This design comes from an exercise in tuning for small area on the open sky130 flow, not from production work. Only simulation tests tie the RTL to the original design; equivalence was not proved. Some runs may be left out. An edit can pass the tests and still lose a function that they never use. Power figures rest on the tool's default switching activity, not on a simulated workload.

File: flow/run.sh
#!/bin/bash
# Own layout flow: the standard ORFS flow (standard.sh), with two changes:
#  - synthesis maps logic with an area-oriented ABC script (abc_area.script
#    here) instead of ORFS's delay-driven one; everything else in synthesis,
#    including flip-flop mapping, is the standard synthesis script
#    (synth_recipe.tcl), which synth.tcl here sources;
#  - the input and output port buffers are the smallest buffer cell.
# Each tool's output is in the ORFS logs under orfs/logs; make's own output
# goes to make.log in this folder.
set -euo pipefail
WORK=$(pwd)
export OWN_ABC_SCRIPT="$WORK/flow/abc_area.script"
export FLOW_SYNTH_TCL="$WORK/synth_recipe.tcl"
sed -e "s#SYNTH_SCRIPT=[^ ]*#SYNTH_SCRIPT=$WORK/flow/synth.tcl#" standard.sh > standard_own.sh
bash standard_own.sh "BUFFER_PORTS_ARGS=-buffer_cell sky130_fd_sc_hd__buf_1" finish > make.log 2>&1
File: flow/abc_area.script
strash
ifraig
scorr
dc2
strash
&get -n
&dch -f
&nf -R 1000
&put
topo
File: flow/synth.tcl
# The standard synthesis (synth_recipe.tcl), with ABC run on our own
# script: the -script argument that ORFS passes to abc is replaced.
proc abc {args} {
  set i [lsearch -exact $args -script]
  if { $i >= 0 } {
    lset args [expr { $i + 1 }] $::env(OWN_ABC_SCRIPT)
  }
  yosys abc {*}$args
}
source $::env(FLOW_SYNTH_TCL)
File: standard.sh
#!/bin/bash
# synth_recipe.tcl (not shown) runs the flow's synth.tcl, then flattens the netlist and writes it again
# the make line also repeats each setting of config.mk as NAME=value (left out here)
make -C /OpenROAD-flow-scripts/flow DESIGN_CONFIG=/design/flow/config.mk WORK_HOME=/design/flow/orfs CLKGATE_MAP_FILE= SYNTH_SCRIPT=/design/flow/synth_recipe.tcl "${@:-finish}"
File: config.mk
export PLATFORM = sky130hd
export DESIGN_NAME = dualcore
export DESIGN_NICKNAME = dualcore
export VERILOG_FILES = /design/flow/design.v
export SDC_FILE = /design/flow/constraint.sdc
export NUM_CORES = 8
export LEC_CHECK = 0
export CAP_MARGIN = 0
export CORE_MARGIN = 2
export CORE_UTILIZATION = 65
export CTS_BUF_LIST = sky130_fd_sc_hd__clkbuf_16
export CTS_CLUSTER_DIAMETER = 60
export CTS_CLUSTER_SIZE = 30
export SLEW_MARGIN = 0
File: constraint.sdc
create_clock -name core_clock -period 10.0 [get_ports {clk}]
set_input_delay 2.0000 -clock core_clock [delete_from_list [all_inputs] [get_ports {clk}]]
set_output_delay 2.0000 -clock core_clock [all_outputs]
set_load 0.01 [all_outputs]
File: design.v
module processor(
    input clk,
    input reset,
    input [24-1:0]  instruction,
    output reg[16-1:0] data,
    output[8-1:0]          pcCounter,
    output [2-1:0] rwToMem,
    output [16-1:0] addrToMem,
    output [16-1:0] dataToMem,
    input wire cacheEn,
    input wire[16-1:0] dataFromMem
);
reg[8-1:0]          counter;
reg[2-1:0] state;
reg[16-1:0]        regFile[4-1:0];
wire[4-1:0] op        = instruction[23:20];
wire[1:0] ri                 = instruction[17:16];
wire[16-1:0] insData = instruction[15:0];
wire [16-1:0] rdata  = regFile[ri];
assign pcCounter = counter;
wire inMem = (state == 2'd2);
assign rwToMem   = inMem ? {1'b0, op[1]} : 2'd2;
assign addrToMem = insData;
assign dataToMem = rdata;
wire setW = (state == 2'd1) && (op == 4'd3);
wire ldW  = (state == 2'd2) && cacheEn && !op[1];
wire [16-1:0] wd = ({16{setW && !reset}} & insData) |
                           ({16{ldW  && !reset}} & dataFromMem);
integer k;
always @(posedge clk)
    for(k = 0; k < 4; k = k + 1)
        if(reset || ((setW || ldW) && ri == k))
            regFile[k] <= wd;
always @(posedge clk) begin
    if(reset) begin
        data       <= 0;
        counter    <= 0;
        state      <= 2'd0;
    end
    else case(state)
        2'd0: state <= 2'd1;
        2'd1: case(op)
            4'd0, 4'd3: begin counter <= counter + 1'b1; state <= 2'd0; end
            4'd4: begin data <= rdata; counter <= counter + 1'b1; state <= 2'd0; end
            4'd1, 4'd2: state <= 2'd2;
            default: state <= 2'd3;
        endcase
        2'd2: if(cacheEn) begin
            counter <= counter + 1'b1;
            state   <= 2'd0;
        end
        default: ;
    endcase
end
endmodule
module cache(
    input clk,
    input reset,
    input[2-1:0] rwFromCPU,
    input[16-1:0]    addrFromCPU,
    input[16-1:0]    dataFromCPU,
    input[16-1:0]    dataFromMem,
    input                 memEn,
    input                 havMsgFromCache,
    input                 allowReadFromCache,
    input                 rmFromCache,
    input                 wmFromCache,
    input[16-1:0] allowReadFromCacheAddr,
    input                 bcTagFromCache,
    input                 tagsEqual,
    input[16-1:0] addrFromCache,
    output reg                    cacheEnToCPU,
    output [16-1:0]    dataToCPU,
    output [2-1:0] rwToMem,
    output [16-1:0]    addrToMem,
    output [16-1:0]    dataToMem,
    output reg havMsgToCache,
    output reg allowReadToCache,
    output reg[16-1:0] allowReadToCacheAddr,
    output [16-1:0] tag,
    output reg bcTag,
    output reg rmToCache,
    output reg wmToCache
);
reg [4-1:0] state;
reg [16-1:0]  addr;
assign tag = addr;
reg [16-1:0]  cacheLine;
reg stall;
wire isInvalid = (state == 4'hb) || (state == 4'hc) || (state == 4'hd);
wire idel      = (rwFromCPU == 2'd2);
wire match     = (addrFromCPU == addr);
wire rm        = (rwFromCPU == 2'd0  ) && (isInvalid  || !match);
wire rh        = (rwFromCPU == 2'd0  ) && (!isInvalid && match);
wire wm        = (rwFromCPU == 2'd1  ) && (isInvalid  || !match);
wire wh        = (rwFromCPU == 2'd1  ) && (!isInvalid && match);
wire snoop     = havMsgFromCache && (bcTagFromCache ? tagsEqual : addrFromCache == addr);
wire snoopRm   = snoop && rmFromCache;
wire snoopWm   = snoop && wmFromCache;
wire okOther   = allowReadFromCache || allowReadFromCacheAddr != addrFromCPU;
wire okOwn     = allowReadFromCache || allowReadToCacheAddr   != addrFromCPU;
wire isWB = (state == 4'h2) || (state == 4'h3) ||
            (state == 4'h4)  || (state == 4'h5);
wire isRD = (state == 4'h6) || (state == 4'h7) || (state == 4'h9) ||
            (state == 4'ha) || (state == 4'hc) || (state == 4'hd);
assign rwToMem     = isWB ? 2'd1 : isRD ? 2'd0 : 2'd2;
assign addrToMem   = isWB ? addr : addrFromCPU;
assign dataToMem   = cacheLine;
assign dataToCPU   = cacheLine;
always @(posedge clk) begin
    if(reset) begin
        cacheEnToCPU         <= 0;
        havMsgToCache        <= 0;
        allowReadToCache     <= 1;
        rmToCache            <= 0;
        wmToCache            <= 0;
        state                <= 4'hb;
        stall                <= 0;
        allowReadToCacheAddr <= 0;
    end
    else begin
        cacheEnToCPU <= 0;
        case(state)
            4'h1: begin
                if(snoopRm) begin
                    havMsgToCache        <= 0;
                    allowReadToCache     <= 0;
                    allowReadToCacheAddr <= addr;
                    rmToCache            <= 0;
                    wmToCache            <= 0;
                    stall                <= 0;
                    state                <= 4'h2;
                end
                else if(snoopWm) begin
                    havMsgToCache        <= 0;
                    allowReadToCache     <= 0;
                    allowReadToCacheAddr <= addr;
                    stall                <= 0;
                    state                <= 4'h3;
                end
                else if(rh) begin
                    cacheEnToCPU         <= 1;
                    havMsgToCache        <= 0;
                    allowReadToCache     <= 1;
                    allowReadToCacheAddr <= 0;
                    rmToCache            <= 0;
                    wmToCache            <= 0;
                    stall                <= 0;
                end
                else if(wh) begin
                    cacheEnToCPU         <= 1;
                    havMsgToCache        <= 0;
                    allowReadToCache     <= 0;
                    allowReadToCacheAddr <= 0;
                    rmToCache            <= 0;
                    wmToCache            <= 0;
                    stall                <= 0;
                    cacheLine            <= dataFromCPU;
                end
                else if(rm) begin
                    havMsgToCache        <= 1;
                    allowReadToCache     <= 0;
                    allowReadToCacheAddr <= addr;
                    bcTag                <= 0;
                    rmToCache            <= 1;
                    wmToCache            <= 0;
                    stall                <= 0;
                    state                <= 4'h5;
                end
                else if(wm) begin
                    havMsgToCache        <= 1;
                    allowReadToCache     <= 0;
                    allowReadToCacheAddr <= addr;
                    bcTag                <= 0;
                    rmToCache            <= 0;
                    wmToCache            <= 1;
                    stall                <= 0;
                    state                <= 4'h4;
                end
            end
            4'h2: begin
                if(memEn) begin
                    allowReadToCache <= 1;
                    state            <= 4'h8;
                end
                else
                    allowReadToCache <= 0;
            end
            4'h3: begin
                if(memEn) begin
                    state            <= 4'hb;
                    allowReadToCache <= 1;
                    stall            <= !idel;
                end
            end
            4'h4: begin
                if(memEn && okOther) begin
                    allowReadToCache     <= 0;
                    allowReadToCacheAddr <= addrFromCPU;
                    state                <= 4'h6;
                end
            end
            4'h5: begin
                if(memEn)
                    state <= 4'h7;
            end
            4'h6: begin
                if(memEn) begin
                    addr          <= addrFromCPU;
                    cacheLine     <= dataFromCPU;
                    cacheEnToCPU  <= 1;
                    havMsgToCache <= 0;
                    wmToCache     <= 0;
                    bcTag         <= 1;
                    state         <= 4'h1;
                end
            end
            4'h7: begin
                if(memEn) begin
                    cacheLine        <= dataFromMem;
                    addr             <= addrFromCPU;
                    cacheEnToCPU     <= 1;
                    allowReadToCache <= 1;
                    havMsgToCache    <= 0;
                    rmToCache        <= 0;
                    bcTag            <= 1;
                    state            <= 4'h8;
                end
            end
            4'h8: begin
                if(snoopRm) begin
                end
                else if(snoopWm) begin
                    state <= 4'hb;
                end
                else if(rh) begin
                    cacheEnToCPU <= 1;
                end
                else if(wh) begin
                    cacheLine    <= dataFromCPU;
                    cacheEnToCPU <= 1;
                    state        <= 4'h1;
                end
                else if(rm) begin
                    havMsgToCache <= 1;
                    rmToCache     <= 1;
                    bcTag         <= 0;
                    if(okOther)
                        state <= 4'h9;
                end
                else if(wm) begin
                    havMsgToCache <= 1;
                    wmToCache     <= 1;
                    bcTag         <= 0;
                    if(okOwn) begin
                        state                <= 4'ha;
                        allowReadToCache     <= 0;
                        allowReadToCacheAddr <= addrFromCPU;
                    end
                end
                else begin
                    havMsgToCache <= 0;
                    wmToCache     <= 0;
                    rmToCache     <= 0;
                end
            end
            4'h9: begin
                if(memEn) begin
                    cacheLine     <= dataFromMem;
                    addr          <= addrFromCPU;
                    cacheEnToCPU  <= 1;
                    havMsgToCache <= 0;
                    rmToCache     <= 0;
                    bcTag         <= 1;
                    state         <= 4'h8;
                end
            end
            4'ha: begin
                if(memEn) begin
                    addr          <= addrFromCPU;
                    cacheLine     <= dataFromCPU;
                    cacheEnToCPU  <= 1;
                    havMsgToCache <= 0;
                    rmToCache     <= 0;
                    bcTag         <= 1;
                    state         <= 4'h1;
                end
            end
            4'hb: begin
                if(rm) begin
                    havMsgToCache <= 1;
                    rmToCache     <= 1;
                    bcTag         <= 0;
                    if(okOwn) begin
                        if(!stall)
                            state <= 4'hc;
                        else
                            stall <= 0;
                    end
                end
                else if(wm) begin
                    havMsgToCache <= 1;
                    wmToCache     <= 1;
                    bcTag         <= 0;
                    if(okOther) begin
                        if(!stall) begin
                            state                <= 4'hd;
                            allowReadToCache     <= 0;
                            allowReadToCacheAddr <= addrFromCPU;
                        end
                        else
                            stall <= 0;
                    end
                end
                else
                    havMsgToCache <= 0;
            end
            4'hc: begin
                if(memEn) begin
                    cacheLine    <= dataFromMem;
                    addr         <= addrFromCPU;
                    cacheEnToCPU <= 1;
                    rmToCache    <= 0;
                    bcTag        <= 1;
                    state        <= 4'h8;
                end
            end
            4'hd: begin
                if(memEn) begin
                    addr          <= addrFromCPU;
                    cacheLine     <= dataFromCPU;
                    cacheEnToCPU  <= 1;
                    havMsgToCache <= 0;
                    wmToCache     <= 0;
                    bcTag         <= 1;
                    state         <= 4'h1;
                end
            end
            default: ;
        endcase
    end
end
endmodule
module memBus(
    input clk,
    input reset,
    input wire[2-1:0] rwFromCacheA,
    input wire[16-1:0]    addrFromCacheA,
    input wire[16-1:0]    dataFromCacheA,
    output reg[16-1:0]    dataToCacheA,
    output memEnA,
    input wire[2-1:0] rwFromCacheB,
    input wire[16-1:0]    addrFromCacheB,
    input wire[16-1:0]    dataFromCacheB,
    output reg[16-1:0]    dataToCacheB,
    output memEnB
);
reg [2:0] phase;     
reg       isWr;
reg       prefer;    
reg       cs;        
reg       memEn;
reg [4:0] maddr;
reg [4:0] ph;
assign memEnA = memEn & ~cs;
assign memEnB = memEn &  cs;
wire reqA  = (rwFromCacheA != 2'd2);
wire reqB  = (rwFromCacheB != 2'd2);
wire idle  = (phase == 0);
wire grant = idle && (reqA || reqB);
wire selB  = prefer ? reqB : !reqA;
wire [2-1:0] rwSel = selB ? rwFromCacheB : rwFromCacheA;
wire [4:0] addrSel = selB ? addrFromCacheB[4:0] : addrFromCacheA[4:0];
always @(posedge clk) begin
    if(reset) begin
        phase  <= 0;
        prefer <= 0;
        memEn  <= 0;
    end
    else case(phase)
        3'd0: begin
            memEn <= 0;
            if(grant) begin
                cs    <= selB;
                isWr  <= rwSel == 2'd1;
                maddr <= addrSel;
                phase <= 1;
            end
        end
        3'd6: begin
            memEn  <= 1;
            prefer <= ~cs;
            phase  <= 7;
        end
        3'd7: phase <= 0;
        default: phase <= phase + 1'b1;
    endcase
end
always @(posedge clk) begin
    if(reset) ph <= 0;
    else      ph <= ph + 1'b1;
end
reg zdone;
always @(posedge clk) begin
    if(reset)          zdone <= 0;
    else if(ph == 5'd7) zdone <= 1;
end
wire zero = reset || !zdone;
wire       curB  = idle ? selB : cs;
wire       curWr = idle ? (rwSel == 2'd1) : isWr;
wire [4:0] pos   = (idle ? addrSel : maddr) + ph;
wire       rdWin = !reset && (grant || (phase != 0 && phase != 7)) && !curWr;
wire       wrWin = !reset && (grant || phase != 0) && curWr;
wire [16-1:0] wdata = zero ? {16{1'b0}} : curB ? dataFromCacheB : dataFromCacheA;
reg [16-1:0] ring [0:31];
reg [16-1:0] rdata;
reg hit;
always @* begin
    hit = 1'b1;
    case(pos)
        5'd0:  rdata = ring[0];
        5'd7:  rdata = ring[7];
        5'd14: rdata = ring[14];
        5'd21: rdata = ring[21];
        5'd27: rdata = ring[27];
        default: begin hit = 1'b0; rdata = {16{1'bx}}; end
    endcase
end
genvar p;
generate for(p = 0; p < 32; p = p + 1) begin : g_ring
    localparam integer PREV = (p + 31) % 32;
    if(p % 8 == 0) begin : g_tap
        wire ins = zero || (wrWin && (pos == PREV));
        always @(posedge clk)
            ring[p] <= ins ? wdata : ring[PREV];
    end
    else begin : g_pass
        always @(posedge clk)
            ring[p] <= ring[PREV];
    end
end endgenerate
wire [16-1:0] rword = zero ? {16{1'b0}} : rdata;
always @(posedge clk) begin
    if(rdWin && hit) begin
        if(curB) dataToCacheB <= rword;
        else     dataToCacheA <= rword;
    end
end
endmodule
module dualcore(
    input clk,
    input reset,
    input  [24-1:0]  ins_code1_proc1,
    input  [24-1:0]  ins_code2_proc2,
    output [8-1:0]   pc_proc1_code1,
    output [8-1:0]   pc_proc2_code2,
    output [16-1:0] dataOut1,
    output [16-1:0] dataOut2
);
wire[2-1:0] rw_P1_C1,rw_P2_C2;
wire                  en_C1_P1,en_C2_P2;
wire [16-1:0] addr_P1_C1,addr_P2_C2;
wire [16-1:0] data_P1_C1,data_P2_C2;
wire [16-1:0] data_C1_P1,data_C2_P2;
wire[16-1:0]data_M_C1,data_M_C2;
wire en_M_C1,en_M_C2;
wire[2-1:0]rw_C1_M,rw_C2_M;
wire[16-1:0] addr_C1_M,addr_C2_M;
wire[16-1:0] data_C1_M,data_C2_M;
wire msg_C2_C1,msg_C1_C2;
wire allowRead_C2_C1,allowRead_C1_C2;
wire [16-1:0] allowReadAddr_C1_C2,allowReadAddr_C2_C1;
wire[16-1:0] tag_C1,tag_C2;
wire bcTag_C1,bcTag_C2;
wire tagsEqual = (tag_C1 == tag_C2);
wire rm_C2_C1,rm_C1_C2,wm_C2_C1,wm_C1_C2;
processor P1(
    .clk(clk), .reset(reset),
    .instruction(ins_code1_proc1), .data(dataOut1), .pcCounter(pc_proc1_code1),
    .rwToMem(rw_P1_C1), .addrToMem(addr_P1_C1), .dataToMem(data_P1_C1),
    .cacheEn(en_C1_P1), .dataFromMem(data_C1_P1)
);
processor P2(
    .clk(clk), .reset(reset),
    .instruction(ins_code2_proc2), .data(dataOut2), .pcCounter(pc_proc2_code2),
    .rwToMem(rw_P2_C2), .addrToMem(addr_P2_C2), .dataToMem(data_P2_C2),
    .cacheEn(en_C2_P2), .dataFromMem(data_C2_P2)
);
cache C1(
    .clk(clk), .reset(reset),
    .rwFromCPU(rw_P1_C1), .addrFromCPU(addr_P1_C1), .dataFromCPU(data_P1_C1),
    .cacheEnToCPU(en_C1_P1), .dataToCPU(data_C1_P1),
    .dataFromMem(data_M_C1), .memEn(en_M_C1), .rwToMem(rw_C1_M),
    .addrToMem(addr_C1_M), .dataToMem(data_C1_M),
    .havMsgFromCache(msg_C2_C1), .allowReadFromCache(allowRead_C2_C1),
    .allowReadFromCacheAddr(allowReadAddr_C2_C1), .addrFromCache(addr_P2_C2),
    .bcTagFromCache(bcTag_C2), .tagsEqual(tagsEqual),
    .rmFromCache(rm_C2_C1), .wmFromCache(wm_C2_C1),
    .havMsgToCache(msg_C1_C2), .allowReadToCache(allowRead_C1_C2),
    .allowReadToCacheAddr(allowReadAddr_C1_C2), .tag(tag_C1), .bcTag(bcTag_C1),
    .rmToCache(rm_C1_C2), .wmToCache(wm_C1_C2)
);
cache C2(
    .clk(clk), .reset(reset),
    .rwFromCPU(rw_P2_C2), .addrFromCPU(addr_P2_C2), .dataFromCPU(data_P2_C2),
    .cacheEnToCPU(en_C2_P2), .dataToCPU(data_C2_P2),
    .dataFromMem(data_M_C2), .memEn(en_M_C2), .rwToMem(rw_C2_M),
    .addrToMem(addr_C2_M), .dataToMem(data_C2_M),
    .havMsgFromCache(msg_C1_C2), .allowReadFromCache(allowRead_C1_C2),
    .allowReadFromCacheAddr(allowReadAddr_C1_C2), .addrFromCache(addr_P1_C1),
    .bcTagFromCache(bcTag_C1), .tagsEqual(tagsEqual),
    .rmFromCache(rm_C1_C2), .wmFromCache(wm_C1_C2),
    .havMsgToCache(msg_C2_C1), .allowReadToCache(allowRead_C2_C1),
    .allowReadToCacheAddr(allowReadAddr_C2_C1), .tag(tag_C2), .bcTag(bcTag_C2),
    .rmToCache(rm_C2_C1), .wmToCache(wm_C2_C1)
);
memBus mb(
    .clk(clk), .reset(reset),
    .rwFromCacheA(rw_C1_M), .addrFromCacheA(addr_C1_M), .dataFromCacheA(data_C1_M),
    .dataToCacheA(data_M_C1), .memEnA(en_M_C1),
    .rwFromCacheB(rw_C2_M), .addrFromCacheB(addr_C2_M), .dataFromCacheB(data_C2_M),
    .dataToCacheB(data_M_C2), .memEnB(en_M_C2)
);
endmodule
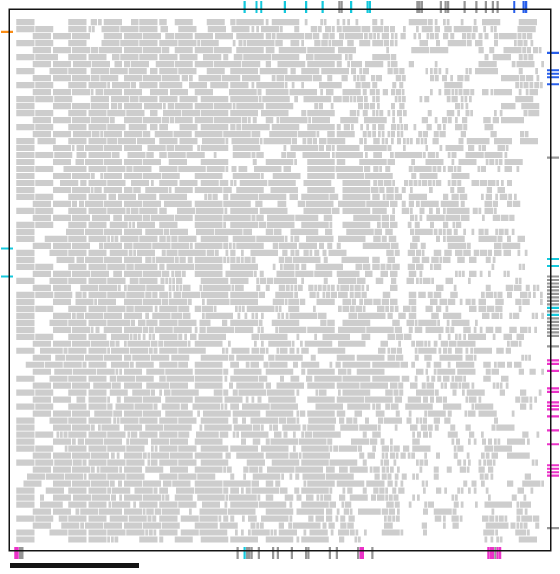
**Above:** run 1 (ports around the boundary).
The bar under the picture is 50 microns long. Pins as bars across the die edge, other pins in grey.
| port | colour | pins | direction | edge |
|---|---|---|---|---|
| dataOut2 | cyan | 16 | output | 9 top, 4 right, 2 left, 1 bottom |
| pc_proc1_code1 | blue | 8 | output | 5 right, 3 top |
| ins_code1_proc1 | magenta | 24 | input | 15 right, 9 bottom |
| clk | orange | 1 | input | left |
all pins by edge: 43 right, 27 bottom, 25 top, 3 left
die width: 210 microns
IO buf count: 93
Die Ht: 210 microns

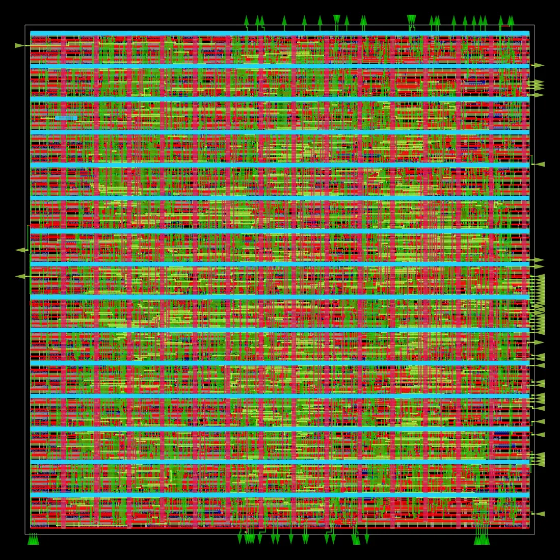
**Above:** run 1 (final layout).
I/O pins: 98
routed wire length: 80500 microns
Die ar.: 44100 sq um
Final Core Density: 72.9%

==> summary.txt, run 1 <==
Yosys
  • Post-synthesis cell area: 27600 sq um
  • Yosys warns: 5
  • Async SR Flop Fraction: 0%
  • Fraction of the mapped netlist area in adder cells: 0.843%
  • Synth Register Bits: 860
  • Most frequent cell after synthesis: dfxtp_1
  • Post-Synth Simple-Gate Area: 10.3%
  • Avg Cell Area, Syn: 12.4 sq um
  • Top-area cell type share of the netlist area: 45.5%
  • Seq/Total Area, Yosys: 70.8%
  • Largest family of logic cells by synthesized area: compound AO/OA/AOI/OAI gates
  • Post-Synthesis Cells: 2219
  • Top cell type by total area after synthesis: dfxtp_1
  • Post-synth EDFFs: 233
  • Yosys cell types: 55
  • Synth Area in Compound Gates: 13.4%
  • XOR/XNOR share of the synthesized area: 3.30%
  • Top post-synthesis cells by area: dfxtp_1 (45%), edfxtp_1 (25%), nand2_1 (2.9%)
  • Synthesized net count: 2287
  • Synth cell count leaders: dfxtp_1 (627), edfxtp_1 (233), nand2_1 (211)
  • Mux share of post-synthesis cell area: 0.594%
  • Main synth FF type: dfxtp_1

STA
  • Clock Skew: 0.0412 ns
  • Period utilization: 69.4%
  • Rel. slew slack: 6.44%
  • F_max: 0.144 GHz
  • Final setup fails: 0
  • Slew Limit Fails: 0
  • Fin crit period: 6.94 ns
  • Setup TNS: 0 ns
  • Final Hold Viols: 0
  • Min Hold Slack: 0.327 ns

Layout
  • Fraction of area in multi-input gates: 25.8%
  • Post-layout nets: 2478
  • Most flop-heavy register: mb.ring
  • Most common cell after layout, fill and taps aside: dfxtp_1
  • FF+latch count: 860
  • Register Area: 19500 sq um
  • Max FFs per register: 512
  • # diodes: 2
  • #MultiIn Comb: 1300
  • Largest registers: mb.ring (512), P1.regFile (64), P2.regFile (64)
  • Non-clock buffer share: 2.40%
  • CLK BUF: 47
  • Final cell count without fillers: 2980
  • Filler Cell Count: 2614
  • Multi-input logic area: 7910 sq um
  • Share of layout cells above drive strength 1: 5.49%
  • Non-CTS buffers: 144
  • Sequential portion of the cell area: 63.9%
  • Inverter count: 59
  • Area Growth Syn to Fin: 10.8%
  • Commonest non-fill, non-tap cells in the layout: dfxtp_1 (627), edfxtp_1 (233), nand2_1 (211), nor2_1 (186), o21ai_0 (112)

Setup path
  • Launch point of the worst path: C2.state[2]$_SDFFE_PP0P_
  • Crit path capture: mb.dataToCacheB[3]$_DFFE_PP_
  • Worst path bufs/invs: 6
  • R2R cell count: 27
  • Crit-path max FO: 17
  • CP Class: reg -> reg
  • Worst path arrival time: 7.29 ns
  • CP top delay family: simple AND/OR/NAND/NOR gates
  • Critical path depth: 27
  • CP Data Required Time: 10.35 ns
  • Slowest cell on the critical path: nor4_2
  • CP Launch Type: flip-flop
  • CP endpoint kind: flip-flop
  • RR Startpoint: C2.state[2]$_SDFFE_PP0P_
  • Most used cell, CP: nor2_1
  • CP max stage delay: 0.62 ns
  • Crit Reg-Reg Endpoint: mb.dataToCacheB[3]$_DFFE_PP_

GRT
  • GR met2 Demand/Resource: 58.1%
  • Number of global-route vias before repair: 19000
  • Met3 usage: 5.44%
  • Gr busiest metal: met2
  • Initial antenna violation count: 3
  • Pin count of the biggest net entering global routing: 63
  • Total gr overflow: 0
  • Met1 GRT Util: 48.7%

Pwr
  • Clk pwr share: 26.8%
  • Combinational power: 0.00180 W
  • Pwr dens: 259 nW/um^2
  • Total power: 0.00793 W
  • Seq. pwr: 0.00400 W
  • Comb pwr share: 22.8%
  • P_sw: 0.00260 W
  • Max power group: registers
  • Net Sw Frac: 32.7%
  • Int Pwr: 0.00533 W
  • Leak: 11.3 nW
  • Clk power: 0.00212 W
  • Max VDD drop: 0.000237 V

Clocking
  • Post-CTS repair timing setup buffer count: 0
  • CTS HTree Levels: 2
  • CTS tree: done
  • CTS sink count: 860
  • Root buf cell: clkbuf_16
  • Clock buffer depth: 3
  • Worst-skew pair later-pin latency: 0.62 ns
  • # hold bufs at CTS: 0
  • Num CTS Buffers: 45
  • Clock transition at the registers of the reported paths: 0.12 ns

Placement
  • DP HPWL: 51200 microns
  • Dpl cells: 2902
  • Dpl cell area: 29100 sq um
  • Gpl congestion: 0.973

Floorplan
  • Tap Count: 539
  • Starting Density: 65.8%

Hold path
  • Min-Delay Path Depth: 0
  • Worst Min Path Start: mb.ring[16][12]$_DFF_P_
  • Min-Delay Path Class: reg -> reg
  • WHS Endpoint: mb.ring[17][12]$_DFF_P_

Route
  • Wire per inst: 27.0 microns
  • Vias: 19700
  • DRT antenna net count: 0
  • DRC errors left: 0
  • Met3 wire len: 8000 microns
  • Drt initial violations: 2574
  • Top Metal Used: met5

Run
  • Max Cap Violations: 0

Outcome
  • Outcome: no timing/DRC/antenna violations
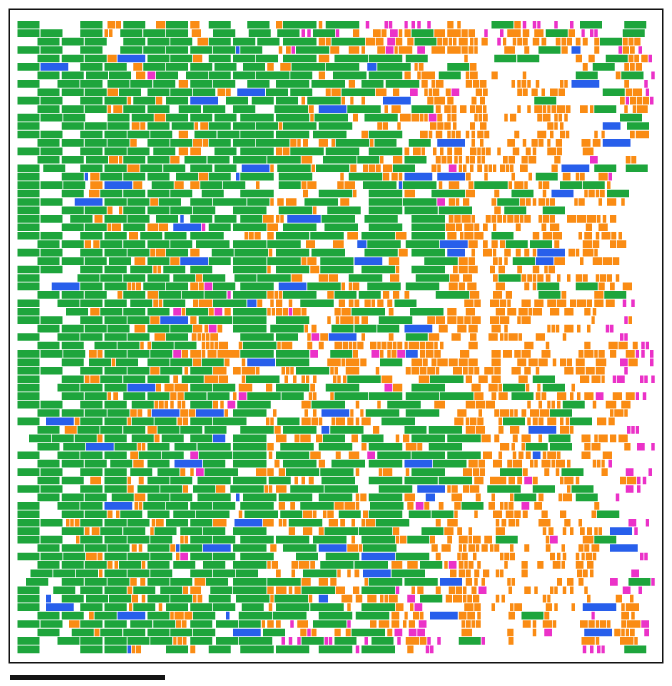
**Above:** run 1 (cell classes on the final placement).
The bar under the picture is 50 microns long.
| class | colour | cells | share of their area |
|---|---|---|---|
| other buffers and delay cells | magenta | 144 | 2.5% |
| all other logic | orange | 1359 | 27% |
| clock drivers and dummy loads | blue | 76 | 5.0% |
| flip-flops | green | 860 | 65% |
post-route cell area: 30600 sq um
FP Rows: 75
Core Area: 41900 sq um

==> run 1 -> run 2 <==
--- a/config.mk
+++ b/config.mk
@@ -8,7 +8,7 @@
 export CAP_MARGIN = 0
 export CORE_MARGIN = 2
 export CORE_UTILIZATION = 65
-export CTS_BUF_LIST = sky130_fd_sc_hd__clkbuf_16
+export CTS_BUF_LIST = sky130_fd_sc_hd__clkbuf_8 sky130_fd_sc_hd__clkbuf_16
 export CTS_CLUSTER_DIAMETER = 60
-export CTS_CLUSTER_SIZE = 30
+export CTS_CLUSTER_SIZE = 25
 export SLEW_MARGIN = 0
==> run 2 against run 1 <==
Effect of this change:
- utilization up 0.13 points
- still clean on timing, DRC and antenna
- critical path depth is 3 lower
- worst setup slack got worse by 0.13 ns
==> summary.txt, run 2 <==
Setup path
  • Crit-path max FO: 17
  • RR Startpoint: C1.state[3]$_SDFFE_PP1P_
  • CP Data Required Time: 10.39 ns
  • CP Class: reg -> reg
  • Most used cell, CP: nor2_1
  • CP endpoint kind: flip-flop
  • CP max stage delay: 0.72 ns
  • Flop-to-flop setup slack: 2.93 ns
  • CP Launch Type: flip-flop
  • Slowest cell on the critical path: a21oi_1
  • Worst path arrival time: 7.46 ns
  • Crit Reg-Reg Endpoint: mb.dataToCacheA[3]$_DFFE_PP_
  • R2R cell count: 24
  • Critical path depth: 24
  • Critical Path, Cell by Cell: nand2b_1 -> nor2_1 -> a21oi_1 -> nand2_1 -> o21ai_0 -> buf_4 -> o211ai_1 -> o21ai_0 -> nor2_1 -> nor2_1 -> ha_1 -> clkinv_1 -> fa_1 -> clkinv_1 -> a21o_1 -> a21oi_1 -> xor2_1 -> xnor2_1 -> nor2_1 -> buf_4 -> nor4_2 -> buf_4 -> a222oi_1 -> a21oi_1
  • CP top delay family: compound AO/OA/AOI/OAI gates
  • Crit path capture: mb.dataToCacheA[3]$_DFFE_PP_
  • Worst path bufs/invs: 5
  • Launch point of the worst path: C1.state[3]$_SDFFE_PP1P_

Pwr
  • Combinational power: 0.00181 W
  • Clk pwr share: 27.4%
  • Max VDD drop: 0.000196 V
  • Net Sw Frac: 33.1%
  • Leak: 11.3 nW
  • Clk power: 0.00219 W
  • P_sw: 0.00265 W
  • Total power: 0.00800 W
  • Comb pwr share: 22.7%
  • Int Pwr: 0.00536 W
  • Pwr dens: 261 nW/um^2
  • Max power group: registers

Floorplan
  • Starting Density: 65.8%
  • Die Ht: 210 microns
  • Core Area: 41900 sq um
  • I/O pins: 98
  • FP Rows: 75
  • Tap Count: 539
  • Die ar.: 44100 sq um
  • Die width: 210 microns

Yosys
  • Synthesized net count: 2287
  • Synth Area in Compound Gates: 13.4%
  • Yosys warns: 5
  • Mux share of post-synthesis cell area: 0.594%
  • Largest family of logic cells by synthesized area: compound AO/OA/AOI/OAI gates
  • XOR/XNOR share of the synthesized area: 3.30%
  • Fraction of the mapped netlist area in adder cells: 0.843%
  • Top cell type by total area after synthesis: dfxtp_1
  • Post-synthesis cell area: 27600 sq um
  • Yosys cell types: 55
  • Async SR Flop Fraction: 0%
  • Synth Register Bits: 860
  • Top-area cell type share of the netlist area: 45.5%
  • Post-Synth Simple-Gate Area: 10.3%
  • Avg Cell Area, Syn: 12.4 sq um
  • Synth cell count leaders: dfxtp_1 (627), edfxtp_1 (233), nand2_1 (211)
  • Most frequent cell after synthesis: dfxtp_1
  • Top post-synthesis cells by area: dfxtp_1 (45%), edfxtp_1 (25%), nand2_1 (2.9%)
  • Post-synth EDFFs: 233
  • Main synth FF type: dfxtp_1
  • Seq/Total Area, Yosys: 70.8%
  • Post-Synthesis Cells: 2219

Route
  • Met2 wire len: 37300 microns
  • Top Metal Used: met4
  • DRC errors left: 0
  • Vias: 19600
  • Met3 wire len: 7970 microns
  • DRT antenna net count: 0
  • Drt initial violations: 2489
  • Wire per inst: 26.9 microns

Hold path
  • Min-Delay Path Class: reg -> reg
  • Worst Min Path Start: mb.ring[6][3]$_DFF_P_
  • Min-Delay Path Depth: 0
  • WHS Endpoint: mb.ring[7][3]$_DFF_P_

Layout
  • Multi-input logic area: 7910 sq um
  • #MultiIn Comb: 1300
  • Post-layout nets: 2481
  • Fraction of area in multi-input gates: 25.8%
  • Non-clock buffer share: 2.39%
  • Max FFs per register: 512
  • # diodes: 0
  • Commonest non-fill, non-tap cells in the layout: dfxtp_1 (627), edfxtp_1 (233), nand2_1 (211), nor2_1 (186), o21ai_0 (112)
  • CLK BUF: 50
  • Inverter count: 59
  • Share of layout cells above drive strength 1: 5.57%
  • FF+latch count: 860
  • Area Growth Syn to Fin: 11.0%
  • Non-CTS buffers: 144
  • Filler Cell Count: 2609
  • Largest registers: mb.ring (512), P1.regFile (64), P2.regFile (64)
  • Most common cell after layout, fill and taps aside: dfxtp_1
  • Most flop-heavy register: mb.ring

Placement
  • Dpl cells: 2902
  • Gpl congestion: 0.973
  • DP HPWL: 51200 microns
  • Dpl cell area: 29100 sq um
  • IO buf count: 93

Run
  • Max Cap Violations: 0

Clocking
  • Clock buffer depth: 3
  • Num CTS Buffers: 48
  • CTS tree: done
  • CTS HTree Levels: 2
  • Post-CTS repair timing setup buffer count: 0
  • Root buf cell: clkbuf_16
  • Worst-skew pair later-pin latency: 0.65 ns
  • # hold bufs at CTS: 0
  • CTS sink count: 860
  • Clock transition at the registers of the reported paths: 0.11 ns

Outcome
  • Outcome: no timing/DRC/antenna violations

STA
  • Fin crit period: 7.07 ns
  • Period utilization: 70.7%
  • Clock Skew: 0.0347 ns
  • Setup TNS: 0 ns
  • F_max: 0.141 GHz
  • Final setup fails: 0
  • Worst-margin pin slew: 1.30 ns
  • Final Hold Viols: 0
  • Min Hold Slack: 0.312 ns
  • Rel. slew slack: 13.3%
  • Slew Limit Fails: 0

GRT
  • Total gr overflow: 0
  • Met3 usage: 6.17%
  • Gr busiest metal: met2
  • GR met2 Demand/Resource: 58.0%
  • Number of global-route vias before repair: 19100
  • Global-route wire length before repair: 119000 microns
  • Initial antenna violation count: 1
  • Met1 GRT Util: 48.3%
  • Pin count of the biggest net entering global routing: 63
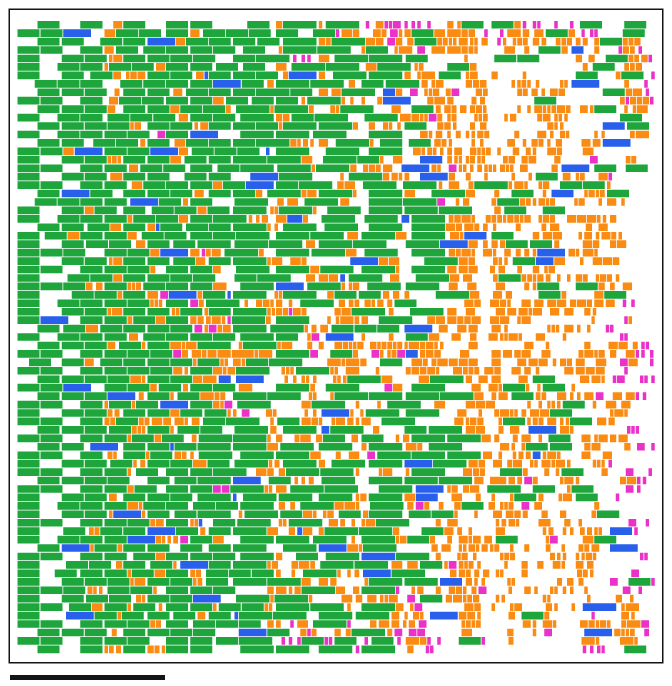
**Above:** run 2 (cell classes on the final placement).
The bar under the picture is 50 microns long.
| class | colour | cells | share of their area |
|---|---|---|---|
| flip-flops | green | 860 | 65% |
| other buffers and delay cells | magenta | 144 | 2.4% |
| clock drivers and dummy loads | blue | 77 | 5.2% |
| all other logic | orange | 1359 | 27% |
post-route cell area: 30700 sq um
sequential portion of the cell area: 63.8%
Final Core Density: 73.1%

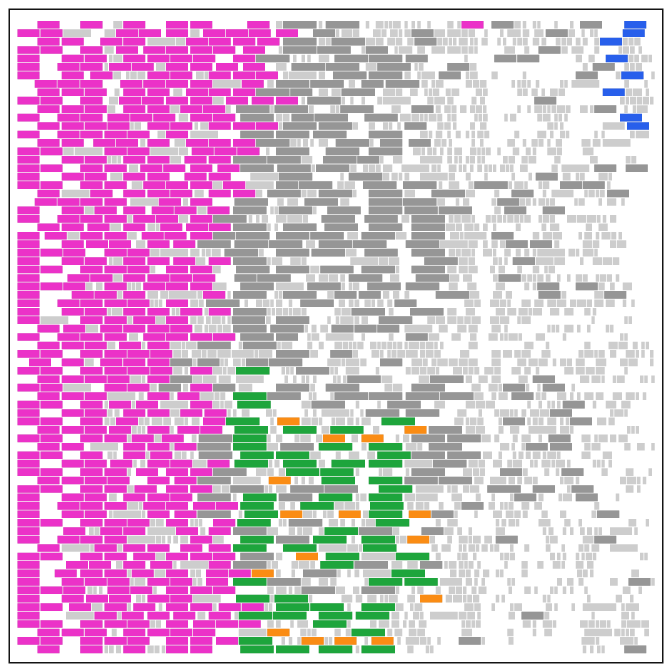
**Above:** run 2 (where the registers sit).
Other sequential cells in the stronger grey, the rest of the logic in the fainter grey.
| name in the netlist | colour | sequential cells |
|---|---|---|
| P1.data | orange | 16 |
| mb.ring | magenta | 512 |
| P1.regFile | green | 64 |
| P1.counter | blue | 8 |
not coloured: 260
Seq. pwr: 0.00400 W
Register Area: 19500 sq um

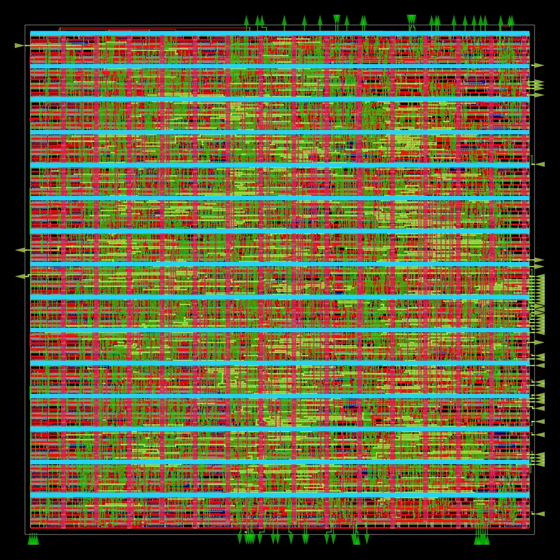
**Above:** run 2 (final layout).
final cell count without fillers: 2979
routed wire length: 80000 microns

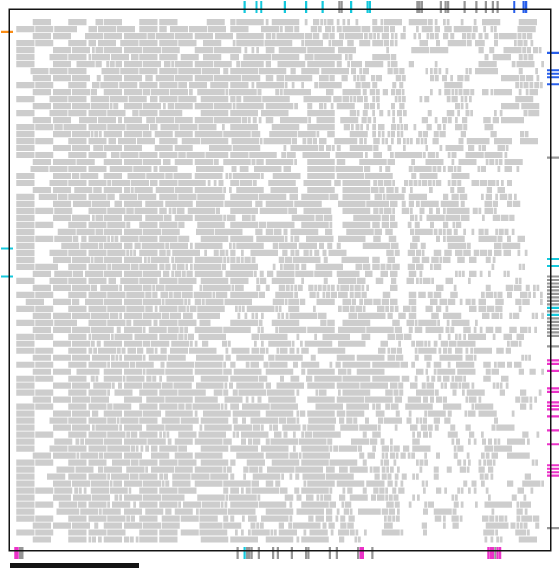
**Above:** run 2 (ports around the boundary).
The bar under the picture is 50 microns long. Pins as bars across the die edge, other pins in grey.
| port | colour | pins | direction | edge |
|---|---|---|---|---|
| pc_proc1_code1 | blue | 8 | output | 5 right, 3 top |
| dataOut2 | cyan | 16 | output | 9 top, 4 right, 2 left, 1 bottom |
| clk | orange | 1 | input | left |
| ins_code1_proc1 | magenta | 24 | input | 15 right, 9 bottom |
all pins by edge: 43 right, 27 bottom, 25 top, 3 left

==> run 2 -> run 3 <==
--- a/config.mk
+++ b/config.mk
@@ -8,7 +8,7 @@
 export CAP_MARGIN = 0
 export CORE_MARGIN = 2
 export CORE_UTILIZATION = 65
-export CTS_BUF_LIST = sky130_fd_sc_hd__clkbuf_8 sky130_fd_sc_hd__clkbuf_16
-export CTS_CLUSTER_DIAMETER = 60
-export CTS_CLUSTER_SIZE = 25
+export CTS_BUF_LIST = sky130_fd_sc_hd__clkbuf_8
+export CTS_CLUSTER_DIAMETER = 45
+export CTS_CLUSTER_SIZE = 18
 export SLEW_MARGIN = 0
==> run 3 against run 2 <==
Effect of this change:
- still clean
- utilization down 0.20 points
- critical path depth is 5 higher
- clock power is 5% lower
- via count fell by 0.43%
- flip-flop and latch count stayed put
- wire length shrank 2.1%
- largest power group unchanged
- highest routed layer unchanged
==> summary.txt, run 3 <==
Clocking
  • CTS HTree Levels: 3
  • Clock buffer depth: 3
  • Root buf cell: clkbuf_8
  • Post-CTS repair timing setup buffer count: 0
  • Num CTS Buffers: 71
  • CTS sink count: 860
  • # hold bufs at CTS: 0
  • Worst-skew pair later-pin latency: 0.69 ns
  • CTS tree: done

GRT
  • Met1 GRT Util: 46.8%
  • Gr busiest metal: met2
  • Initial antenna violation count: 2
  • Total gr overflow: 0
  • Number of global-route vias before repair: 19000

Hold path
  • Worst Min Path Start: mb.ring[26][14]$_DFF_P_
  • WHS Endpoint: mb.ring[27][14]$_DFF_P_
  • Min-Delay Path Class: reg -> reg

Layout
  • Multi-input logic area: 7910 sq um
  • Most common cell after layout, fill and taps aside: dfxtp_1
  • Inverter count: 59
  • Post-layout nets: 2504
  • Register Area: 19500 sq um
  • Largest registers: mb.ring (512), P1.regFile (64), P2.regFile (64)
  • CLK BUF: 76
  • Filler Cell Count: 2656
  • Max FFs per register: 512
  • #MultiIn Comb: 1300
  • Most flop-heavy register: mb.ring
  • Share of layout cells above drive strength 1: 6.70%
  • Commonest non-fill, non-tap cells in the layout: dfxtp_1 (627), edfxtp_1 (233), nand2_1 (211), nor2_1 (186), o21ai_0 (112)
  • Non-clock buffer share: 2.40%

Setup path
  • Crit path capture: mb.dataToCacheB[6]$_DFFE_PP_
  • CP Data Required Time: 10.42 ns
  • CP Class: reg -> reg
  • Worst path bufs/invs: 7
  • CP top delay family: simple AND/OR/NAND/NOR gates
  • Worst path arrival time: 7.19 ns
  • CP Launch Type: flip-flop
  • R2R cell count: 29
  • Flop-to-flop setup slack: 3.22 ns
  • Slowest cell on the critical path: nor4_2
  • Crit-path max FO: 17
  • CP max stage delay: 0.64 ns
  • Most used cell, CP: nor2_1

Pwr
  • P_sw: 0.00256 W
  • Clk pwr share: 26.3%
  • Pwr dens: 257 nW/um^2
  • Leak: 11.3 nW
  • Max power group: registers
  • Int Pwr: 0.00529 W
  • Max VDD drop: 0.000255 V
  • Net Sw Frac: 32.7%
  • Comb pwr share: 22.7%

Route
  • Wire per inst: 26.0 microns
  • DRC errors left: 0
  • DRT antenna net count: 0
  • Met3 wire len: 7550 microns
  • Met2 wire len: 36600 microns
  • Drt initial violations: 2513
  • Vias: 19600

Floorplan
  • Die width: 210 microns
  • Die ar.: 44100 sq um
  • Die Ht: 210 microns
  • Core Area: 41900 sq um
  • Tap Count: 539

STA
  • Final setup fails: 0
  • Slew Limit Fails: 0
  • Worst-margin pin slew: 1.32 ns
  • Clock Skew: 0.0618 ns
  • Period utilization: 67.8%
  • Min Hold Slack: 0.302 ns
  • F_max: 0.148 GHz

Yosys
  • Top cell type by total area after synthesis: dfxtp_1
  • Synthesized net count: 2287
  • Largest family of logic cells by synthesized area: compound AO/OA/AOI/OAI gates
  • Seq/Total Area, Yosys: 70.8%
  • Avg Cell Area, Syn: 12.4 sq um
  • Yosys warns: 5
  • Fraction of the mapped netlist area in adder cells: 0.843%
  • Top-area cell type share of the netlist area: 45.5%
  • XOR/XNOR share of the synthesized area: 3.30%
  • Async SR Flop Fraction: 0%
  • Most frequent cell after synthesis: dfxtp_1
  • Post-synthesis cell area: 27600 sq um
  • Post-Synth Simple-Gate Area: 10.3%
  • Top post-synthesis cells by area: dfxtp_1 (45%), edfxtp_1 (25%), nand2_1 (2.9%)

Outcome
  • Outcome: no timing/DRC/antenna violations

Placement
  • IO buf count: 93
  • DP HPWL: 51200 microns
  • Gpl congestion: 0.973
  • Dpl cell area: 29100 sq um

Run
  • Max Cap Violations: 0
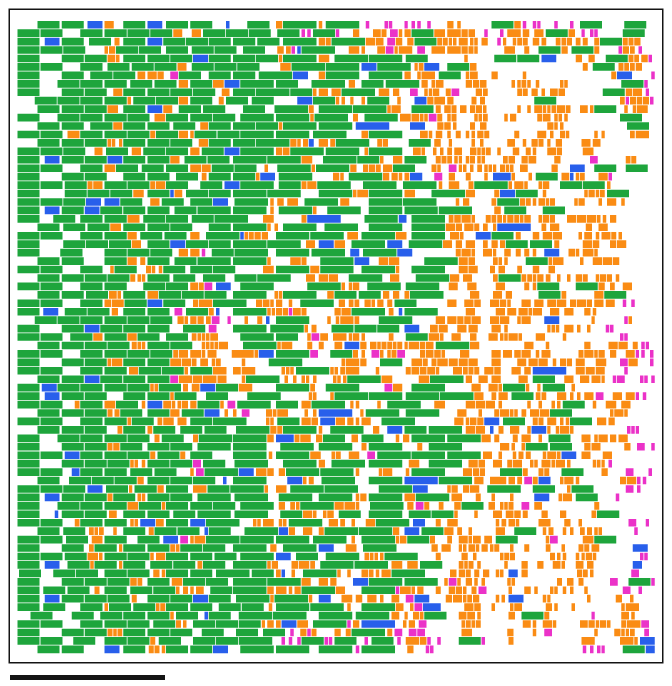
**Above:** run 3 (cell classes on the final placement).
The bar under the picture is 50 microns long.
| class | colour | cells | share of their area |
|---|---|---|---|
| all other logic | orange | 1359 | 27% |
| flip-flops | green | 860 | 65% |
| clock drivers and dummy loads | blue | 113 | 4.9% |
| other buffers and delay cells | magenta | 144 | 2.5% |
sequential portion of the cell area: 64.0%
post-route cell area: 30600 sq um
Final Core Density: 72.9%

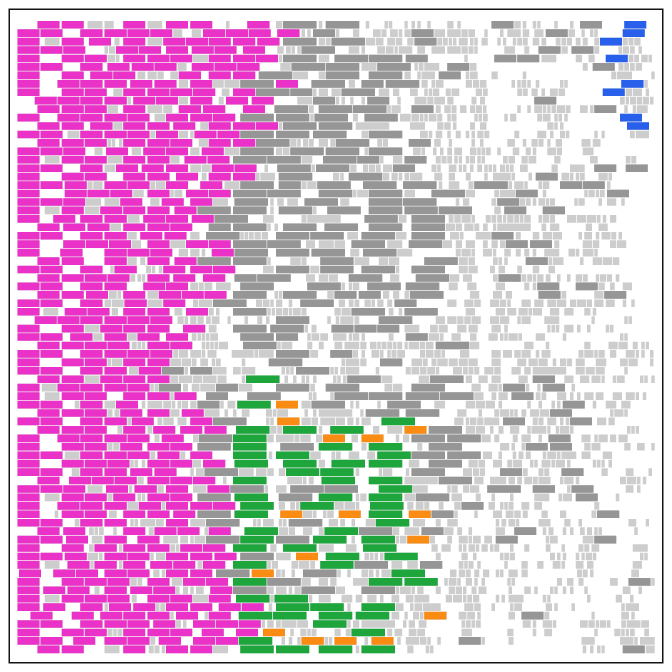
**Above:** run 3 (where the registers sit).
Other sequential cells in the stronger grey, the rest of the logic in the fainter grey.
| name in the netlist | colour | sequential cells |
|---|---|---|
| mb.ring | magenta | 512 |
| P1.data | orange | 16 |
| P1.regFile | green | 64 |
| P1.counter | blue | 8 |
not coloured: 260

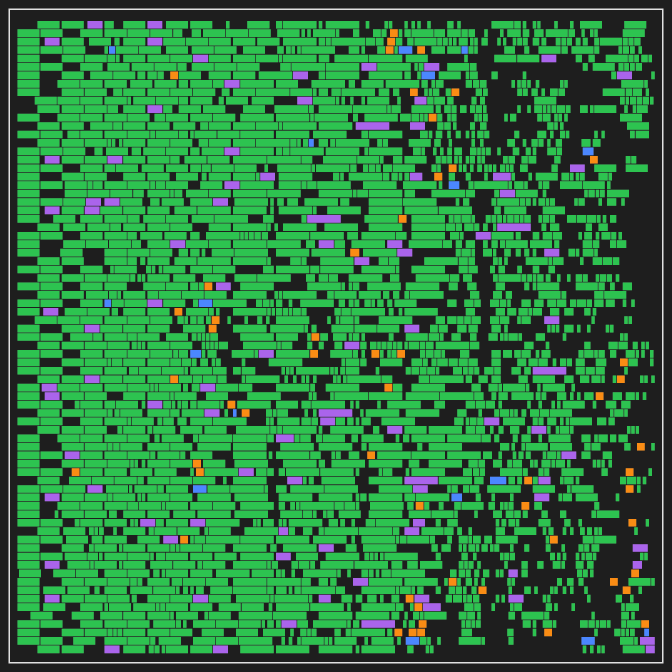
**Above:** run 3 (drive-strength map).
| size | colour | cells |
|---|---|---|
| drive 3 to 4 | orange | 54 |
| drive 6 and up | purple | 95 |
| drive 1 or less | green | 2310 |
| drive 2 | blue | 17 |
Non-CTS buffers: 144
Setup WS post-layout: 3.22 ns
Area Growth Syn to Fin: 10.7%

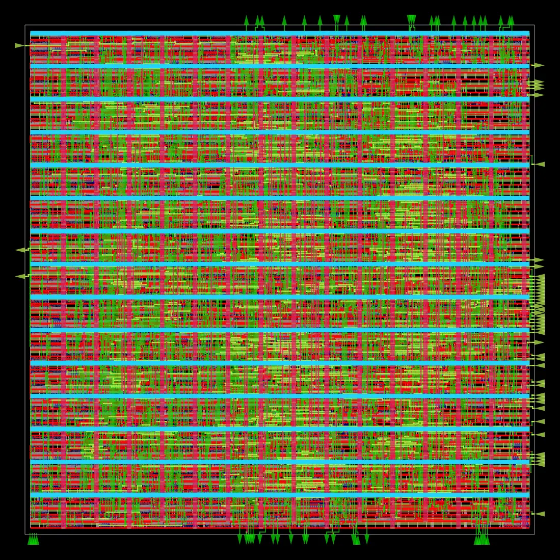
**Above:** run 3 (final layout).
final cell count without fillers: 3016
routed wire length: 78300 microns

==> run 3 -> run 4 <==
--- a/flow/run.sh
+++ b/flow/run.sh
@@ -1,6 +1,7 @@
 #!/bin/bash
 # Own layout flow: the standard ORFS flow (standard.sh), with two changes:
-#  - synthesis maps logic with an area-oriented ABC script (abc_area.script
+#  - synthesis maps logic with an area-oriented ABC script (abc_area.script,
+#    which runs ABC's &deepsyn for five minutes
 #    here) instead of ORFS's delay-driven one; everything else in synthesis,
 #    including flip-flop mapping, is the standard synthesis script
 #    (synth_recipe.tcl), which synth.tcl here sources;
==> flow/abc_area.script (replaced) <==
strash
ifraig
scorr
dc2
strash
&get -n
&deepsyn -T 300
&dch -f
&nf -R 1000
&put
topo
--- a/config.mk
+++ b/config.mk
@@ -8,7 +8,7 @@
 export CAP_MARGIN = 0
 export CORE_MARGIN = 2
 export CORE_UTILIZATION = 65
-export CTS_BUF_LIST = sky130_fd_sc_hd__clkbuf_8
-export CTS_CLUSTER_DIAMETER = 45
-export CTS_CLUSTER_SIZE = 18
+export CTS_BUF_LIST = sky130_fd_sc_hd__clkbuf_16
+export CTS_CLUSTER_DIAMETER = 60
+export CTS_CLUSTER_SIZE = 25
 export SLEW_MARGIN = 0
==> run 4 against run 3 <==
Effect of this change:
- design area decreased by 2.5%
- global-route usage about the same
- non-clock buffer count decreased by 23
- area after synthesis decreased by 2.3%
- clock power increased by 3%
- via count decreased by 4.8%
- register-to-register slack got worse by 0.74 ns
- highest routed layer is now met5
- sequential share of layout area increased by 1.6 points
- critical path type unchanged
==> summary.txt, run 4 <==
Outcome
  • Outcome: no timing/DRC/antenna violations

Yosys
  • Top cell type by total area after synthesis: dfxtp_1
  • Yosys warns: 5
  • Post-Synth Simple-Gate Area: 7.73%
  • Largest family of logic cells by synthesized area: compound AO/OA/AOI/OAI gates
  • Synth Area in Compound Gates: 15.3%
  • Avg Cell Area, Syn: 13.2 sq um
  • Post-synth EDFFs: 233
  • XOR/XNOR share of the synthesized area: 1.17%
  • Post-Synthesis Cells: 2042
  • Fraction of the mapped netlist area in adder cells: 0.862%
  • Async SR Flop Fraction: 0%
  • Mux share of post-synthesis cell area: 0.668%
  • Synth Register Bits: 860

Layout
  • Share of layout cells above drive strength 1: 5.13%
  • Max FFs per register: 512
  • Filler Cell Count: 2526
  • Final cell count without fillers: 2775
  • Multi-input logic area: 7010 sq um
  • #MultiIn Comb: 1052
  • Fraction of area in multi-input gates: 23.5%

Pwr
  • Leak: 11.0 nW
  • Max power group: registers
  • Combinational power: 0.00140 W
  • Max VDD drop: 0.000190 V
  • Clk power: 0.00214 W
  • Int Pwr: 0.00527 W
  • P_sw: 0.00237 W

Clocking
  • # hold bufs at CTS: 0
  • CTS HTree Levels: 2
  • CTS sink count: 860
  • CTS tree: done
  • Num CTS Buffers: 49
  • Clock transition at the registers of the reported paths: 0.10 ns

Route
  • Vias: 18600
  • Wire per inst: 28.1 microns
  • DRT antenna net count: 0
  • Drt initial violations: 2670
  • DRC errors left: 0
  • Met3 wire len: 7520 microns

Setup path
  • Launch point of the worst path: C2.state[1]$_SDFFE_PP1P_
  • Worst path arrival time: 7.96 ns
  • R2R cell count: 27
  • Most used cell, CP: clkinv_1
  • Crit Reg-Reg Endpoint: mb.dataToCacheB[12]$_DFFE_PP_
  • CP Class: reg -> reg
  • Crit path capture: mb.dataToCacheB[12]$_DFFE_PP_
  • Flop-to-flop setup slack: 2.49 ns
  • CP Launch Type: flip-flop
  • CP Data Required Time: 10.45 ns

STA
  • Min Hold Slack: 0.328 ns
  • Period utilization: 75.1%
  • Final Hold Viols: 0
  • Slew Limit Fails: 0
  • F_max: 0.133 GHz

Floorplan
  • Die ar.: 43200 sq um
  • Die Ht: 208 microns

GRT
  • Number of global-route vias before repair: 18200
  • Met3 usage: 6.58%
  • Global-route wire length before repair: 116000 microns
  • Gr busiest metal: met2
  • GR met2 Demand/Resource: 58.0%

Hold path
  • Worst Min Path Start: mb.ring[20][1]$_DFF_P_
  • Min-Delay Path Class: reg -> reg

Placement
  • DP HPWL: 50400 microns
  • Gpl congestion: 1.02
  • Dpl cells: 2695
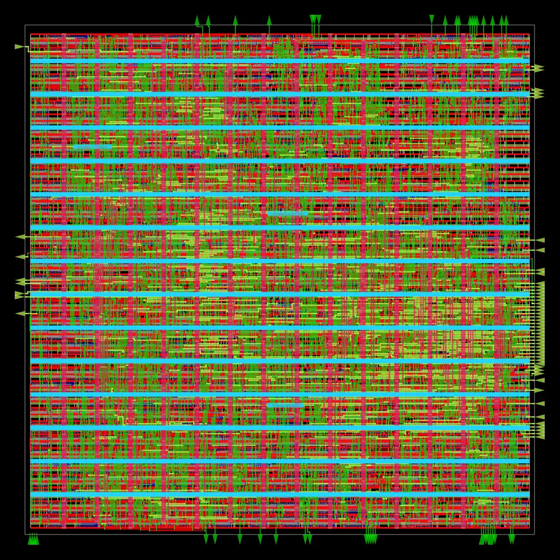
**Above:** run 4 (final layout).
FP Rows: 74
routed wire length: 77800 microns
post-route cell area: 29800 sq um

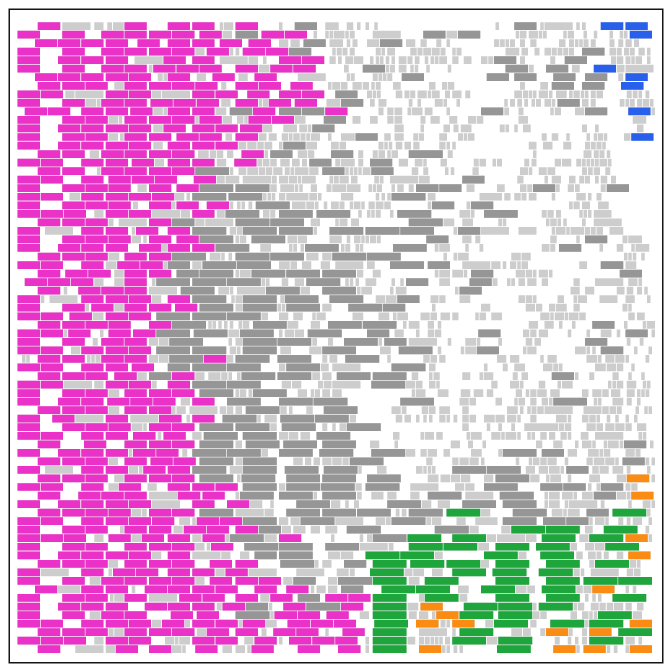
**Above:** run 4 (where the registers sit).
Other sequential cells in the stronger grey, the rest of the logic in the fainter grey.
| name in the netlist | colour | sequential cells |
|---|---|---|
| mb.ring | magenta | 512 |
| P1.data | orange | 16 |
| P1.counter | blue | 8 |
| P1.regFile | green | 64 |
not coloured: 260
Seq. pwr: 0.00410 W
sequential portion of the cell area: 65.6%

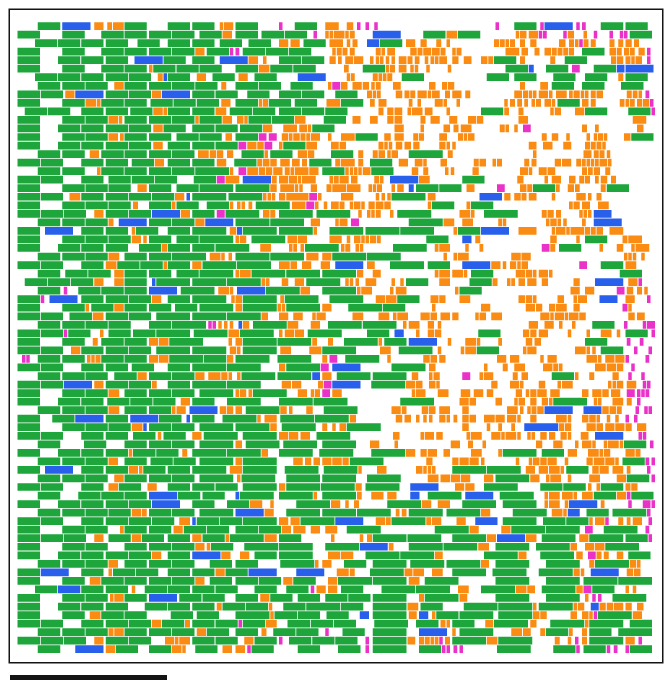
**Above:** run 4 (cell classes on the final placement).
The bar under the picture is 50 microns long.
| class | colour | cells | share of their area |
|---|---|---|---|
| other buffers and delay cells | magenta | 121 | 1.9% |
| flip-flops | green | 860 | 67% |
| clock drivers and dummy loads | blue | 78 | 5.2% |
| all other logic | orange | 1182 | 26% |
Final Core Density: 72.8%
Core Area: 40900 sq um

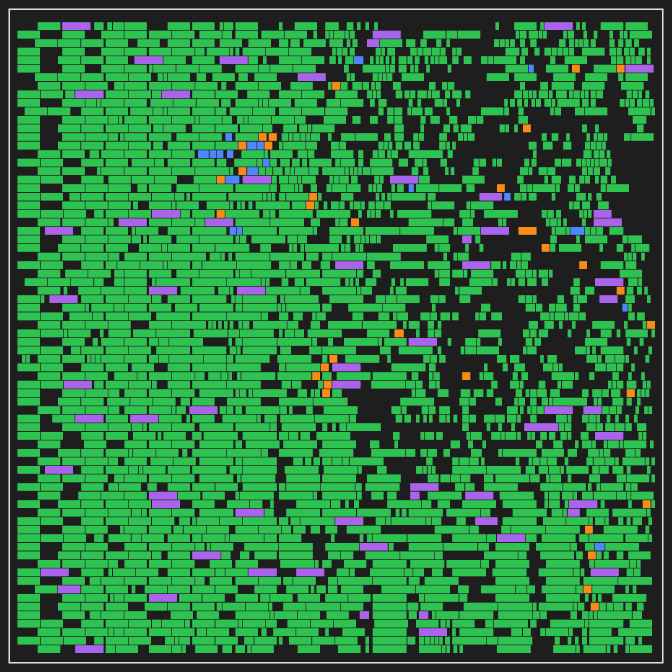
**Above:** run 4 (drive-strength map).
| size | colour | cells |
|---|---|---|
| drive 6 and up | purple | 63 |
| drive 1 or less | green | 2126 |
| drive 2 | blue | 19 |
| drive 3 to 4 | orange | 33 |
Non-CTS buffers: 121
Setup WS post-layout: 2.49 ns
Area Growth Syn to Fin: 10.4%

==> run 4 -> run 5 <==
--- a/flow/run.sh
+++ b/flow/run.sh
@@ -1,8 +1,8 @@
 #!/bin/bash
 # Own layout flow: the standard ORFS flow (standard.sh), with two changes:
-#  - synthesis maps logic with an area-oriented ABC script (abc_area.script,
-#    which runs ABC's &deepsyn for five minutes
-#    here) instead of ORFS's delay-driven one; everything else in synthesis,
+#  - synthesis maps logic with an area-oriented ABC script (abc_area.script
+#    here, which runs ABC's &deepsyn for five minutes) instead of ORFS's
+#    delay-driven one; everything else in synthesis,
 #    including flip-flop mapping, is the standard synthesis script
 #    (synth_recipe.tcl), which synth.tcl here sources;
 #  - the input and output port buffers are the smallest buffer cell.
==> run 5 against run 4 <==
Effect of this change:
- flip-flop and latch count stayed put
- maximum frequency unchanged
- largest cell class unchanged
- die area unchanged
- global-route usage unchanged
- still clean on timing, DRC and antenna
- highest routed layer unchanged
- design area unchanged
- first-iteration DRC count unchanged
- register-to-register slack hardly changed
==> summary.txt, run 5 <==
Setup path
  • Worst path bufs/invs: 5
  • CP Launch Type: flip-flop
  • CP Data Required Time: 10.45 ns
  • Flop-to-flop setup slack: 2.49 ns
  • Crit Reg-Reg Endpoint: mb.dataToCacheB[12]$_DFFE_PP_
  • R2R cell count: 27
  • CP top delay family: simple AND/OR/NAND/NOR gates
  • CP max stage delay: 0.99 ns
  • CP endpoint kind: flip-flop
  • Crit-path max FO: 16
  • RR Startpoint: C2.state[1]$_SDFFE_PP1P_
  • Critical path depth: 27
  • Launch point of the worst path: C2.state[1]$_SDFFE_PP1P_
  • Crit path capture: mb.dataToCacheB[12]$_DFFE_PP_
  • Worst path arrival time: 7.96 ns
  • Slowest cell on the critical path: nor2_2
  • Most used cell, CP: clkinv_1
  • CP Class: reg -> reg

Yosys
  • Yosys warns: 5
  • Synthesized net count: 2110
  • Seq/Total Area, Yosys: 72.4%
  • Synth Register Bits: 860
  • Largest family of logic cells by synthesized area: compound AO/OA/AOI/OAI gates
  • Avg Cell Area, Syn: 13.2 sq um
  • Synth cell count leaders: dfxtp_1 (627), edfxtp_1 (233), a22o_1 (143)
  • Yosys cell types: 57
  • Mux share of post-synthesis cell area: 0.668%
  • Top post-synthesis cells by area: dfxtp_1 (47%), edfxtp_1 (26%), a22o_1 (4.6%)
  • Most frequent cell after synthesis: dfxtp_1
  • Post-Synth Simple-Gate Area: 7.73%
  • Synth Area in Compound Gates: 15.3%
  • Post-synthesis cell area: 27000 sq um
  • Fraction of the mapped netlist area in adder cells: 0.862%
  • Top-area cell type share of the netlist area: 46.5%
  • Top cell type by total area after synthesis: dfxtp_1
  • Post-synth EDFFs: 233
  • XOR/XNOR share of the synthesized area: 1.17%
  • Post-Synthesis Cells: 2042
  • Main synth FF type: dfxtp_1
  • Async SR Flop Fraction: 0%

GRT
  • Initial antenna violation count: 7
  • Met1 GRT Util: 46.9%
  • Global-route wire length before repair: 116000 microns
  • Met3 usage: 6.58%
  • Gr busiest metal: met2
  • Total gr overflow: 0
  • Total track usage: 35.6%
  • Number of global-route vias before repair: 18200
  • GR met2 Demand/Resource: 58.0%
  • Pin count of the biggest net entering global routing: 29

Layout
  • Max FFs per register: 512
  • Fraction of area in multi-input gates: 23.5%
  • Non-CTS buffers: 121
  • Sequential portion of the cell area: 65.6%
  • Multi-input logic area: 7010 sq um
  • Non-clock buffer share: 1.88%
  • Largest registers: mb.ring (512), P1.regFile (64), P2.regFile (64)
  • Share of layout cells above drive strength 1: 5.13%
  • Final Core Density: 72.8%
  • Most flop-heavy register: mb.ring
  • FF+latch count: 860
  • CLK BUF: 50
  • Register Area: 19500 sq um
  • Most common cell after layout, fill and taps aside: dfxtp_1
  • Filler Cell Count: 2526
  • Final cell count without fillers: 2775
  • Commonest non-fill, non-tap cells in the layout: dfxtp_1 (627), edfxtp_1 (233), a22o_1 (143), clkinv_1 (130), nand2_1 (127)
  • #MultiIn Comb: 1052
  • Clock-cell share: 5.11%
  • Post-layout nets: 2282
  • # diodes: 2
  • Inverter count: 130
  • Biggest Area Class: sequential cells
  • Area Growth Syn to Fin: 10.4%
  • Post-route cell area: 29800 sq um

Pwr
  • Seq. pwr: 0.00410 W
  • Total power: 0.00764 W
  • Net Sw Frac: 31.1%
  • Max VDD drop: 0.000190 V
  • Seq pwr share: 53.7%
  • P_sw: 0.00237 W
  • Clk power: 0.00214 W
  • Leak: 11.0 nW
  • Int Pwr: 0.00527 W
  • Clk pwr share: 28.0%
  • Comb pwr share: 18.4%
  • Pwr dens: 257 nW/um^2
  • Combinational power: 0.00140 W
  • Max power group: registers

Hold path
  • Min-Delay Path Class: reg -> reg
  • Min-Delay Path Depth: 0
  • WHS Endpoint: mb.ring[21][1]$_DFF_P_
  • Worst Min Path Start: mb.ring[20][1]$_DFF_P_

Clocking
  • Root buf cell: clkbuf_16
  • Num CTS Buffers: 49
  • Clock buffer depth: 3
  • Clock transition at the registers of the reported paths: 0.10 ns
  • CTS sink count: 860
  • CTS HTree Levels: 2
  • Worst-skew pair later-pin latency: 0.63 ns
  • # hold bufs at CTS: 0
  • CTS resizes: 0
  • CTS tree: done
  • Post-CTS repair timing setup buffer count: 0

Route
  • Wire per inst: 28.1 microns
  • Met2 wire len: 36900 microns
  • Met3 wire len: 7520 microns
  • Top Metal Used: met5
  • Pre-Repair DR Iteration Count: 9
  • Met1 WL: 29600 microns
  • DRT antenna net count: 0
  • Routed wire length: 77800 microns
  • Mean number of vias per cell: 6.71
  • DRC errors left: 0
  • Vias: 18600
  • Drt initial violations: 2670

Outcome
  • Outcome: no timing/DRC/antenna violations

STA
  • RSZ-0062 raised after global routing: false
  • Slew Limit Fails: 0
  • Final setup fails: 0
  • Min Hold Slack: 0.328 ns
  • Fin crit period: 7.51 ns
  • Clock Skew: 0.0318 ns
  • Rel. slew slack: 10.8%
  • Setup TNS: 0 ns
  • Period utilization: 75.1%
  • Final Hold Viols: 0
  • Worst-margin pin slew: 1.34 ns
  • Setup WS post-layout: 2.49 ns
  • F_max: 0.133 GHz

Placement
  • Gpl congestion: 1.02
  • DP HPWL: 50400 microns
  • Place WS: 3.07 ns
  • Dpl cells: 2695
  • IO buf count: 93
  • Dpl cell area: 28300 sq um

Floorplan
  • Core Area: 40900 sq um
  • I/O pins: 98
  • Die ar.: 43200 sq um
  • Tap Count: 532
  • FP Rows: 74
  • Starting Density: 65.9%

Run
  • Max Cap Violations: 0
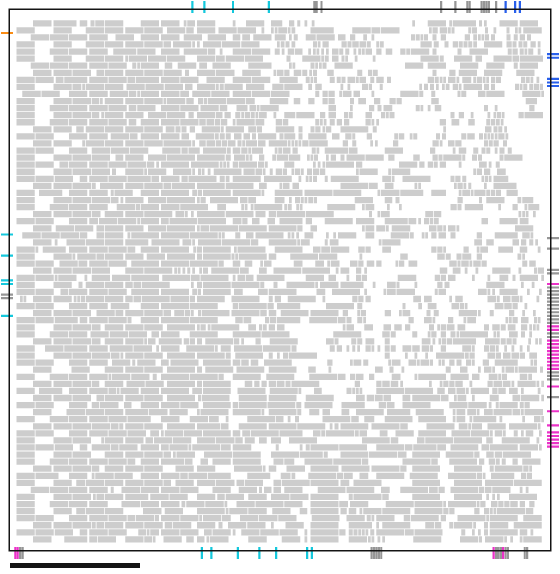
**Above:** run 5 (ports around the boundary).
The bar under the picture is 50 microns long. Pins as bars across the die edge, other pins in grey.
| port | colour | pins | direction | edge |
|---|---|---|---|---|
| pc_proc1_code1 | blue | 8 | output | 5 right, 3 top |
| dataOut2 | cyan | 16 | output | 7 bottom, 5 left, 4 top |
| ins_code1_proc1 | magenta | 24 | input | 20 right, 4 bottom |
| clk | orange | 1 | input | left |
die width: 208 microns
Die Ht: 208 microns

==> run 5 -> run 6 <==
--- a/config.mk
+++ b/config.mk
@@ -7,7 +7,7 @@
 export LEC_CHECK = 0
 export CAP_MARGIN = 0
 export CORE_MARGIN = 2
-export CORE_UTILIZATION = 65
+export CORE_UTILIZATION = 70
 export CTS_BUF_LIST = sky130_fd_sc_hd__clkbuf_16
 export CTS_CLUSTER_DIAMETER = 60
 export CTS_CLUSTER_SIZE = 25
==> run 6 against run 5 <==
Effect of this change:
- register-to-register slack worse by 0.46 ns
- sequential share of layout area is essentially flat
- combinational power is 6% higher
- sequential power barely moved
- total power is 1.6% higher
- hold slack got worse by 0.0058 ns
- die area shrank 7.0%
- count of clock-buffer cells in the layout shrank 1
- worst setup slack lost 0.46 ns
- maximum frequency fell by 5.8%
- utilization rose by 5.9 points
==> summary.txt, run 6 <==
Outcome
  • Outcome: no timing/DRC/antenna violations

Route
  • Drt initial violations: 3227
  • Met1 WL: 28600 microns
  • Top Metal Used: met4
  • Met3 wire len: 10700 microns
  • DRT antenna net count: 0
  • Met2 wire len: 37600 microns
  • Routed wire length: 81800 microns
  • DRC errors left: 0
  • Mean number of vias per cell: 7.07
  • Wire per inst: 29.7 microns

Floorplan
  • Starting Density: 71.3%
  • I/O pins: 98

Clocking
  • CTS sink count: 860
  • Clock transition at the registers of the reported paths: 0.10 ns
  • CTS tree: done
  • Post-CTS repair timing setup buffer count: 0
  • CTS resizes: 0

STA
  • Worst-margin pin slew: 1.40 ns
  • Final Hold Viols: 0
  • F_max: 0.125 GHz
  • Min Hold Slack: 0.322 ns
  • Final setup fails: 0
  • Fin crit period: 7.97 ns
  • Slew Limit Fails: 0
  • Period utilization: 79.7%
  • Setup TNS: 0 ns

GRT
  • Gr busiest metal: met2
  • Number of global-route vias before repair: 18800
  • Global-route wire length before repair: 122000 microns
  • Total gr overflow: 0
  • Met1 GRT Util: 52.5%
  • Total track usage: 40.6%
  • Met3 usage: 10.2%
  • Initial antenna violation count: 3

Yosys
  • Post-synth EDFFs: 233
  • Synth cell count leaders: dfxtp_1 (627), edfxtp_1 (233), a22o_1 (143)
  • Async SR Flop Fraction: 0%
  • Main synth FF type: dfxtp_1
  • Yosys warns: 5
  • Avg Cell Area, Syn: 13.2 sq um
  • Largest family of logic cells by synthesized area: compound AO/OA/AOI/OAI gates
  • Synthesized net count: 2110
  • Post-Synthesis Cells: 2042
  • Most frequent cell after synthesis: dfxtp_1
  • XOR/XNOR share of the synthesized area: 1.17%
  • Fraction of the mapped netlist area in adder cells: 0.862%
  • Top post-synthesis cells by area: dfxtp_1 (47%), edfxtp_1 (26%), a22o_1 (4.6%)
  • Post-synthesis cell area: 27000 sq um

Setup path
  • Critical path depth: 27
  • Worst path arrival time: 8.46 ns
  • Launch point of the worst path: C1.state[1]$_SDFFE_PP1P_
  • Most used cell, CP: clkinv_1
  • CP top delay family: simple AND/OR/NAND/NOR gates
  • R2R cell count: 27
  • Worst path bufs/invs: 6
  • CP Launch Type: flip-flop

Layout
  • Clock-cell share: 5.19%
  • Filler Cell Count: 1980
  • Most common cell after layout, fill and taps aside: dfxtp_1
  • Non-clock buffer share: 1.88%
  • FF+latch count: 860
  • Share of layout cells above drive strength 1: 4.95%
  • Most flop-heavy register: mb.ring
  • Largest registers: mb.ring (512), P1.regFile (64), P2.regFile (64)
  • #MultiIn Comb: 1052
  • # diodes: 3

Placement
  • Place WS: 2.89 ns
  • DP HPWL: 51300 microns
  • IO buf count: 93
  • Dpl cell area: 28200 sq um

Pwr
  • Max VDD drop: 0.000276 V
  • Total power: 0.00776 W
  • Clk pwr share: 27.9%
  • Pwr dens: 261 nW/um^2
  • Int Pwr: 0.00527 W
  • Clk power: 0.00217 W

Run
  • Max Cap Violations: 0

Hold path
  • Min-Delay Path Depth: 0
  • Min-Delay Path Class: reg -> reg
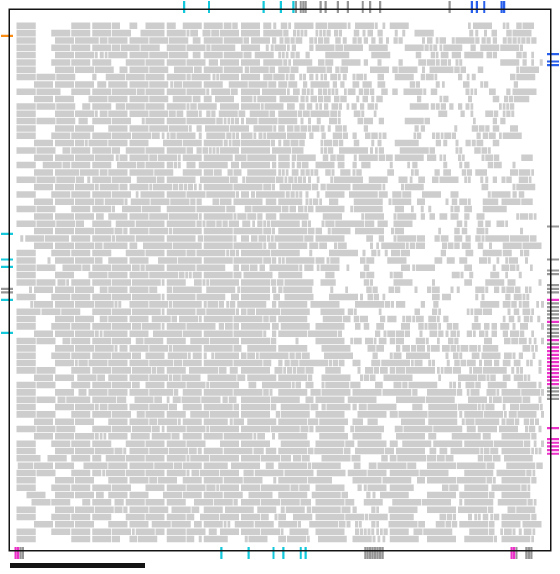
**Above:** run 6 (ports around the boundary).
The bar under the picture is 50 microns long. Pins as bars across the die edge, other pins in grey.
| port | colour | pins | direction | edge |
|---|---|---|---|---|
| pc_proc1_code1 | blue | 8 | output | 5 top, 3 right |
| ins_code1_proc1 | magenta | 24 | input | 20 right, 4 bottom |
| clk | orange | 1 | input | left |
| dataOut2 | cyan | 16 | output | 6 bottom, 5 top, 5 left |
die width: 200 microns
Die Ht: 200 microns

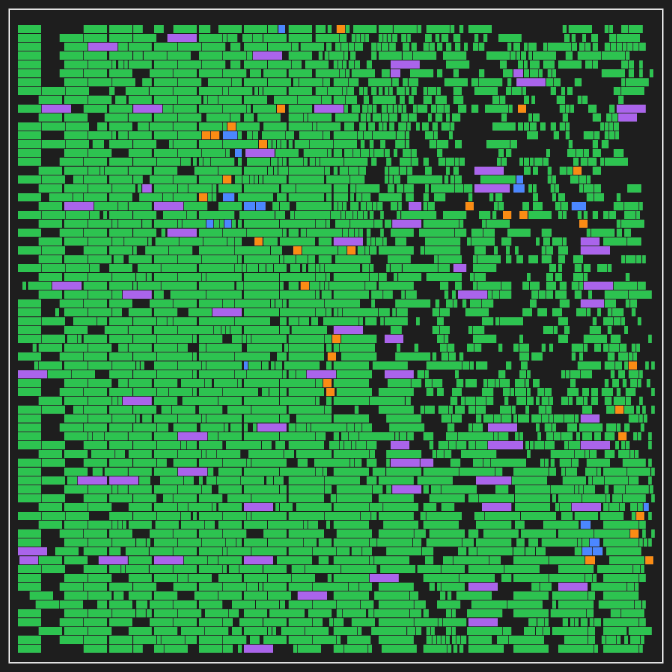
**Above:** run 6 (drive-strength map).
| size | colour | cells |
|---|---|---|
| drive 3 to 4 | orange | 29 |
| drive 6 and up | purple | 65 |
| drive 2 | blue | 17 |
| drive 1 or less | green | 2130 |
post-route cell area: 29800 sq um
Area Growth Syn to Fin: 10.4%
Setup WS post-layout: 2.03 ns

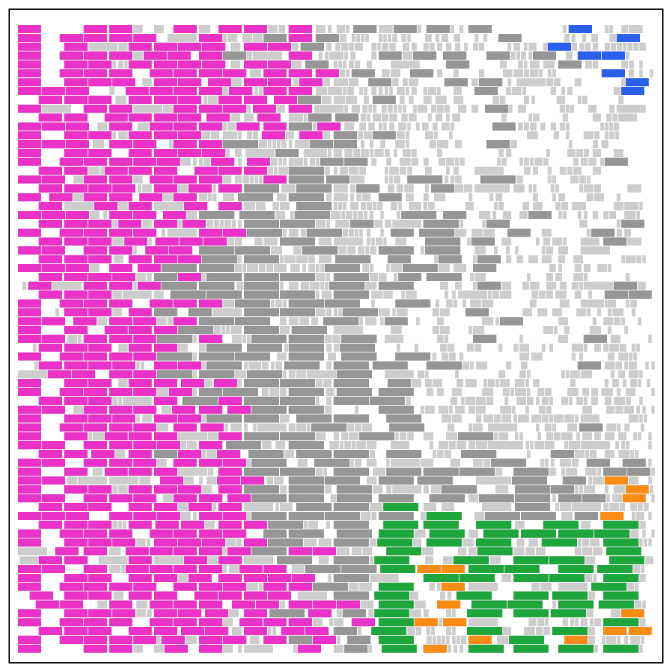
**Above:** run 6 (where the registers sit).
Other sequential cells in the stronger grey, the rest of the logic in the fainter grey.
| name in the netlist | colour | sequential cells |
|---|---|---|
| mb.ring | magenta | 512 |
| P1.counter | blue | 8 |
| P1.data | orange | 16 |
| P1.regFile | green | 64 |
not coloured: 260
Final Core Density: 78.7%
Seq. pwr: 0.00411 W
sequential portion of the cell area: 65.6%

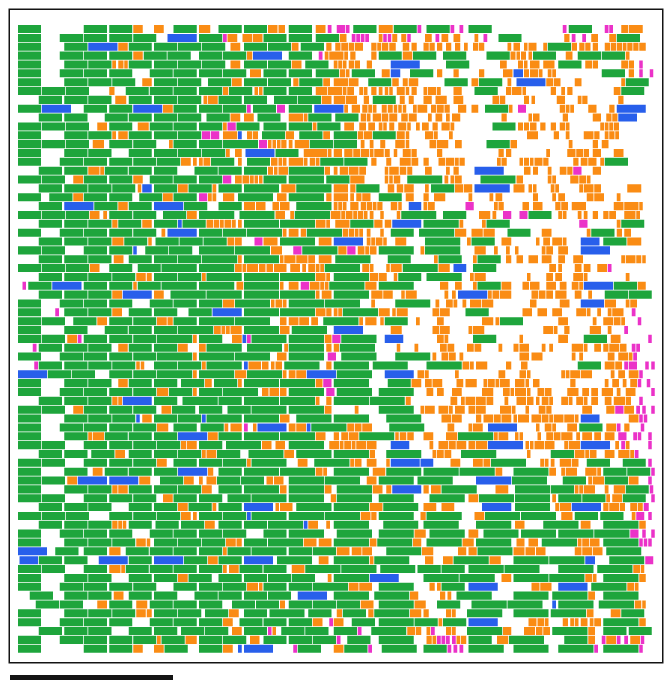
**Above:** run 6 (cell classes on the final placement).
The bar under the picture is 50 microns long.
| class | colour | cells | share of their area |
|---|---|---|---|
| other buffers and delay cells | magenta | 121 | 1.9% |
| flip-flops | green | 860 | 67% |
| all other logic | orange | 1182 | 26% |
| clock drivers and dummy loads | blue | 78 | 5.3% |
FP Rows: 71
Core Area: 37800 sq um

==> run 6 -> run 7 <==
--- a/flow/run.sh
+++ b/flow/run.sh
@@ -1,7 +1,7 @@
 #!/bin/bash
 # Own layout flow: the standard ORFS flow (standard.sh), with two changes:
 #  - synthesis maps logic with an area-oriented ABC script (abc_area.script
-#    here, which runs ABC's &deepsyn for five minutes) instead of ORFS's
+#    here, which runs ABC's &deepsyn for ten minutes) instead of ORFS's
 #    delay-driven one; everything else in synthesis,
 #    including flip-flop mapping, is the standard synthesis script
 #    (synth_recipe.tcl), which synth.tcl here sources;
==> flow/abc_area.script (replaced) <==
strash
ifraig
scorr
dc2
strash
&get -n
&deepsyn -T 600
&dch -f
&nf -R 1000
&put
topo
--- a/config.mk
+++ b/config.mk
@@ -7,7 +7,7 @@
 export LEC_CHECK = 0
 export CAP_MARGIN = 0
 export CORE_MARGIN = 2
-export CORE_UTILIZATION = 70
+export CORE_UTILIZATION = 65
 export CTS_BUF_LIST = sky130_fd_sc_hd__clkbuf_16
 export CTS_CLUSTER_DIAMETER = 60
 export CTS_CLUSTER_SIZE = 25
==> run 7 against run 6 <==
Effect of this change:
- hold slack improved by 0.0058 ns
- worst setup slack better by 0.46 ns
- die area increased by 7.5%
- via count shrank 4.4%
- clock skew decreased by 0.028 ns
- wire length down 4.8%
- synthesized cell count is the same
- critical endpoint unchanged
- largest cell class unchanged
- highest routed layer is now met5
==> summary.txt, run 7 <==
Clocking
  • Root buf cell: clkbuf_16
  • CTS tree: done
  • CTS sink count: 860
  • Post-CTS repair timing setup buffer count: 0
  • # hold bufs at CTS: 0
  • Num CTS Buffers: 49
  • CTS resizes: 0
  • Clock buffer depth: 3
  • Worst-skew pair later-pin latency: 0.63 ns
  • CTS HTree Levels: 2
  • Clock transition at the registers of the reported paths: 0.10 ns

Floorplan
  • Tap Count: 532
  • Starting Density: 65.9%
  • Core Area: 40900 sq um
  • Die ar.: 43200 sq um
  • I/O pins: 98
  • FP Rows: 74
  • Die Ht: 208 microns
  • Die width: 208 microns

STA
  • Final setup fails: 0
  • Min Hold Slack: 0.328 ns
  • F_max: 0.133 GHz
  • Rel. slew slack: 10.8%
  • Period utilization: 75.1%
  • Fin crit period: 7.51 ns
  • RSZ-0062 raised after global routing: false
  • Setup WS post-layout: 2.49 ns
  • Clock Skew: 0.0318 ns
  • Setup TNS: 0 ns
  • Slew Limit Fails: 0
  • Worst-margin pin slew: 1.34 ns
  • Final Hold Viols: 0

GRT
  • Total gr overflow: 0
  • Total track usage: 35.6%
  • Gr busiest metal: met2
  • Global-route wire length before repair: 116000 microns
  • Initial antenna violation count: 7
  • Pin count of the biggest net entering global routing: 29
  • Met3 usage: 6.58%
  • Met1 GRT Util: 46.9%
  • GR met2 Demand/Resource: 58.0%
  • Number of global-route vias before repair: 18200

Layout
  • Fraction of area in multi-input gates: 23.5%
  • #MultiIn Comb: 1052
  • Non-CTS buffers: 121
  • Area Growth Syn to Fin: 10.4%
  • # diodes: 2
  • Multi-input logic area: 7010 sq um
  • Final cell count without fillers: 2775
  • CLK BUF: 50
  • Most common cell after layout, fill and taps aside: dfxtp_1
  • Largest registers: mb.ring (512), P1.regFile (64), P2.regFile (64)
  • FF+latch count: 860
  • Filler Cell Count: 2526
  • Max FFs per register: 512
  • Share of layout cells above drive strength 1: 5.13%
  • Register Area: 19500 sq um
  • Non-clock buffer share: 1.88%
  • Post-route cell area: 29800 sq um
  • Biggest Area Class: sequential cells
  • Clock-cell share: 5.11%
  • Commonest non-fill, non-tap cells in the layout: dfxtp_1 (627), edfxtp_1 (233), a22o_1 (143), clkinv_1 (130), nand2_1 (127)
  • Final Core Density: 72.8%
  • Post-layout nets: 2282
  • Sequential portion of the cell area: 65.6%
  • Most flop-heavy register: mb.ring
  • Inverter count: 130

Yosys
  • Post-Synth Simple-Gate Area: 7.73%
  • Async SR Flop Fraction: 0%
  • Top cell type by total area after synthesis: dfxtp_1
  • Yosys cell types: 57
  • Synth Register Bits: 860
  • Main synth FF type: dfxtp_1
  • XOR/XNOR share of the synthesized area: 1.17%
  • Avg Cell Area, Syn: 13.2 sq um
  • Post-Synthesis Cells: 2042
  • Post-synthesis cell area: 27000 sq um
  • Largest family of logic cells by synthesized area: compound AO/OA/AOI/OAI gates
  • Fraction of the mapped netlist area in adder cells: 0.862%
  • Post-synth EDFFs: 233
  • Yosys warns: 5
  • Synthesized net count: 2110
  • Top-area cell type share of the netlist area: 46.5%
  • Most frequent cell after synthesis: dfxtp_1
  • Seq/Total Area, Yosys: 72.4%
  • Mux share of post-synthesis cell area: 0.668%
  • Synth cell count leaders: dfxtp_1 (627), edfxtp_1 (233), a22o_1 (143)
  • Synth Area in Compound Gates: 15.3%
  • Top post-synthesis cells by area: dfxtp_1 (47%), edfxtp_1 (26%), a22o_1 (4.6%)

Setup path
  • Most used cell, CP: clkinv_1
  • CP Class: reg -> reg
  • Worst path arrival time: 7.96 ns
  • Crit Reg-Reg Endpoint: mb.dataToCacheB[12]$_DFFE_PP_
  • CP Launch Type: flip-flop
  • CP max stage delay: 0.99 ns
  • Crit-path max FO: 16
  • CP Data Required Time: 10.45 ns
  • Flop-to-flop setup slack: 2.49 ns
  • R2R cell count: 27
  • Slowest cell on the critical path: nor2_2
  • CP endpoint kind: flip-flop
  • Worst path bufs/invs: 5
  • CP top delay family: simple AND/OR/NAND/NOR gates
  • RR Startpoint: C2.state[1]$_SDFFE_PP1P_
  • Launch point of the worst path: C2.state[1]$_SDFFE_PP1P_
  • Critical path depth: 27
  • Crit path capture: mb.dataToCacheB[12]$_DFFE_PP_

Route
  • Met1 WL: 29600 microns
  • Mean number of vias per cell: 6.71
  • Pre-Repair DR Iteration Count: 9
  • Met3 wire len: 7520 microns
  • Routed wire length: 77800 microns
  • DRC errors left: 0
  • Vias: 18600
  • Drt initial violations: 2670
  • Wire per inst: 28.1 microns
  • Met2 wire len: 36900 microns
  • DRT antenna net count: 0
  • Top Metal Used: met5

Hold path
  • WHS Endpoint: mb.ring[21][1]$_DFF_P_
  • Min-Delay Path Depth: 0
  • Worst Min Path Start: mb.ring[20][1]$_DFF_P_
  • Min-Delay Path Class: reg -> reg

Pwr
  • Pwr dens: 257 nW/um^2
  • Total power: 0.00764 W
  • Leak: 11.0 nW
  • P_sw: 0.00237 W
  • Max power group: registers
  • Seq pwr share: 53.7%
  • Net Sw Frac: 31.1%
  • Comb pwr share: 18.4%
  • Int Pwr: 0.00527 W
  • Seq. pwr: 0.00410 W
  • Max VDD drop: 0.000190 V
  • Clk power: 0.00214 W
  • Combinational power: 0.00140 W
  • Clk pwr share: 28.0%

Placement
  • IO buf count: 93
  • Dpl cells: 2695
  • Place WS: 3.07 ns
  • DP HPWL: 50400 microns
  • Dpl cell area: 28300 sq um
  • Gpl congestion: 1.02

Run
  • Max Cap Violations: 0

Outcome
  • Outcome: no timing/DRC/antenna violations
==> run 7 -> run 8 <==
==> flow/run.sh (replaced) <==
#!/bin/bash
# Own layout flow: the standard ORFS flow (standard.sh), with two changes:
#  - synthesis maps logic with an area-oriented ABC script (abc_area.script
#    here, which runs ABC's &deepsyn for five minutes) instead of ORFS's
#    delay-driven one; everything else in synthesis,
#    including flip-flop mapping, is the standard synthesis script
#    (synth_recipe.tcl), which synth.tcl here sources;
#  - the input and output port buffers are the smallest buffer cell.
# Each tool's output is in the ORFS logs under orfs/logs; make's own output
# goes to make.log in this folder.
set -euo pipefail
WORK=$(pwd)
export OWN_ABC_SCRIPT="$WORK/flow/abc_area.script"
export FLOW_SYNTH_TCL="$WORK/synth_recipe.tcl"
sed -e "s#SYNTH_SCRIPT=[^ ]*#SYNTH_SCRIPT=$WORK/flow/synth.tcl#" standard.sh > standard_own.sh
bash standard_own.sh "BUFFER_PORTS_ARGS=-buffer_cell sky130_fd_sc_hd__buf_1" \
  "CTS_ARGS=-sink_clustering_enable -repair_clock_nets -buf_list sky130_fd_sc_hd__clkbuf_16 -sink_clustering_size 25 -sink_clustering_max_diameter 60 -dont_use_dummy_load" \
  finish > make.log 2>&1
==> flow/abc_area.script (replaced) <==
strash
ifraig
scorr
dc2
strash
&get -n
&deepsyn -T 300
&dch -f
&nf -R 1000
&put
topo
==> run 8 against run 7 <==
Effect of this change:
- still clean
- sequential power hardly changed
- flip-flop and latch count did not move
- final cell count shrank 1.0%
- sequential share of layout area is 0.66 points higher
- critical endpoint is now mb.dataToCacheB[14]$_DFFE_PP_
- highest routed layer is now met4
==> summary.txt, run 8 <==
Clocking
  • CTS HTree Levels: 2
  • CTS resizes: 0
  • CTS sink count: 860
  • Clock buffer depth: 3
  • Post-CTS repair timing setup buffer count: 0
  • Worst-skew pair later-pin latency: 0.63 ns
  • # hold bufs at CTS: 0
  • Root buf cell: clkbuf_16
  • Clock transition at the registers of the reported paths: 0.09 ns
  • Num CTS Buffers: 49
  • CTS tree: done

Yosys
  • Post-Synthesis Cells: 2042
  • Fraction of the mapped netlist area in adder cells: 0.862%
  • Top post-synthesis cells by area: dfxtp_1 (47%), edfxtp_1 (26%), a22o_1 (4.6%)
  • Synth Area in Compound Gates: 15.3%
  • Mux share of post-synthesis cell area: 0.668%
  • Main synth FF type: dfxtp_1
  • Seq/Total Area, Yosys: 72.4%
  • Largest family of logic cells by synthesized area: compound AO/OA/AOI/OAI gates
  • Yosys warns: 5
  • Most frequent cell after synthesis: dfxtp_1
  • Post-synthesis cell area: 27000 sq um
  • Synth cell count leaders: dfxtp_1 (627), edfxtp_1 (233), a22o_1 (143)
  • XOR/XNOR share of the synthesized area: 1.17%
  • Top-area cell type share of the netlist area: 46.5%
  • Synth Register Bits: 860
  • Top cell type by total area after synthesis: dfxtp_1
  • Synthesized net count: 2110
  • Async SR Flop Fraction: 0%
  • Post-Synth Simple-Gate Area: 7.73%
  • Avg Cell Area, Syn: 13.2 sq um
  • Post-synth EDFFs: 233
  • Yosys cell types: 57

GRT
  • Total gr overflow: 0
  • Total track usage: 35.3%
  • Pin count of the biggest net entering global routing: 29
  • Met1 GRT Util: 47.2%
  • Initial antenna violation count: 5
  • Met3 usage: 6.61%
  • Global-route wire length before repair: 115000 microns
  • Number of global-route vias before repair: 18000
  • Gr busiest metal: met2
  • GR met2 Demand/Resource: 57.0%

Layout
  • Most flop-heavy register: mb.ring
  • Non-CTS buffers: 121
  • Most common cell after layout, fill and taps aside: dfxtp_1
  • Fraction of area in multi-input gates: 23.8%
  • #MultiIn Comb: 1052
  • Biggest Area Class: sequential cells
  • Commonest non-fill, non-tap cells in the layout: dfxtp_1 (627), edfxtp_1 (233), a22o_1 (143), clkinv_1 (130), nand2_1 (127)
  • # diodes: 2
  • Post-layout nets: 2282
  • CLK BUF: 49
  • Max FFs per register: 512
  • Register Area: 19500 sq um
  • Inverter count: 130
  • FF+latch count: 860
  • Share of layout cells above drive strength 1: 4.25%
  • Multi-input logic area: 7010 sq um
  • Clock-cell share: 4.16%
  • Largest registers: mb.ring (512), P1.regFile (64), P2.regFile (64)
  • Non-clock buffer share: 1.90%
  • Filler Cell Count: 2548

Floorplan
  • Tap Count: 532
  • I/O pins: 98
  • Core Area: 40900 sq um
  • Starting Density: 65.9%

Setup path
  • Worst path bufs/invs: 5
  • Flop-to-flop setup slack: 2.52 ns
  • Crit path capture: mb.dataToCacheB[14]$_DFFE_PP_
  • CP top delay family: simple AND/OR/NAND/NOR gates
  • Launch point of the worst path: C1.state[1]$_SDFFE_PP1P_
  • R2R cell count: 26
  • Slowest cell on the critical path: nor2_2
  • CP Launch Type: flip-flop
  • Critical path depth: 26
  • Crit Reg-Reg Endpoint: mb.dataToCacheB[14]$_DFFE_PP_
  • CP Data Required Time: 10.44 ns
  • Crit-path max FO: 16
  • CP Class: reg -> reg
  • CP max stage delay: 0.94 ns
  • CP endpoint kind: flip-flop
  • RR Startpoint: C1.state[1]$_SDFFE_PP1P_
  • Worst path arrival time: 7.93 ns

Placement
  • Place WS: 3.07 ns
  • Gpl congestion: 1.02
  • DP HPWL: 50400 microns
  • Dpl cells: 2695
  • Dpl cell area: 28300 sq um
  • IO buf count: 93

Pwr
  • Leak: 10.8 nW
  • Max VDD drop: 0.000192 V
  • Clk power: 0.00192 W
  • Clk pwr share: 25.8%
  • Seq pwr share: 55.2%
  • Net Sw Frac: 30.2%
  • P_sw: 0.00225 W
  • Int Pwr: 0.00519 W
  • Comb pwr share: 19.1%
  • Total power: 0.00744 W
  • Max power group: registers
  • Pwr dens: 252 nW/um^2
  • Combinational power: 0.00142 W

Route
  • DRT antenna net count: 0
  • Met3 wire len: 7350 microns
  • Vias: 18400
  • DRC errors left: 0
  • Top Metal Used: met4
  • Wire per inst: 28.0 microns
  • Drt initial violations: 2740
  • Mean number of vias per cell: 6.70
  • Pre-Repair DR Iteration Count: 9
  • Met2 wire len: 36500 microns
  • Met1 WL: 29800 microns

STA
  • Final Hold Viols: 0
  • Setup TNS: 0 ns
  • Period utilization: 74.8%
  • Clock Skew: 0.0885 ns
  • Min Hold Slack: 0.286 ns
  • F_max: 0.134 GHz
  • Rel. slew slack: 10.0%
  • RSZ-0062 raised after global routing: false
  • Final setup fails: 0
  • Slew Limit Fails: 0
  • Fin crit period: 7.48 ns
  • Worst-margin pin slew: 1.35 ns

Hold path
  • WHS Endpoint: mb.ring[21][9]$_DFF_P_
  • Worst Min Path Start: mb.ring[20][9]$_DFF_P_
  • Min-Delay Path Class: reg -> reg
  • Min-Delay Path Depth: 0

Run
  • Max Cap Violations: 0

Outcome
  • Outcome: no timing/DRC/antenna violations
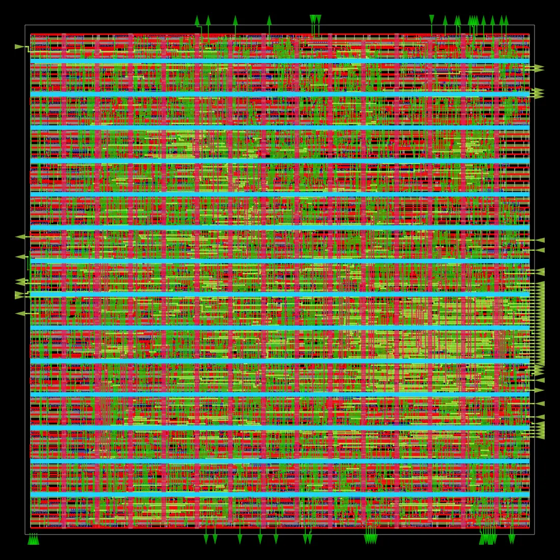
**Above:** run 8 (final layout).
FP Rows: 74
routed wire length: 77000 microns
post-route cell area: 29500 sq um
Die ar.: 43200 sq um
final cell count without fillers: 2746

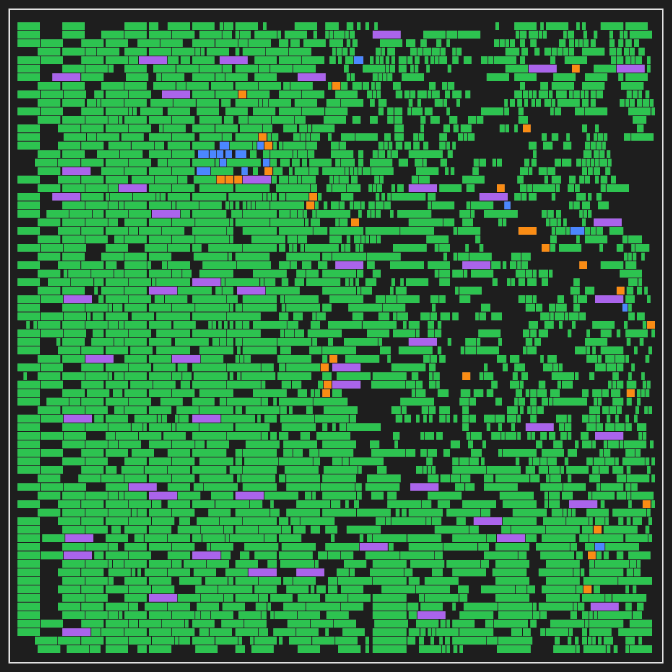
**Above:** run 8 (drive-strength map).
| size | colour | cells |
|---|---|---|
| drive 3 to 4 | orange | 29 |
| drive 1 or less | green | 2118 |
| drive 6 and up | purple | 49 |
| drive 2 | blue | 16 |
Area Growth Syn to Fin: 9.34%
Setup WS post-layout: 2.52 ns

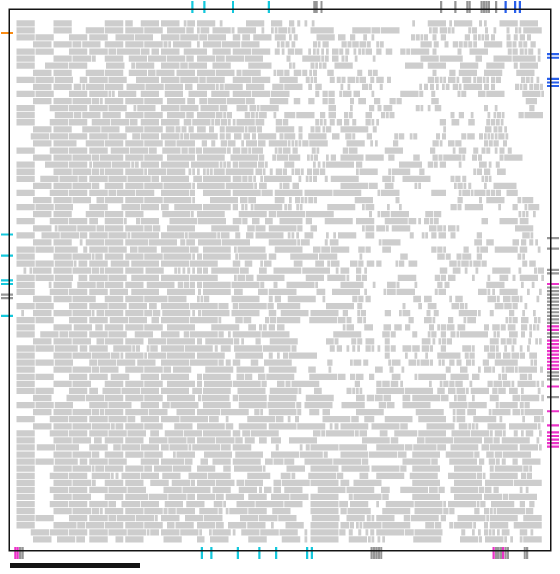
**Above:** run 8 (ports around the boundary).
The bar under the picture is 50 microns long. Pins as bars across the die edge, other pins in grey.
| port | colour | pins | direction | edge |
|---|---|---|---|---|
| pc_proc1_code1 | blue | 8 | output | 5 right, 3 top |
| clk | orange | 1 | input | left |
| ins_code1_proc1 | magenta | 24 | input | 20 right, 4 bottom |
| dataOut2 | cyan | 16 | output | 7 bottom, 5 left, 4 top |
all pins by edge: 46 right, 25 bottom, 19 top, 8 left
die width: 208 microns
Die Ht: 208 microns

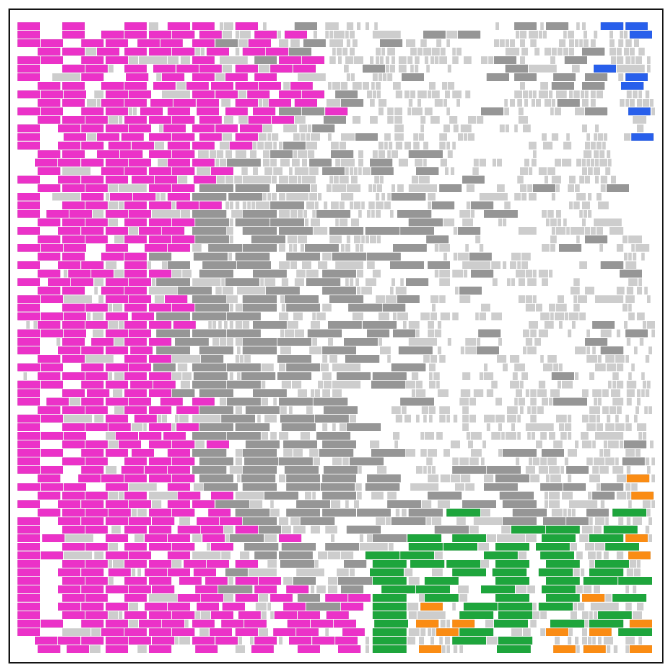
**Above:** run 8 (where the registers sit).
Other sequential cells in the stronger grey, the rest of the logic in the fainter grey.
| name in the netlist | colour | sequential cells |
|---|---|---|
| P1.counter | blue | 8 |
| mb.ring | magenta | 512 |
| P1.regFile | green | 64 |
| P1.data | orange | 16 |
not coloured: 260
sequential portion of the cell area: 66.3%
Final Core Density: 72.1%
Seq. pwr: 0.00410 W

==> run 8 -> run 9 <==
--- a/flow/run.sh
+++ b/flow/run.sh
@@ -14,5 +14,5 @@
 export FLOW_SYNTH_TCL="$WORK/synth_recipe.tcl"
 sed -e "s#SYNTH_SCRIPT=[^ ]*#SYNTH_SCRIPT=$WORK/flow/synth.tcl#" standard.sh > standard_own.sh
 bash standard_own.sh "BUFFER_PORTS_ARGS=-buffer_cell sky130_fd_sc_hd__buf_1" \
-  "CTS_ARGS=-sink_clustering_enable -repair_clock_nets -buf_list sky130_fd_sc_hd__clkbuf_16 -sink_clustering_size 25 -sink_clustering_max_diameter 60 -dont_use_dummy_load" \
+  "CTS_ARGS=-sink_clustering_enable -repair_clock_nets -buf_list sky130_fd_sc_hd__clkbuf_16 -sink_clustering_size 40 -sink_clustering_max_diameter 45 -dont_use_dummy_load" \
   finish > make.log 2>&1
==> run 9 against run 8 <==
Effect of this change:
- via count is 1.2% higher
- combinational power hardly changed
- global-route usage is 0.58 points higher
- highest routed layer is now met5
==> summary.txt, run 9 <==
Outcome
  • Outcome: no timing/DRC/antenna violations

Layout
  • Most flop-heavy register: mb.ring
  • Non-CTS buffers: 121
  • Biggest Area Class: sequential cells
  • Multi-input logic area: 7010 sq um
  • Clock-cell share: 5.52%
  • Most common cell after layout, fill and taps aside: dfxtp_1
  • #MultiIn Comb: 1052
  • Fraction of area in multi-input gates: 23.4%
  • Largest registers: mb.ring (512), P1.regFile (64), P2.regFile (64)

Route
  • Vias: 18600
  • Pre-Repair DR Iteration Count: 11
  • DRT antenna net count: 0
  • Top Metal Used: met5
  • Met3 wire len: 7580 microns

Floorplan
  • FP Rows: 74
  • I/O pins: 98
  • Die ar.: 43200 sq um
  • Die width: 208 microns
  • Die Ht: 208 microns
  • Tap Count: 532

Setup path
  • Worst path bufs/invs: 5
  • CP Data Required Time: 10.41 ns
  • Flop-to-flop setup slack: 2.66 ns
  • CP Class: reg -> reg
  • RR Startpoint: C2.state[1]$_SDFFE_PP1P_
  • CP Launch Type: flip-flop
  • Most used cell, CP: clkinv_1
  • Worst path arrival time: 7.75 ns
  • R2R cell count: 27
  • Critical path depth: 27
  • Slowest cell on the critical path: nor2_2
  • Crit path capture: mb.dataToCacheB[12]$_DFFE_PP_

GRT
  • Initial antenna violation count: 6
  • Global-route wire length before repair: 116000 microns
  • Number of global-route vias before repair: 18400
  • Total gr overflow: 0
  • Total track usage: 35.9%
  • GR met2 Demand/Resource: 58.0%
  • Met1 GRT Util: 46.8%
  • Met3 usage: 7.85%

Placement
  • Place WS: 3.07 ns
  • DP HPWL: 50400 microns
  • Dpl cells: 2695

Yosys
  • XOR/XNOR share of the synthesized area: 1.17%
  • Synthesized net count: 2110
  • Synth cell count leaders: dfxtp_1 (627), edfxtp_1 (233), a22o_1 (143)
  • Post-Synth Simple-Gate Area: 7.73%
  • Top-area cell type share of the netlist area: 46.5%
  • Synth Register Bits: 860
  • Fraction of the mapped netlist area in adder cells: 0.862%
  • Post-synth EDFFs: 233
  • Async SR Flop Fraction: 0%
  • Synth Area in Compound Gates: 15.3%

STA
  • Fin crit period: 7.34 ns
  • Final setup fails: 0
  • Min Hold Slack: 0.287 ns
  • RSZ-0062 raised after global routing: false
  • Slew Limit Fails: 0

Clocking
  • Post-CTS repair timing setup buffer count: 0
  • # hold bufs at CTS: 0
  • CTS resizes: 0
  • CTS tree: done
  • Clock buffer depth: 3
  • CTS HTree Levels: 3
  • CTS sink count: 860

Pwr
  • Leak: 11.0 nW
  • Int Pwr: 0.00549 W
  • Total power: 0.00781 W
  • Max VDD drop: 0.000183 V
  • Clk pwr share: 29.3%
  • Net Sw Frac: 29.7%
  • Seq pwr share: 52.6%

Hold path
  • Min-Delay Path Class: reg -> reg
  • Min-Delay Path Depth: 0

Run
  • Max Cap Violations: 0
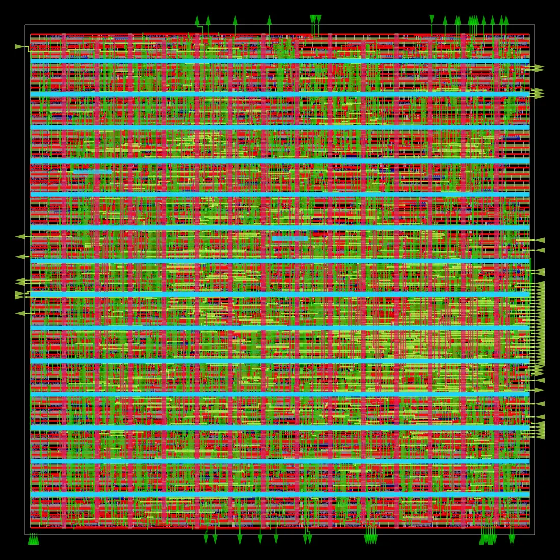
**Above:** run 9 (final layout).
final cell count without fillers: 2764
Final Core Density: 73.1%
routed wire length: 78300 microns

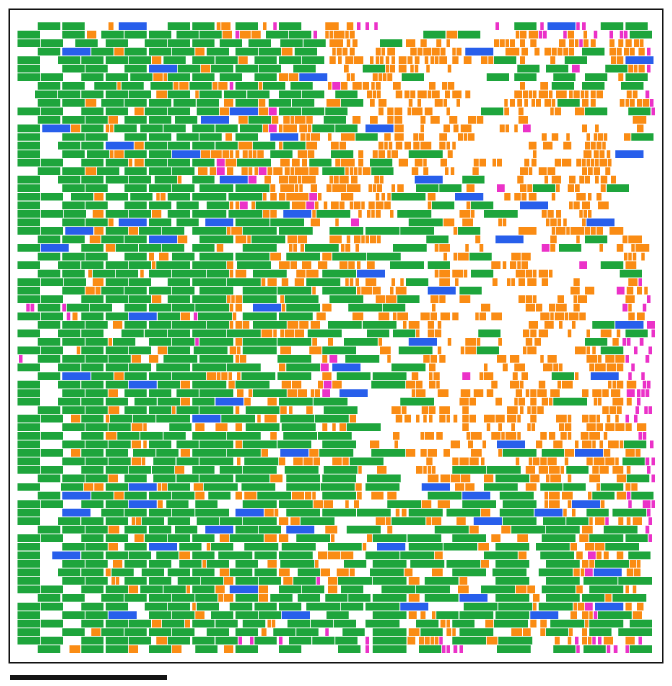
**Above:** run 9 (cell classes on the final placement).
The bar under the picture is 50 microns long.
| class | colour | cells | share of their area |
|---|---|---|---|
| cells driving clock nets | blue | 66 | 5.6% |
| all other logic | orange | 1182 | 26% |
| other buffers and delay cells | magenta | 121 | 1.9% |
| flip-flops | green | 860 | 67% |
sequential portion of the cell area: 65.3%
post-route cell area: 29900 sq um

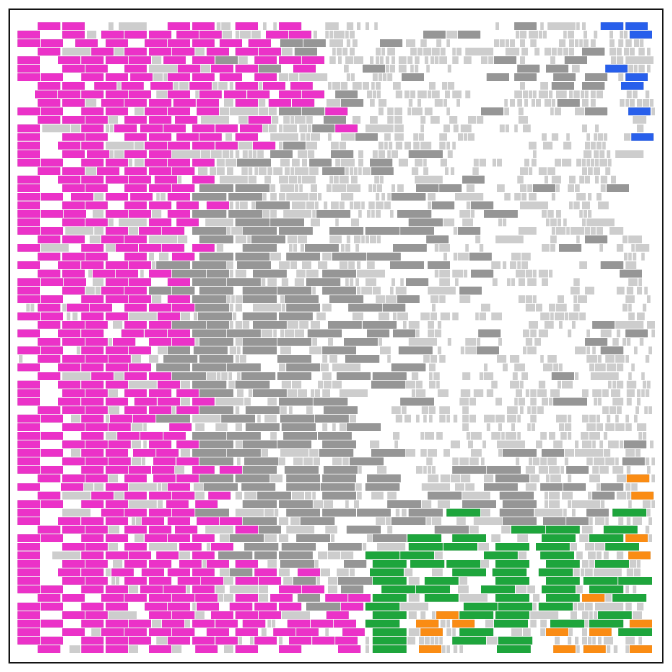
**Above:** run 9 (where the registers sit).
Other sequential cells in the stronger grey, the rest of the logic in the fainter grey.
| name in the netlist | colour | sequential cells |
|---|---|---|
| P1.counter | blue | 8 |
| mb.ring | magenta | 512 |
| P1.regFile | green | 64 |
| P1.data | orange | 16 |
Seq. pwr: 0.00411 W

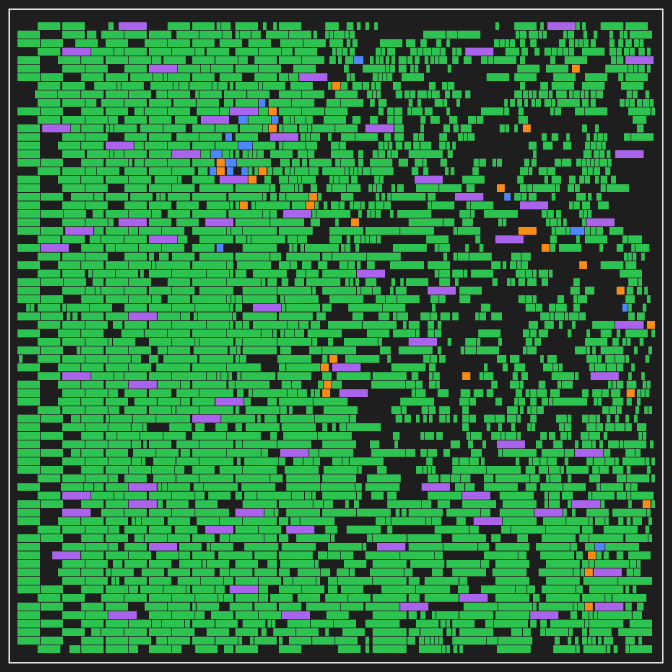
**Above:** run 9 (drive-strength map).
| size | colour | cells |
|---|---|---|
| drive 2 | blue | 16 |
| drive 1 or less | green | 2118 |
| drive 6 and up | purple | 66 |
| drive 3 to 4 | orange | 29 |
Area Growth Syn to Fin: 10.9%
Setup WS post-layout: 2.66 ns

==> run 9 -> run 10 <==
--- a/flow/run.sh
+++ b/flow/run.sh
@@ -14,5 +14,5 @@
 export FLOW_SYNTH_TCL="$WORK/synth_recipe.tcl"
 sed -e "s#SYNTH_SCRIPT=[^ ]*#SYNTH_SCRIPT=$WORK/flow/synth.tcl#" standard.sh > standard_own.sh
 bash standard_own.sh "BUFFER_PORTS_ARGS=-buffer_cell sky130_fd_sc_hd__buf_1" \
-  "CTS_ARGS=-sink_clustering_enable -repair_clock_nets -buf_list sky130_fd_sc_hd__clkbuf_16 -sink_clustering_size 40 -sink_clustering_max_diameter 45 -dont_use_dummy_load" \
+  "CTS_ARGS=-sink_clustering_enable -repair_clock_nets -buf_list sky130_fd_sc_hd__clkbuf_16 -sink_clustering_size 32 -sink_clustering_max_diameter 50 -dont_use_dummy_load" \
   finish > make.log 2>&1
==> run 10 against run 9 <==
Effect of this change:
- critical path depth is the same
- area after synthesis is the same
- clock power shrank 15%
- worst setup slack gained 0.091 ns
- via count shrank 1.2%
- largest cell class unchanged
- total power shrank 4.8%
==> summary.txt, run 10 <==
Yosys
  • Async SR Flop Fraction: 0%
  • Fraction of the mapped netlist area in adder cells: 0.862%
  • XOR/XNOR share of the synthesized area: 1.17%
  • Top-area cell type share of the netlist area: 46.5%
  • Synth cell count leaders: dfxtp_1 (627), edfxtp_1 (233), a22o_1 (143)
  • Main synth FF type: dfxtp_1
  • Post-Synth Simple-Gate Area: 7.73%
  • Mux share of post-synthesis cell area: 0.668%
  • Most frequent cell after synthesis: dfxtp_1
  • Synth Register Bits: 860
  • Largest family of logic cells by synthesized area: compound AO/OA/AOI/OAI gates
  • Top cell type by total area after synthesis: dfxtp_1
  • Yosys cell types: 57
  • Yosys warns: 5
  • Post-synthesis cell area: 27000 sq um
  • Post-Synthesis Cells: 2042
  • Synth Area in Compound Gates: 15.3%
  • Post-synth EDFFs: 233
  • Seq/Total Area, Yosys: 72.4%
  • Avg Cell Area, Syn: 13.2 sq um
  • Top post-synthesis cells by area: dfxtp_1 (47%), edfxtp_1 (26%), a22o_1 (4.6%)
  • Synthesized net count: 2110

Floorplan
  • I/O pins: 98
  • FP Rows: 74
  • Starting Density: 65.9%
  • Die width: 208 microns
  • Die Ht: 208 microns
  • Die ar.: 43200 sq um
  • Tap Count: 532

Placement
  • Dpl cell area: 28300 sq um
  • Gpl congestion: 1.02
  • DP HPWL: 50400 microns
  • Place WS: 3.07 ns
  • Dpl cells: 2695
  • IO buf count: 93

Route
  • Pre-Repair DR Iteration Count: 8
  • DRT antenna net count: 0
  • Top Metal Used: met5
  • Vias: 18400
  • Wire per inst: 27.7 microns
  • Met1 WL: 29100 microns
  • Met3 wire len: 7760 microns
  • Mean number of vias per cell: 6.69
  • Drt initial violations: 2407
  • DRC errors left: 0
  • Met2 wire len: 35700 microns

Setup path
  • Launch point of the worst path: C2.state[1]$_SDFFE_PP1P_
  • CP Class: reg -> reg
  • Worst path arrival time: 7.70 ns
  • CP endpoint kind: flip-flop
  • Crit Reg-Reg Endpoint: mb.dataToCacheA[14]$_DFFE_PP_
  • Crit path capture: mb.dataToCacheA[14]$_DFFE_PP_
  • R2R cell count: 27
  • RR Startpoint: C2.state[1]$_SDFFE_PP1P_
  • CP Launch Type: flip-flop
  • Most used cell, CP: clkinv_1
  • CP top delay family: simple AND/OR/NAND/NOR gates
  • CP Data Required Time: 10.45 ns
  • CP max stage delay: 0.94 ns
  • Critical path depth: 27
  • Flop-to-flop setup slack: 2.75 ns
  • Crit-path max FO: 16
  • Worst path bufs/invs: 5
  • Slowest cell on the critical path: nor2_2

Layout
  • Non-CTS buffers: 121
  • Most flop-heavy register: mb.ring
  • Share of layout cells above drive strength 1: 4.29%
  • Max FFs per register: 512
  • Register Area: 19500 sq um
  • #MultiIn Comb: 1052
  • Commonest non-fill, non-tap cells in the layout: dfxtp_1 (627), edfxtp_1 (233), a22o_1 (143), clkinv_1 (130), nand2_1 (127)
  • Biggest Area Class: sequential cells
  • Filler Cell Count: 2585
  • Inverter count: 130
  • Multi-input logic area: 7010 sq um
  • Clock-cell share: 4.24%
  • CLK BUF: 50
  • FF+latch count: 860
  • Largest registers: mb.ring (512), P1.regFile (64), P2.regFile (64)
  • Non-clock buffer share: 1.90%
  • # diodes: 2
  • Fraction of area in multi-input gates: 23.7%
  • Post-layout nets: 2283
  • Most common cell after layout, fill and taps aside: dfxtp_1

Pwr
  • Net Sw Frac: 29.9%
  • P_sw: 0.00223 W
  • Pwr dens: 252 nW/um^2
  • Combinational power: 0.00139 W
  • Max VDD drop: 0.000189 V
  • Int Pwr: 0.00521 W
  • Clk pwr share: 26.1%
  • Leak: 10.8 nW
  • Comb pwr share: 18.7%
  • Clk power: 0.00194 W
  • Total power: 0.00743 W
  • Max power group: registers
  • Seq pwr share: 55.2%

Clocking
  • Clock transition at the registers of the reported paths: 0.11 ns
  • CTS sink count: 860
  • CTS tree: done
  • Worst-skew pair later-pin latency: 0.64 ns
  • CTS resizes: 0
  • # hold bufs at CTS: 0
  • CTS HTree Levels: 2
  • Root buf cell: clkbuf_16
  • Clock buffer depth: 3
  • Num CTS Buffers: 50
  • Post-CTS repair timing setup buffer count: 0

STA
  • Slew Limit Fails: 0
  • Final Hold Viols: 0
  • Period utilization: 72.5%
  • Clock Skew: 0.0814 ns
  • Fin crit period: 7.25 ns
  • Setup TNS: 0 ns
  • Final setup fails: 0
  • Worst-margin pin slew: 1.30 ns
  • RSZ-0062 raised after global routing: false
  • F_max: 0.138 GHz
  • Min Hold Slack: 0.263 ns
  • Rel. slew slack: 13.3%

Hold path
  • WHS Endpoint: mb.ring[20][10]$_DFF_P_
  • Worst Min Path Start: mb.ring[19][10]$_DFF_P_
  • Min-Delay Path Class: reg -> reg
  • Min-Delay Path Depth: 0

GRT
  • Pin count of the biggest net entering global routing: 33
  • GR met2 Demand/Resource: 55.7%
  • Total gr overflow: 0
  • Gr busiest metal: met2
  • Initial antenna violation count: 6
  • Number of global-route vias before repair: 18000
  • Total track usage: 34.7%
  • Met1 GRT Util: 45.7%
  • Global-route wire length before repair: 113000 microns
  • Met3 usage: 7.50%

Run
  • Max Cap Violations: 0

Outcome
  • Outcome: no timing/DRC/antenna violations
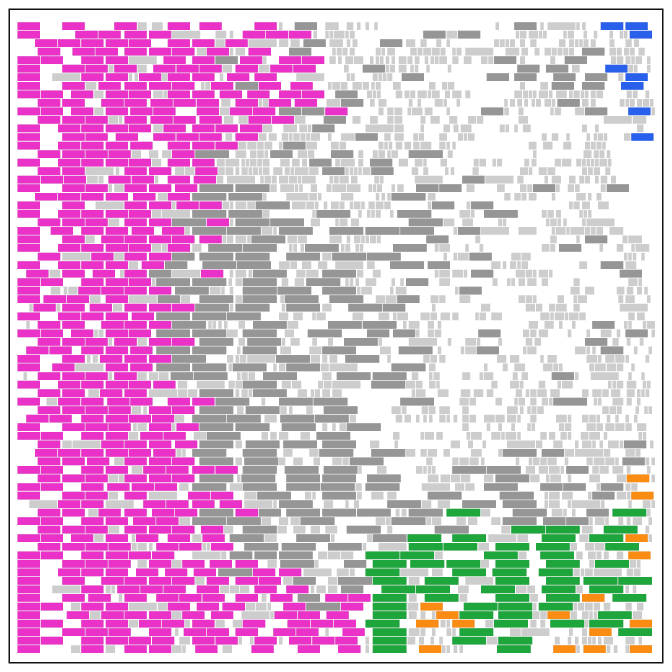
**Above:** run 10 (where the registers sit).
Other sequential cells in the stronger grey, the rest of the logic in the fainter grey.
| name in the netlist | colour | sequential cells |
|---|---|---|
| mb.ring | magenta | 512 |
| P1.counter | blue | 8 |
| P1.regFile | green | 64 |
| P1.data | orange | 16 |
not coloured: 260
Seq. pwr: 0.00410 W
Final Core Density: 72.2%
sequential portion of the cell area: 66.2%

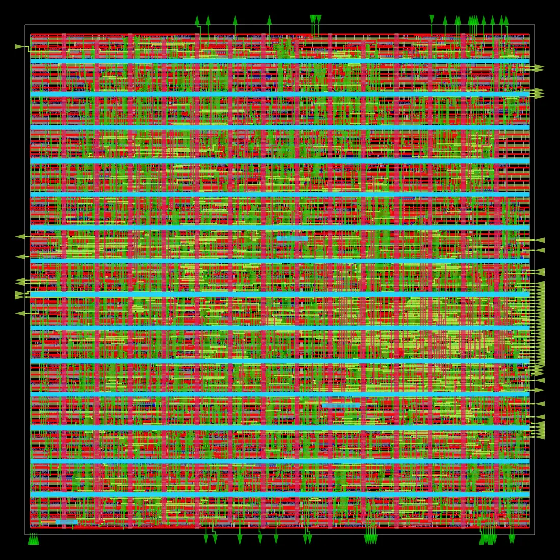
**Above:** run 10 (final layout).
final cell count without fillers: 2747
post-route cell area: 29500 sq um
routed wire length: 76000 microns

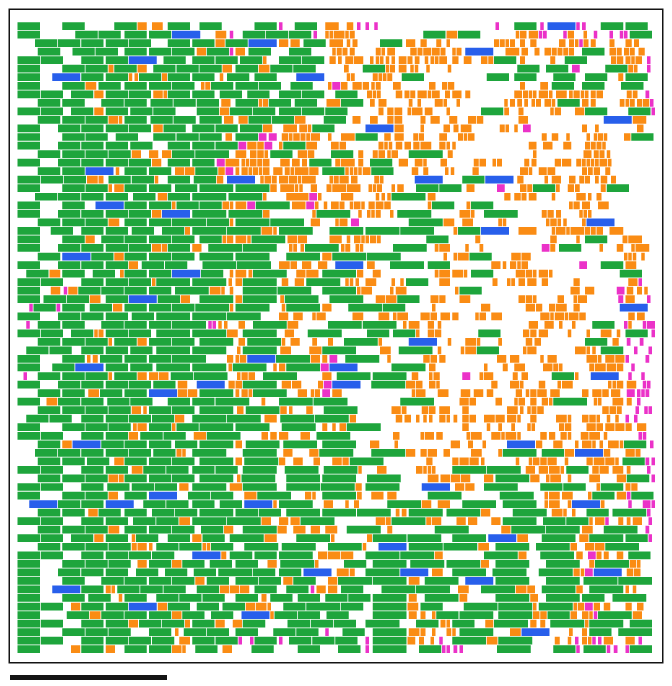
**Above:** run 10 (cell classes on the final placement).
The bar under the picture is 50 microns long.
| class | colour | cells | share of their area |
|---|---|---|---|
| cells driving clock nets | blue | 50 | 4.3% |
| other buffers and delay cells | magenta | 121 | 1.9% |
| all other logic | orange | 1182 | 26% |
| flip-flops | green | 860 | 68% |
Core Area: 40900 sq um

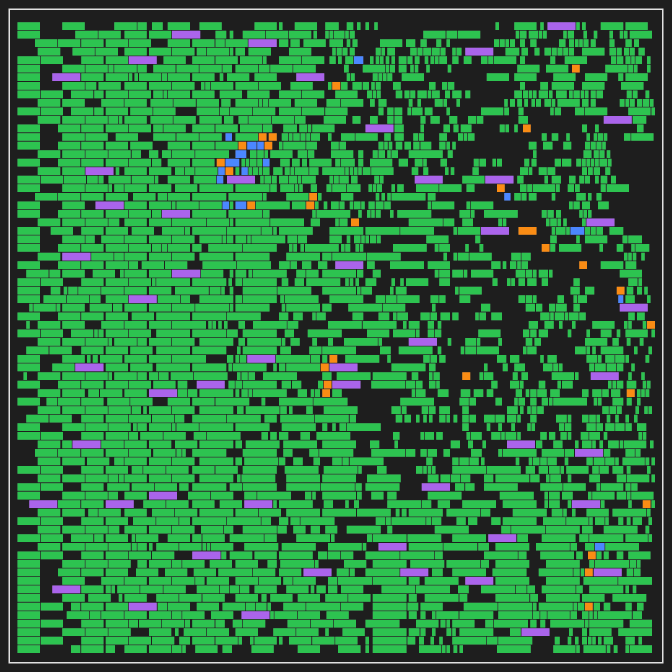
**Above:** run 10 (drive-strength map).
| size | colour | cells |
|---|---|---|
| drive 3 to 4 | orange | 29 |
| drive 1 or less | green | 2118 |
| drive 6 and up | purple | 50 |
| drive 2 | blue | 16 |
Area Growth Syn to Fin: 9.43%
Setup WS post-layout: 2.75 ns

==> run 10 -> run 11 <==
--- a/flow/run.sh
+++ b/flow/run.sh
@@ -14,5 +14,5 @@
 export FLOW_SYNTH_TCL="$WORK/synth_recipe.tcl"
 sed -e "s#SYNTH_SCRIPT=[^ ]*#SYNTH_SCRIPT=$WORK/flow/synth.tcl#" standard.sh > standard_own.sh
 bash standard_own.sh "BUFFER_PORTS_ARGS=-buffer_cell sky130_fd_sc_hd__buf_1" \
-  "CTS_ARGS=-sink_clustering_enable -repair_clock_nets -buf_list sky130_fd_sc_hd__clkbuf_16 -sink_clustering_size 32 -sink_clustering_max_diameter 50 -dont_use_dummy_load" \
+  "CTS_ARGS=-sink_clustering_enable -repair_clock_nets -buf_list sky130_fd_sc_hd__clkbuf_8 -root_buf sky130_fd_sc_hd__clkbuf_16 -sink_clustering_size 18 -sink_clustering_max_diameter 45 -dont_use_dummy_load" \
   finish > make.log 2>&1
==> run 11 against run 10 <==
Effect of this change:
- sequential power is essentially flat
- non-clock buffer count stayed put
- critical path depth is the same
- via count fell by 0.53%
- synthesized cell count is the same
- global-route usage fell by 0.52 points
- total power is 2.1% lower
- wire length decreased by 1.8%
- final cell count increased by 0.84%
- largest power group unchanged
==> summary.txt, run 11 <==
Floorplan
  • Die Ht: 208 microns
  • FP Rows: 74
  • Core Area: 40900 sq um
  • Die width: 208 microns
  • Tap Count: 532
  • Starting Density: 65.9%

Layout
  • FF+latch count: 860
  • Register Area: 19500 sq um
  • Post-layout nets: 2306
  • Most common cell after layout, fill and taps aside: dfxtp_1
  • Commonest non-fill, non-tap cells in the layout: dfxtp_1 (627), edfxtp_1 (233), a22o_1 (143), clkinv_1 (130), nand2_1 (127)
  • Non-CTS buffers: 121
  • Fraction of area in multi-input gates: 23.9%
  • #MultiIn Comb: 1052
  • # diodes: 2
  • Max FFs per register: 512
  • Largest registers: mb.ring (512), P1.regFile (64), P2.regFile (64)

GRT
  • Met1 GRT Util: 45.7%
  • Global-route wire length before repair: 111000 microns
  • Pin count of the biggest net entering global routing: 29
  • Met3 usage: 7.93%
  • GR met2 Demand/Resource: 53.8%
  • Number of global-route vias before repair: 17800

Route
  • Drt initial violations: 2474
  • DRC errors left: 0
  • Met2 wire len: 34800 microns
  • Mean number of vias per cell: 6.60
  • Top Metal Used: met5

Yosys
  • Post-Synth Simple-Gate Area: 7.73%
  • Post-synthesis cell area: 27000 sq um
  • Top cell type by total area after synthesis: dfxtp_1
  • Synth Area in Compound Gates: 15.3%
  • Async SR Flop Fraction: 0%
  • Synth Register Bits: 860
  • XOR/XNOR share of the synthesized area: 1.17%
  • Fraction of the mapped netlist area in adder cells: 0.862%
  • Most frequent cell after synthesis: dfxtp_1
  • Avg Cell Area, Syn: 13.2 sq um
  • Mux share of post-synthesis cell area: 0.668%
  • Post-synth EDFFs: 233
  • Top-area cell type share of the netlist area: 46.5%
  • Main synth FF type: dfxtp_1

STA
  • F_max: 0.140 GHz
  • Worst-margin pin slew: 1.28 ns
  • Final Hold Viols: 0
  • Clock Skew: 0.0926 ns
  • Final setup fails: 0
  • Fin crit period: 7.14 ns
  • RSZ-0062 raised after global routing: false

Setup path
  • Worst path arrival time: 7.55 ns
  • CP Class: reg -> reg
  • CP top delay family: simple AND/OR/NAND/NOR gates
  • Launch point of the worst path: C2.state[1]$_SDFFE_PP1P_
  • Most used cell, CP: clkinv_1
  • RR Startpoint: C2.state[1]$_SDFFE_PP1P_
  • CP Launch Type: flip-flop
  • Critical path depth: 27
  • Slowest cell on the critical path: nor2_2
  • Worst path bufs/invs: 5
  • Crit path capture: mb.dataToCacheA[14]$_DFFE_PP_

Clocking
  • Clock buffer depth: 3
  • # hold bufs at CTS: 0
  • Worst-skew pair later-pin latency: 0.60 ns
  • CTS HTree Levels: 3
  • Root buf cell: clkbuf_16
  • Num CTS Buffers: 73
  • CTS tree: done

Pwr
  • Clk power: 0.00179 W
  • Comb pwr share: 19.0%
  • Total power: 0.00727 W
  • Pwr dens: 248 nW/um^2
  • Seq. pwr: 0.00410 W
  • Max power group: registers

Outcome
  • Outcome: no timing/DRC/antenna violations

Hold path
  • Min-Delay Path Depth: 0
  • Min-Delay Path Class: reg -> reg

Placement
  • Dpl cells: 2695
  • IO buf count: 93
  • Dpl cell area: 28300 sq um
  • Gpl congestion: 1.02
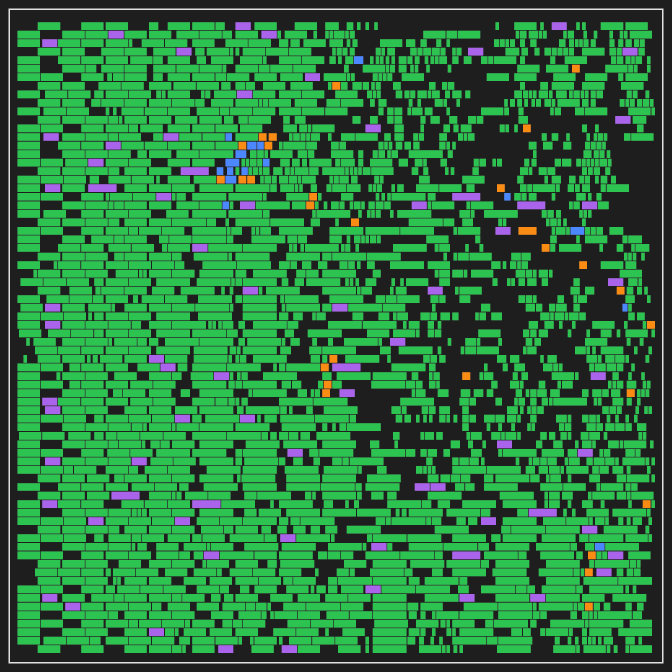
**Above:** run 11 (drive-strength map).
| size | colour | cells |
|---|---|---|
| drive 1 or less | green | 2118 |
| drive 6 and up | purple | 73 |
| drive 3 to 4 | orange | 29 |
| drive 2 | blue | 16 |
Setup WS post-layout: 2.86 ns
Area Growth Syn to Fin: 8.89%

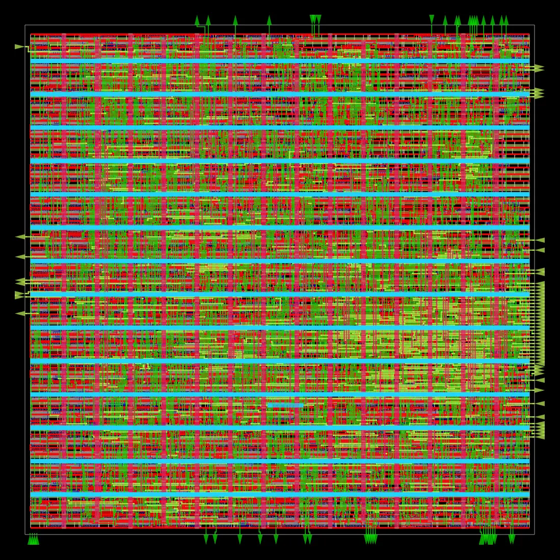
**Above:** run 11 (final layout).
Final Core Density: 71.8%
routed wire length: 74600 microns

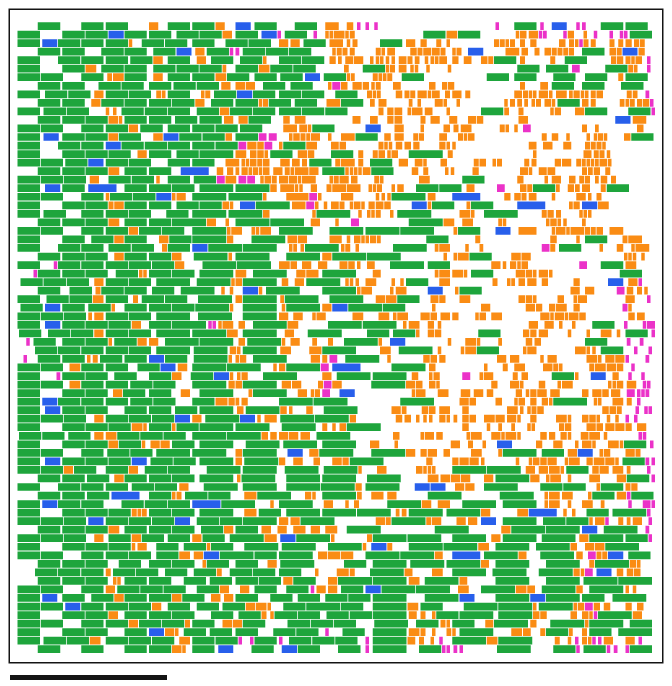
**Above:** run 11 (cell classes on the final placement).
The bar under the picture is 50 microns long.
| class | colour | cells | share of their area |
|---|---|---|---|
| all other logic | orange | 1182 | 26% |
| flip-flops | green | 860 | 68% |
| other buffers and delay cells | magenta | 121 | 2.0% |
| cells driving clock nets | blue | 73 | 3.9% |
post-route cell area: 29400 sq um
sequential portion of the cell area: 66.5%

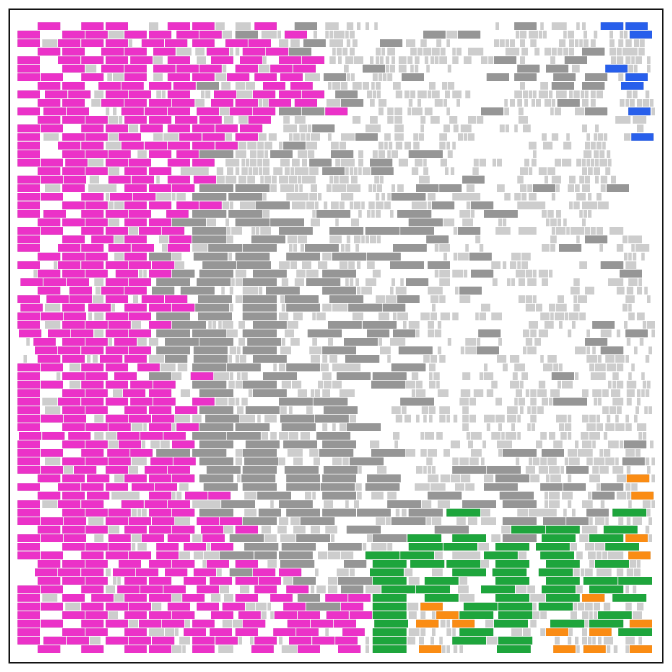
**Above:** run 11 (where the registers sit).
Other sequential cells in the stronger grey, the rest of the logic in the fainter grey.
| name in the netlist | colour | sequential cells |
|---|---|---|
| mb.ring | magenta | 512 |
| P1.regFile | green | 64 |
| P1.data | orange | 16 |
| P1.counter | blue | 8 |

[what the ideal ports hide]
The flow's constraints put no driver on any port. The routed layouts listed below were extracted and timed again, unchanged, in two steps. Step 1 (the two cells are an assumption about what drives the block):
set clk [get_ports {clk}]
set_driving_cell -lib_cell sky130_fd_sc_hd__clkbuf_16 $clk
set_driving_cell -lib_cell sky130_fd_sc_hd__buf_2 [delete_from_list [all_inputs] $clk]
Step 2 also shifts input and output timing later by t, the mid clock arrival at the registers, as if the neighbouring blocks saw the same clock. a / b / c = ideal ports / drivers / drivers and shift; a / b = the first two.
run | shift t [ns] | slack for setup (ns) | clock arrival spread, ns | worst register clock-pin slew, ns | worst data-port slew with drivers (ns)
run 1 | 0.653 | 3.061 / 3.061 / 2.627 | 0.047 / 0.047 | 0.12 / 0.12 | 0.04
run 2 | 0.683 | 2.930 / 2.930 / 2.541 | 0.045 / 0.045 | 0.11 / 0.11 | 0.04
run 3 | 0.718 | 3.223 / 3.223 / 2.869 | 0.065 / 0.065 | 0.12 / 0.12 | 0.04
run 4 | 0.676 | 2.486 / 2.486 / 2.486 | 0.038 / 0.038 | 0.10 / 0.10 | 0.10
run 5 | 0.676 | 2.486 / 2.486 / 2.486 | 0.038 / 0.038 | 0.10 / 0.10 | 0.10
run 6 | 0.686 | 2.027 / 2.027 / 2.027 | 0.060 / 0.060 | 0.11 / 0.11 | 0.10
run 7 | 0.676 | 2.486 / 2.486 / 2.486 | 0.038 / 0.038 | 0.10 / 0.10 | 0.10
run 8 | 0.649 | 2.515 / 2.515 / 2.515 | 0.092 / 0.092 | 0.10 / 0.10 | 0.08
run 9 | 0.649 | 2.658 / 2.658 / 2.658 | 0.106 / 0.106 | 0.11 / 0.11 | 0.10
run 10 | 0.663 | 2.749 / 2.748 / 2.748 | 0.085 / 0.084 | 0.11 / 0.11 | 0.10
run 11 | 0.621 | 2.865 / 2.865 / 2.865 | 0.094 / 0.094 | 0.11 / 0.11 | 0.08
After both steps setup and hold are still met in every run listed. For run 1, which loses most, drivers alone change the setup slack by 0.000 ns; drivers and shift together by -0.434 ns.
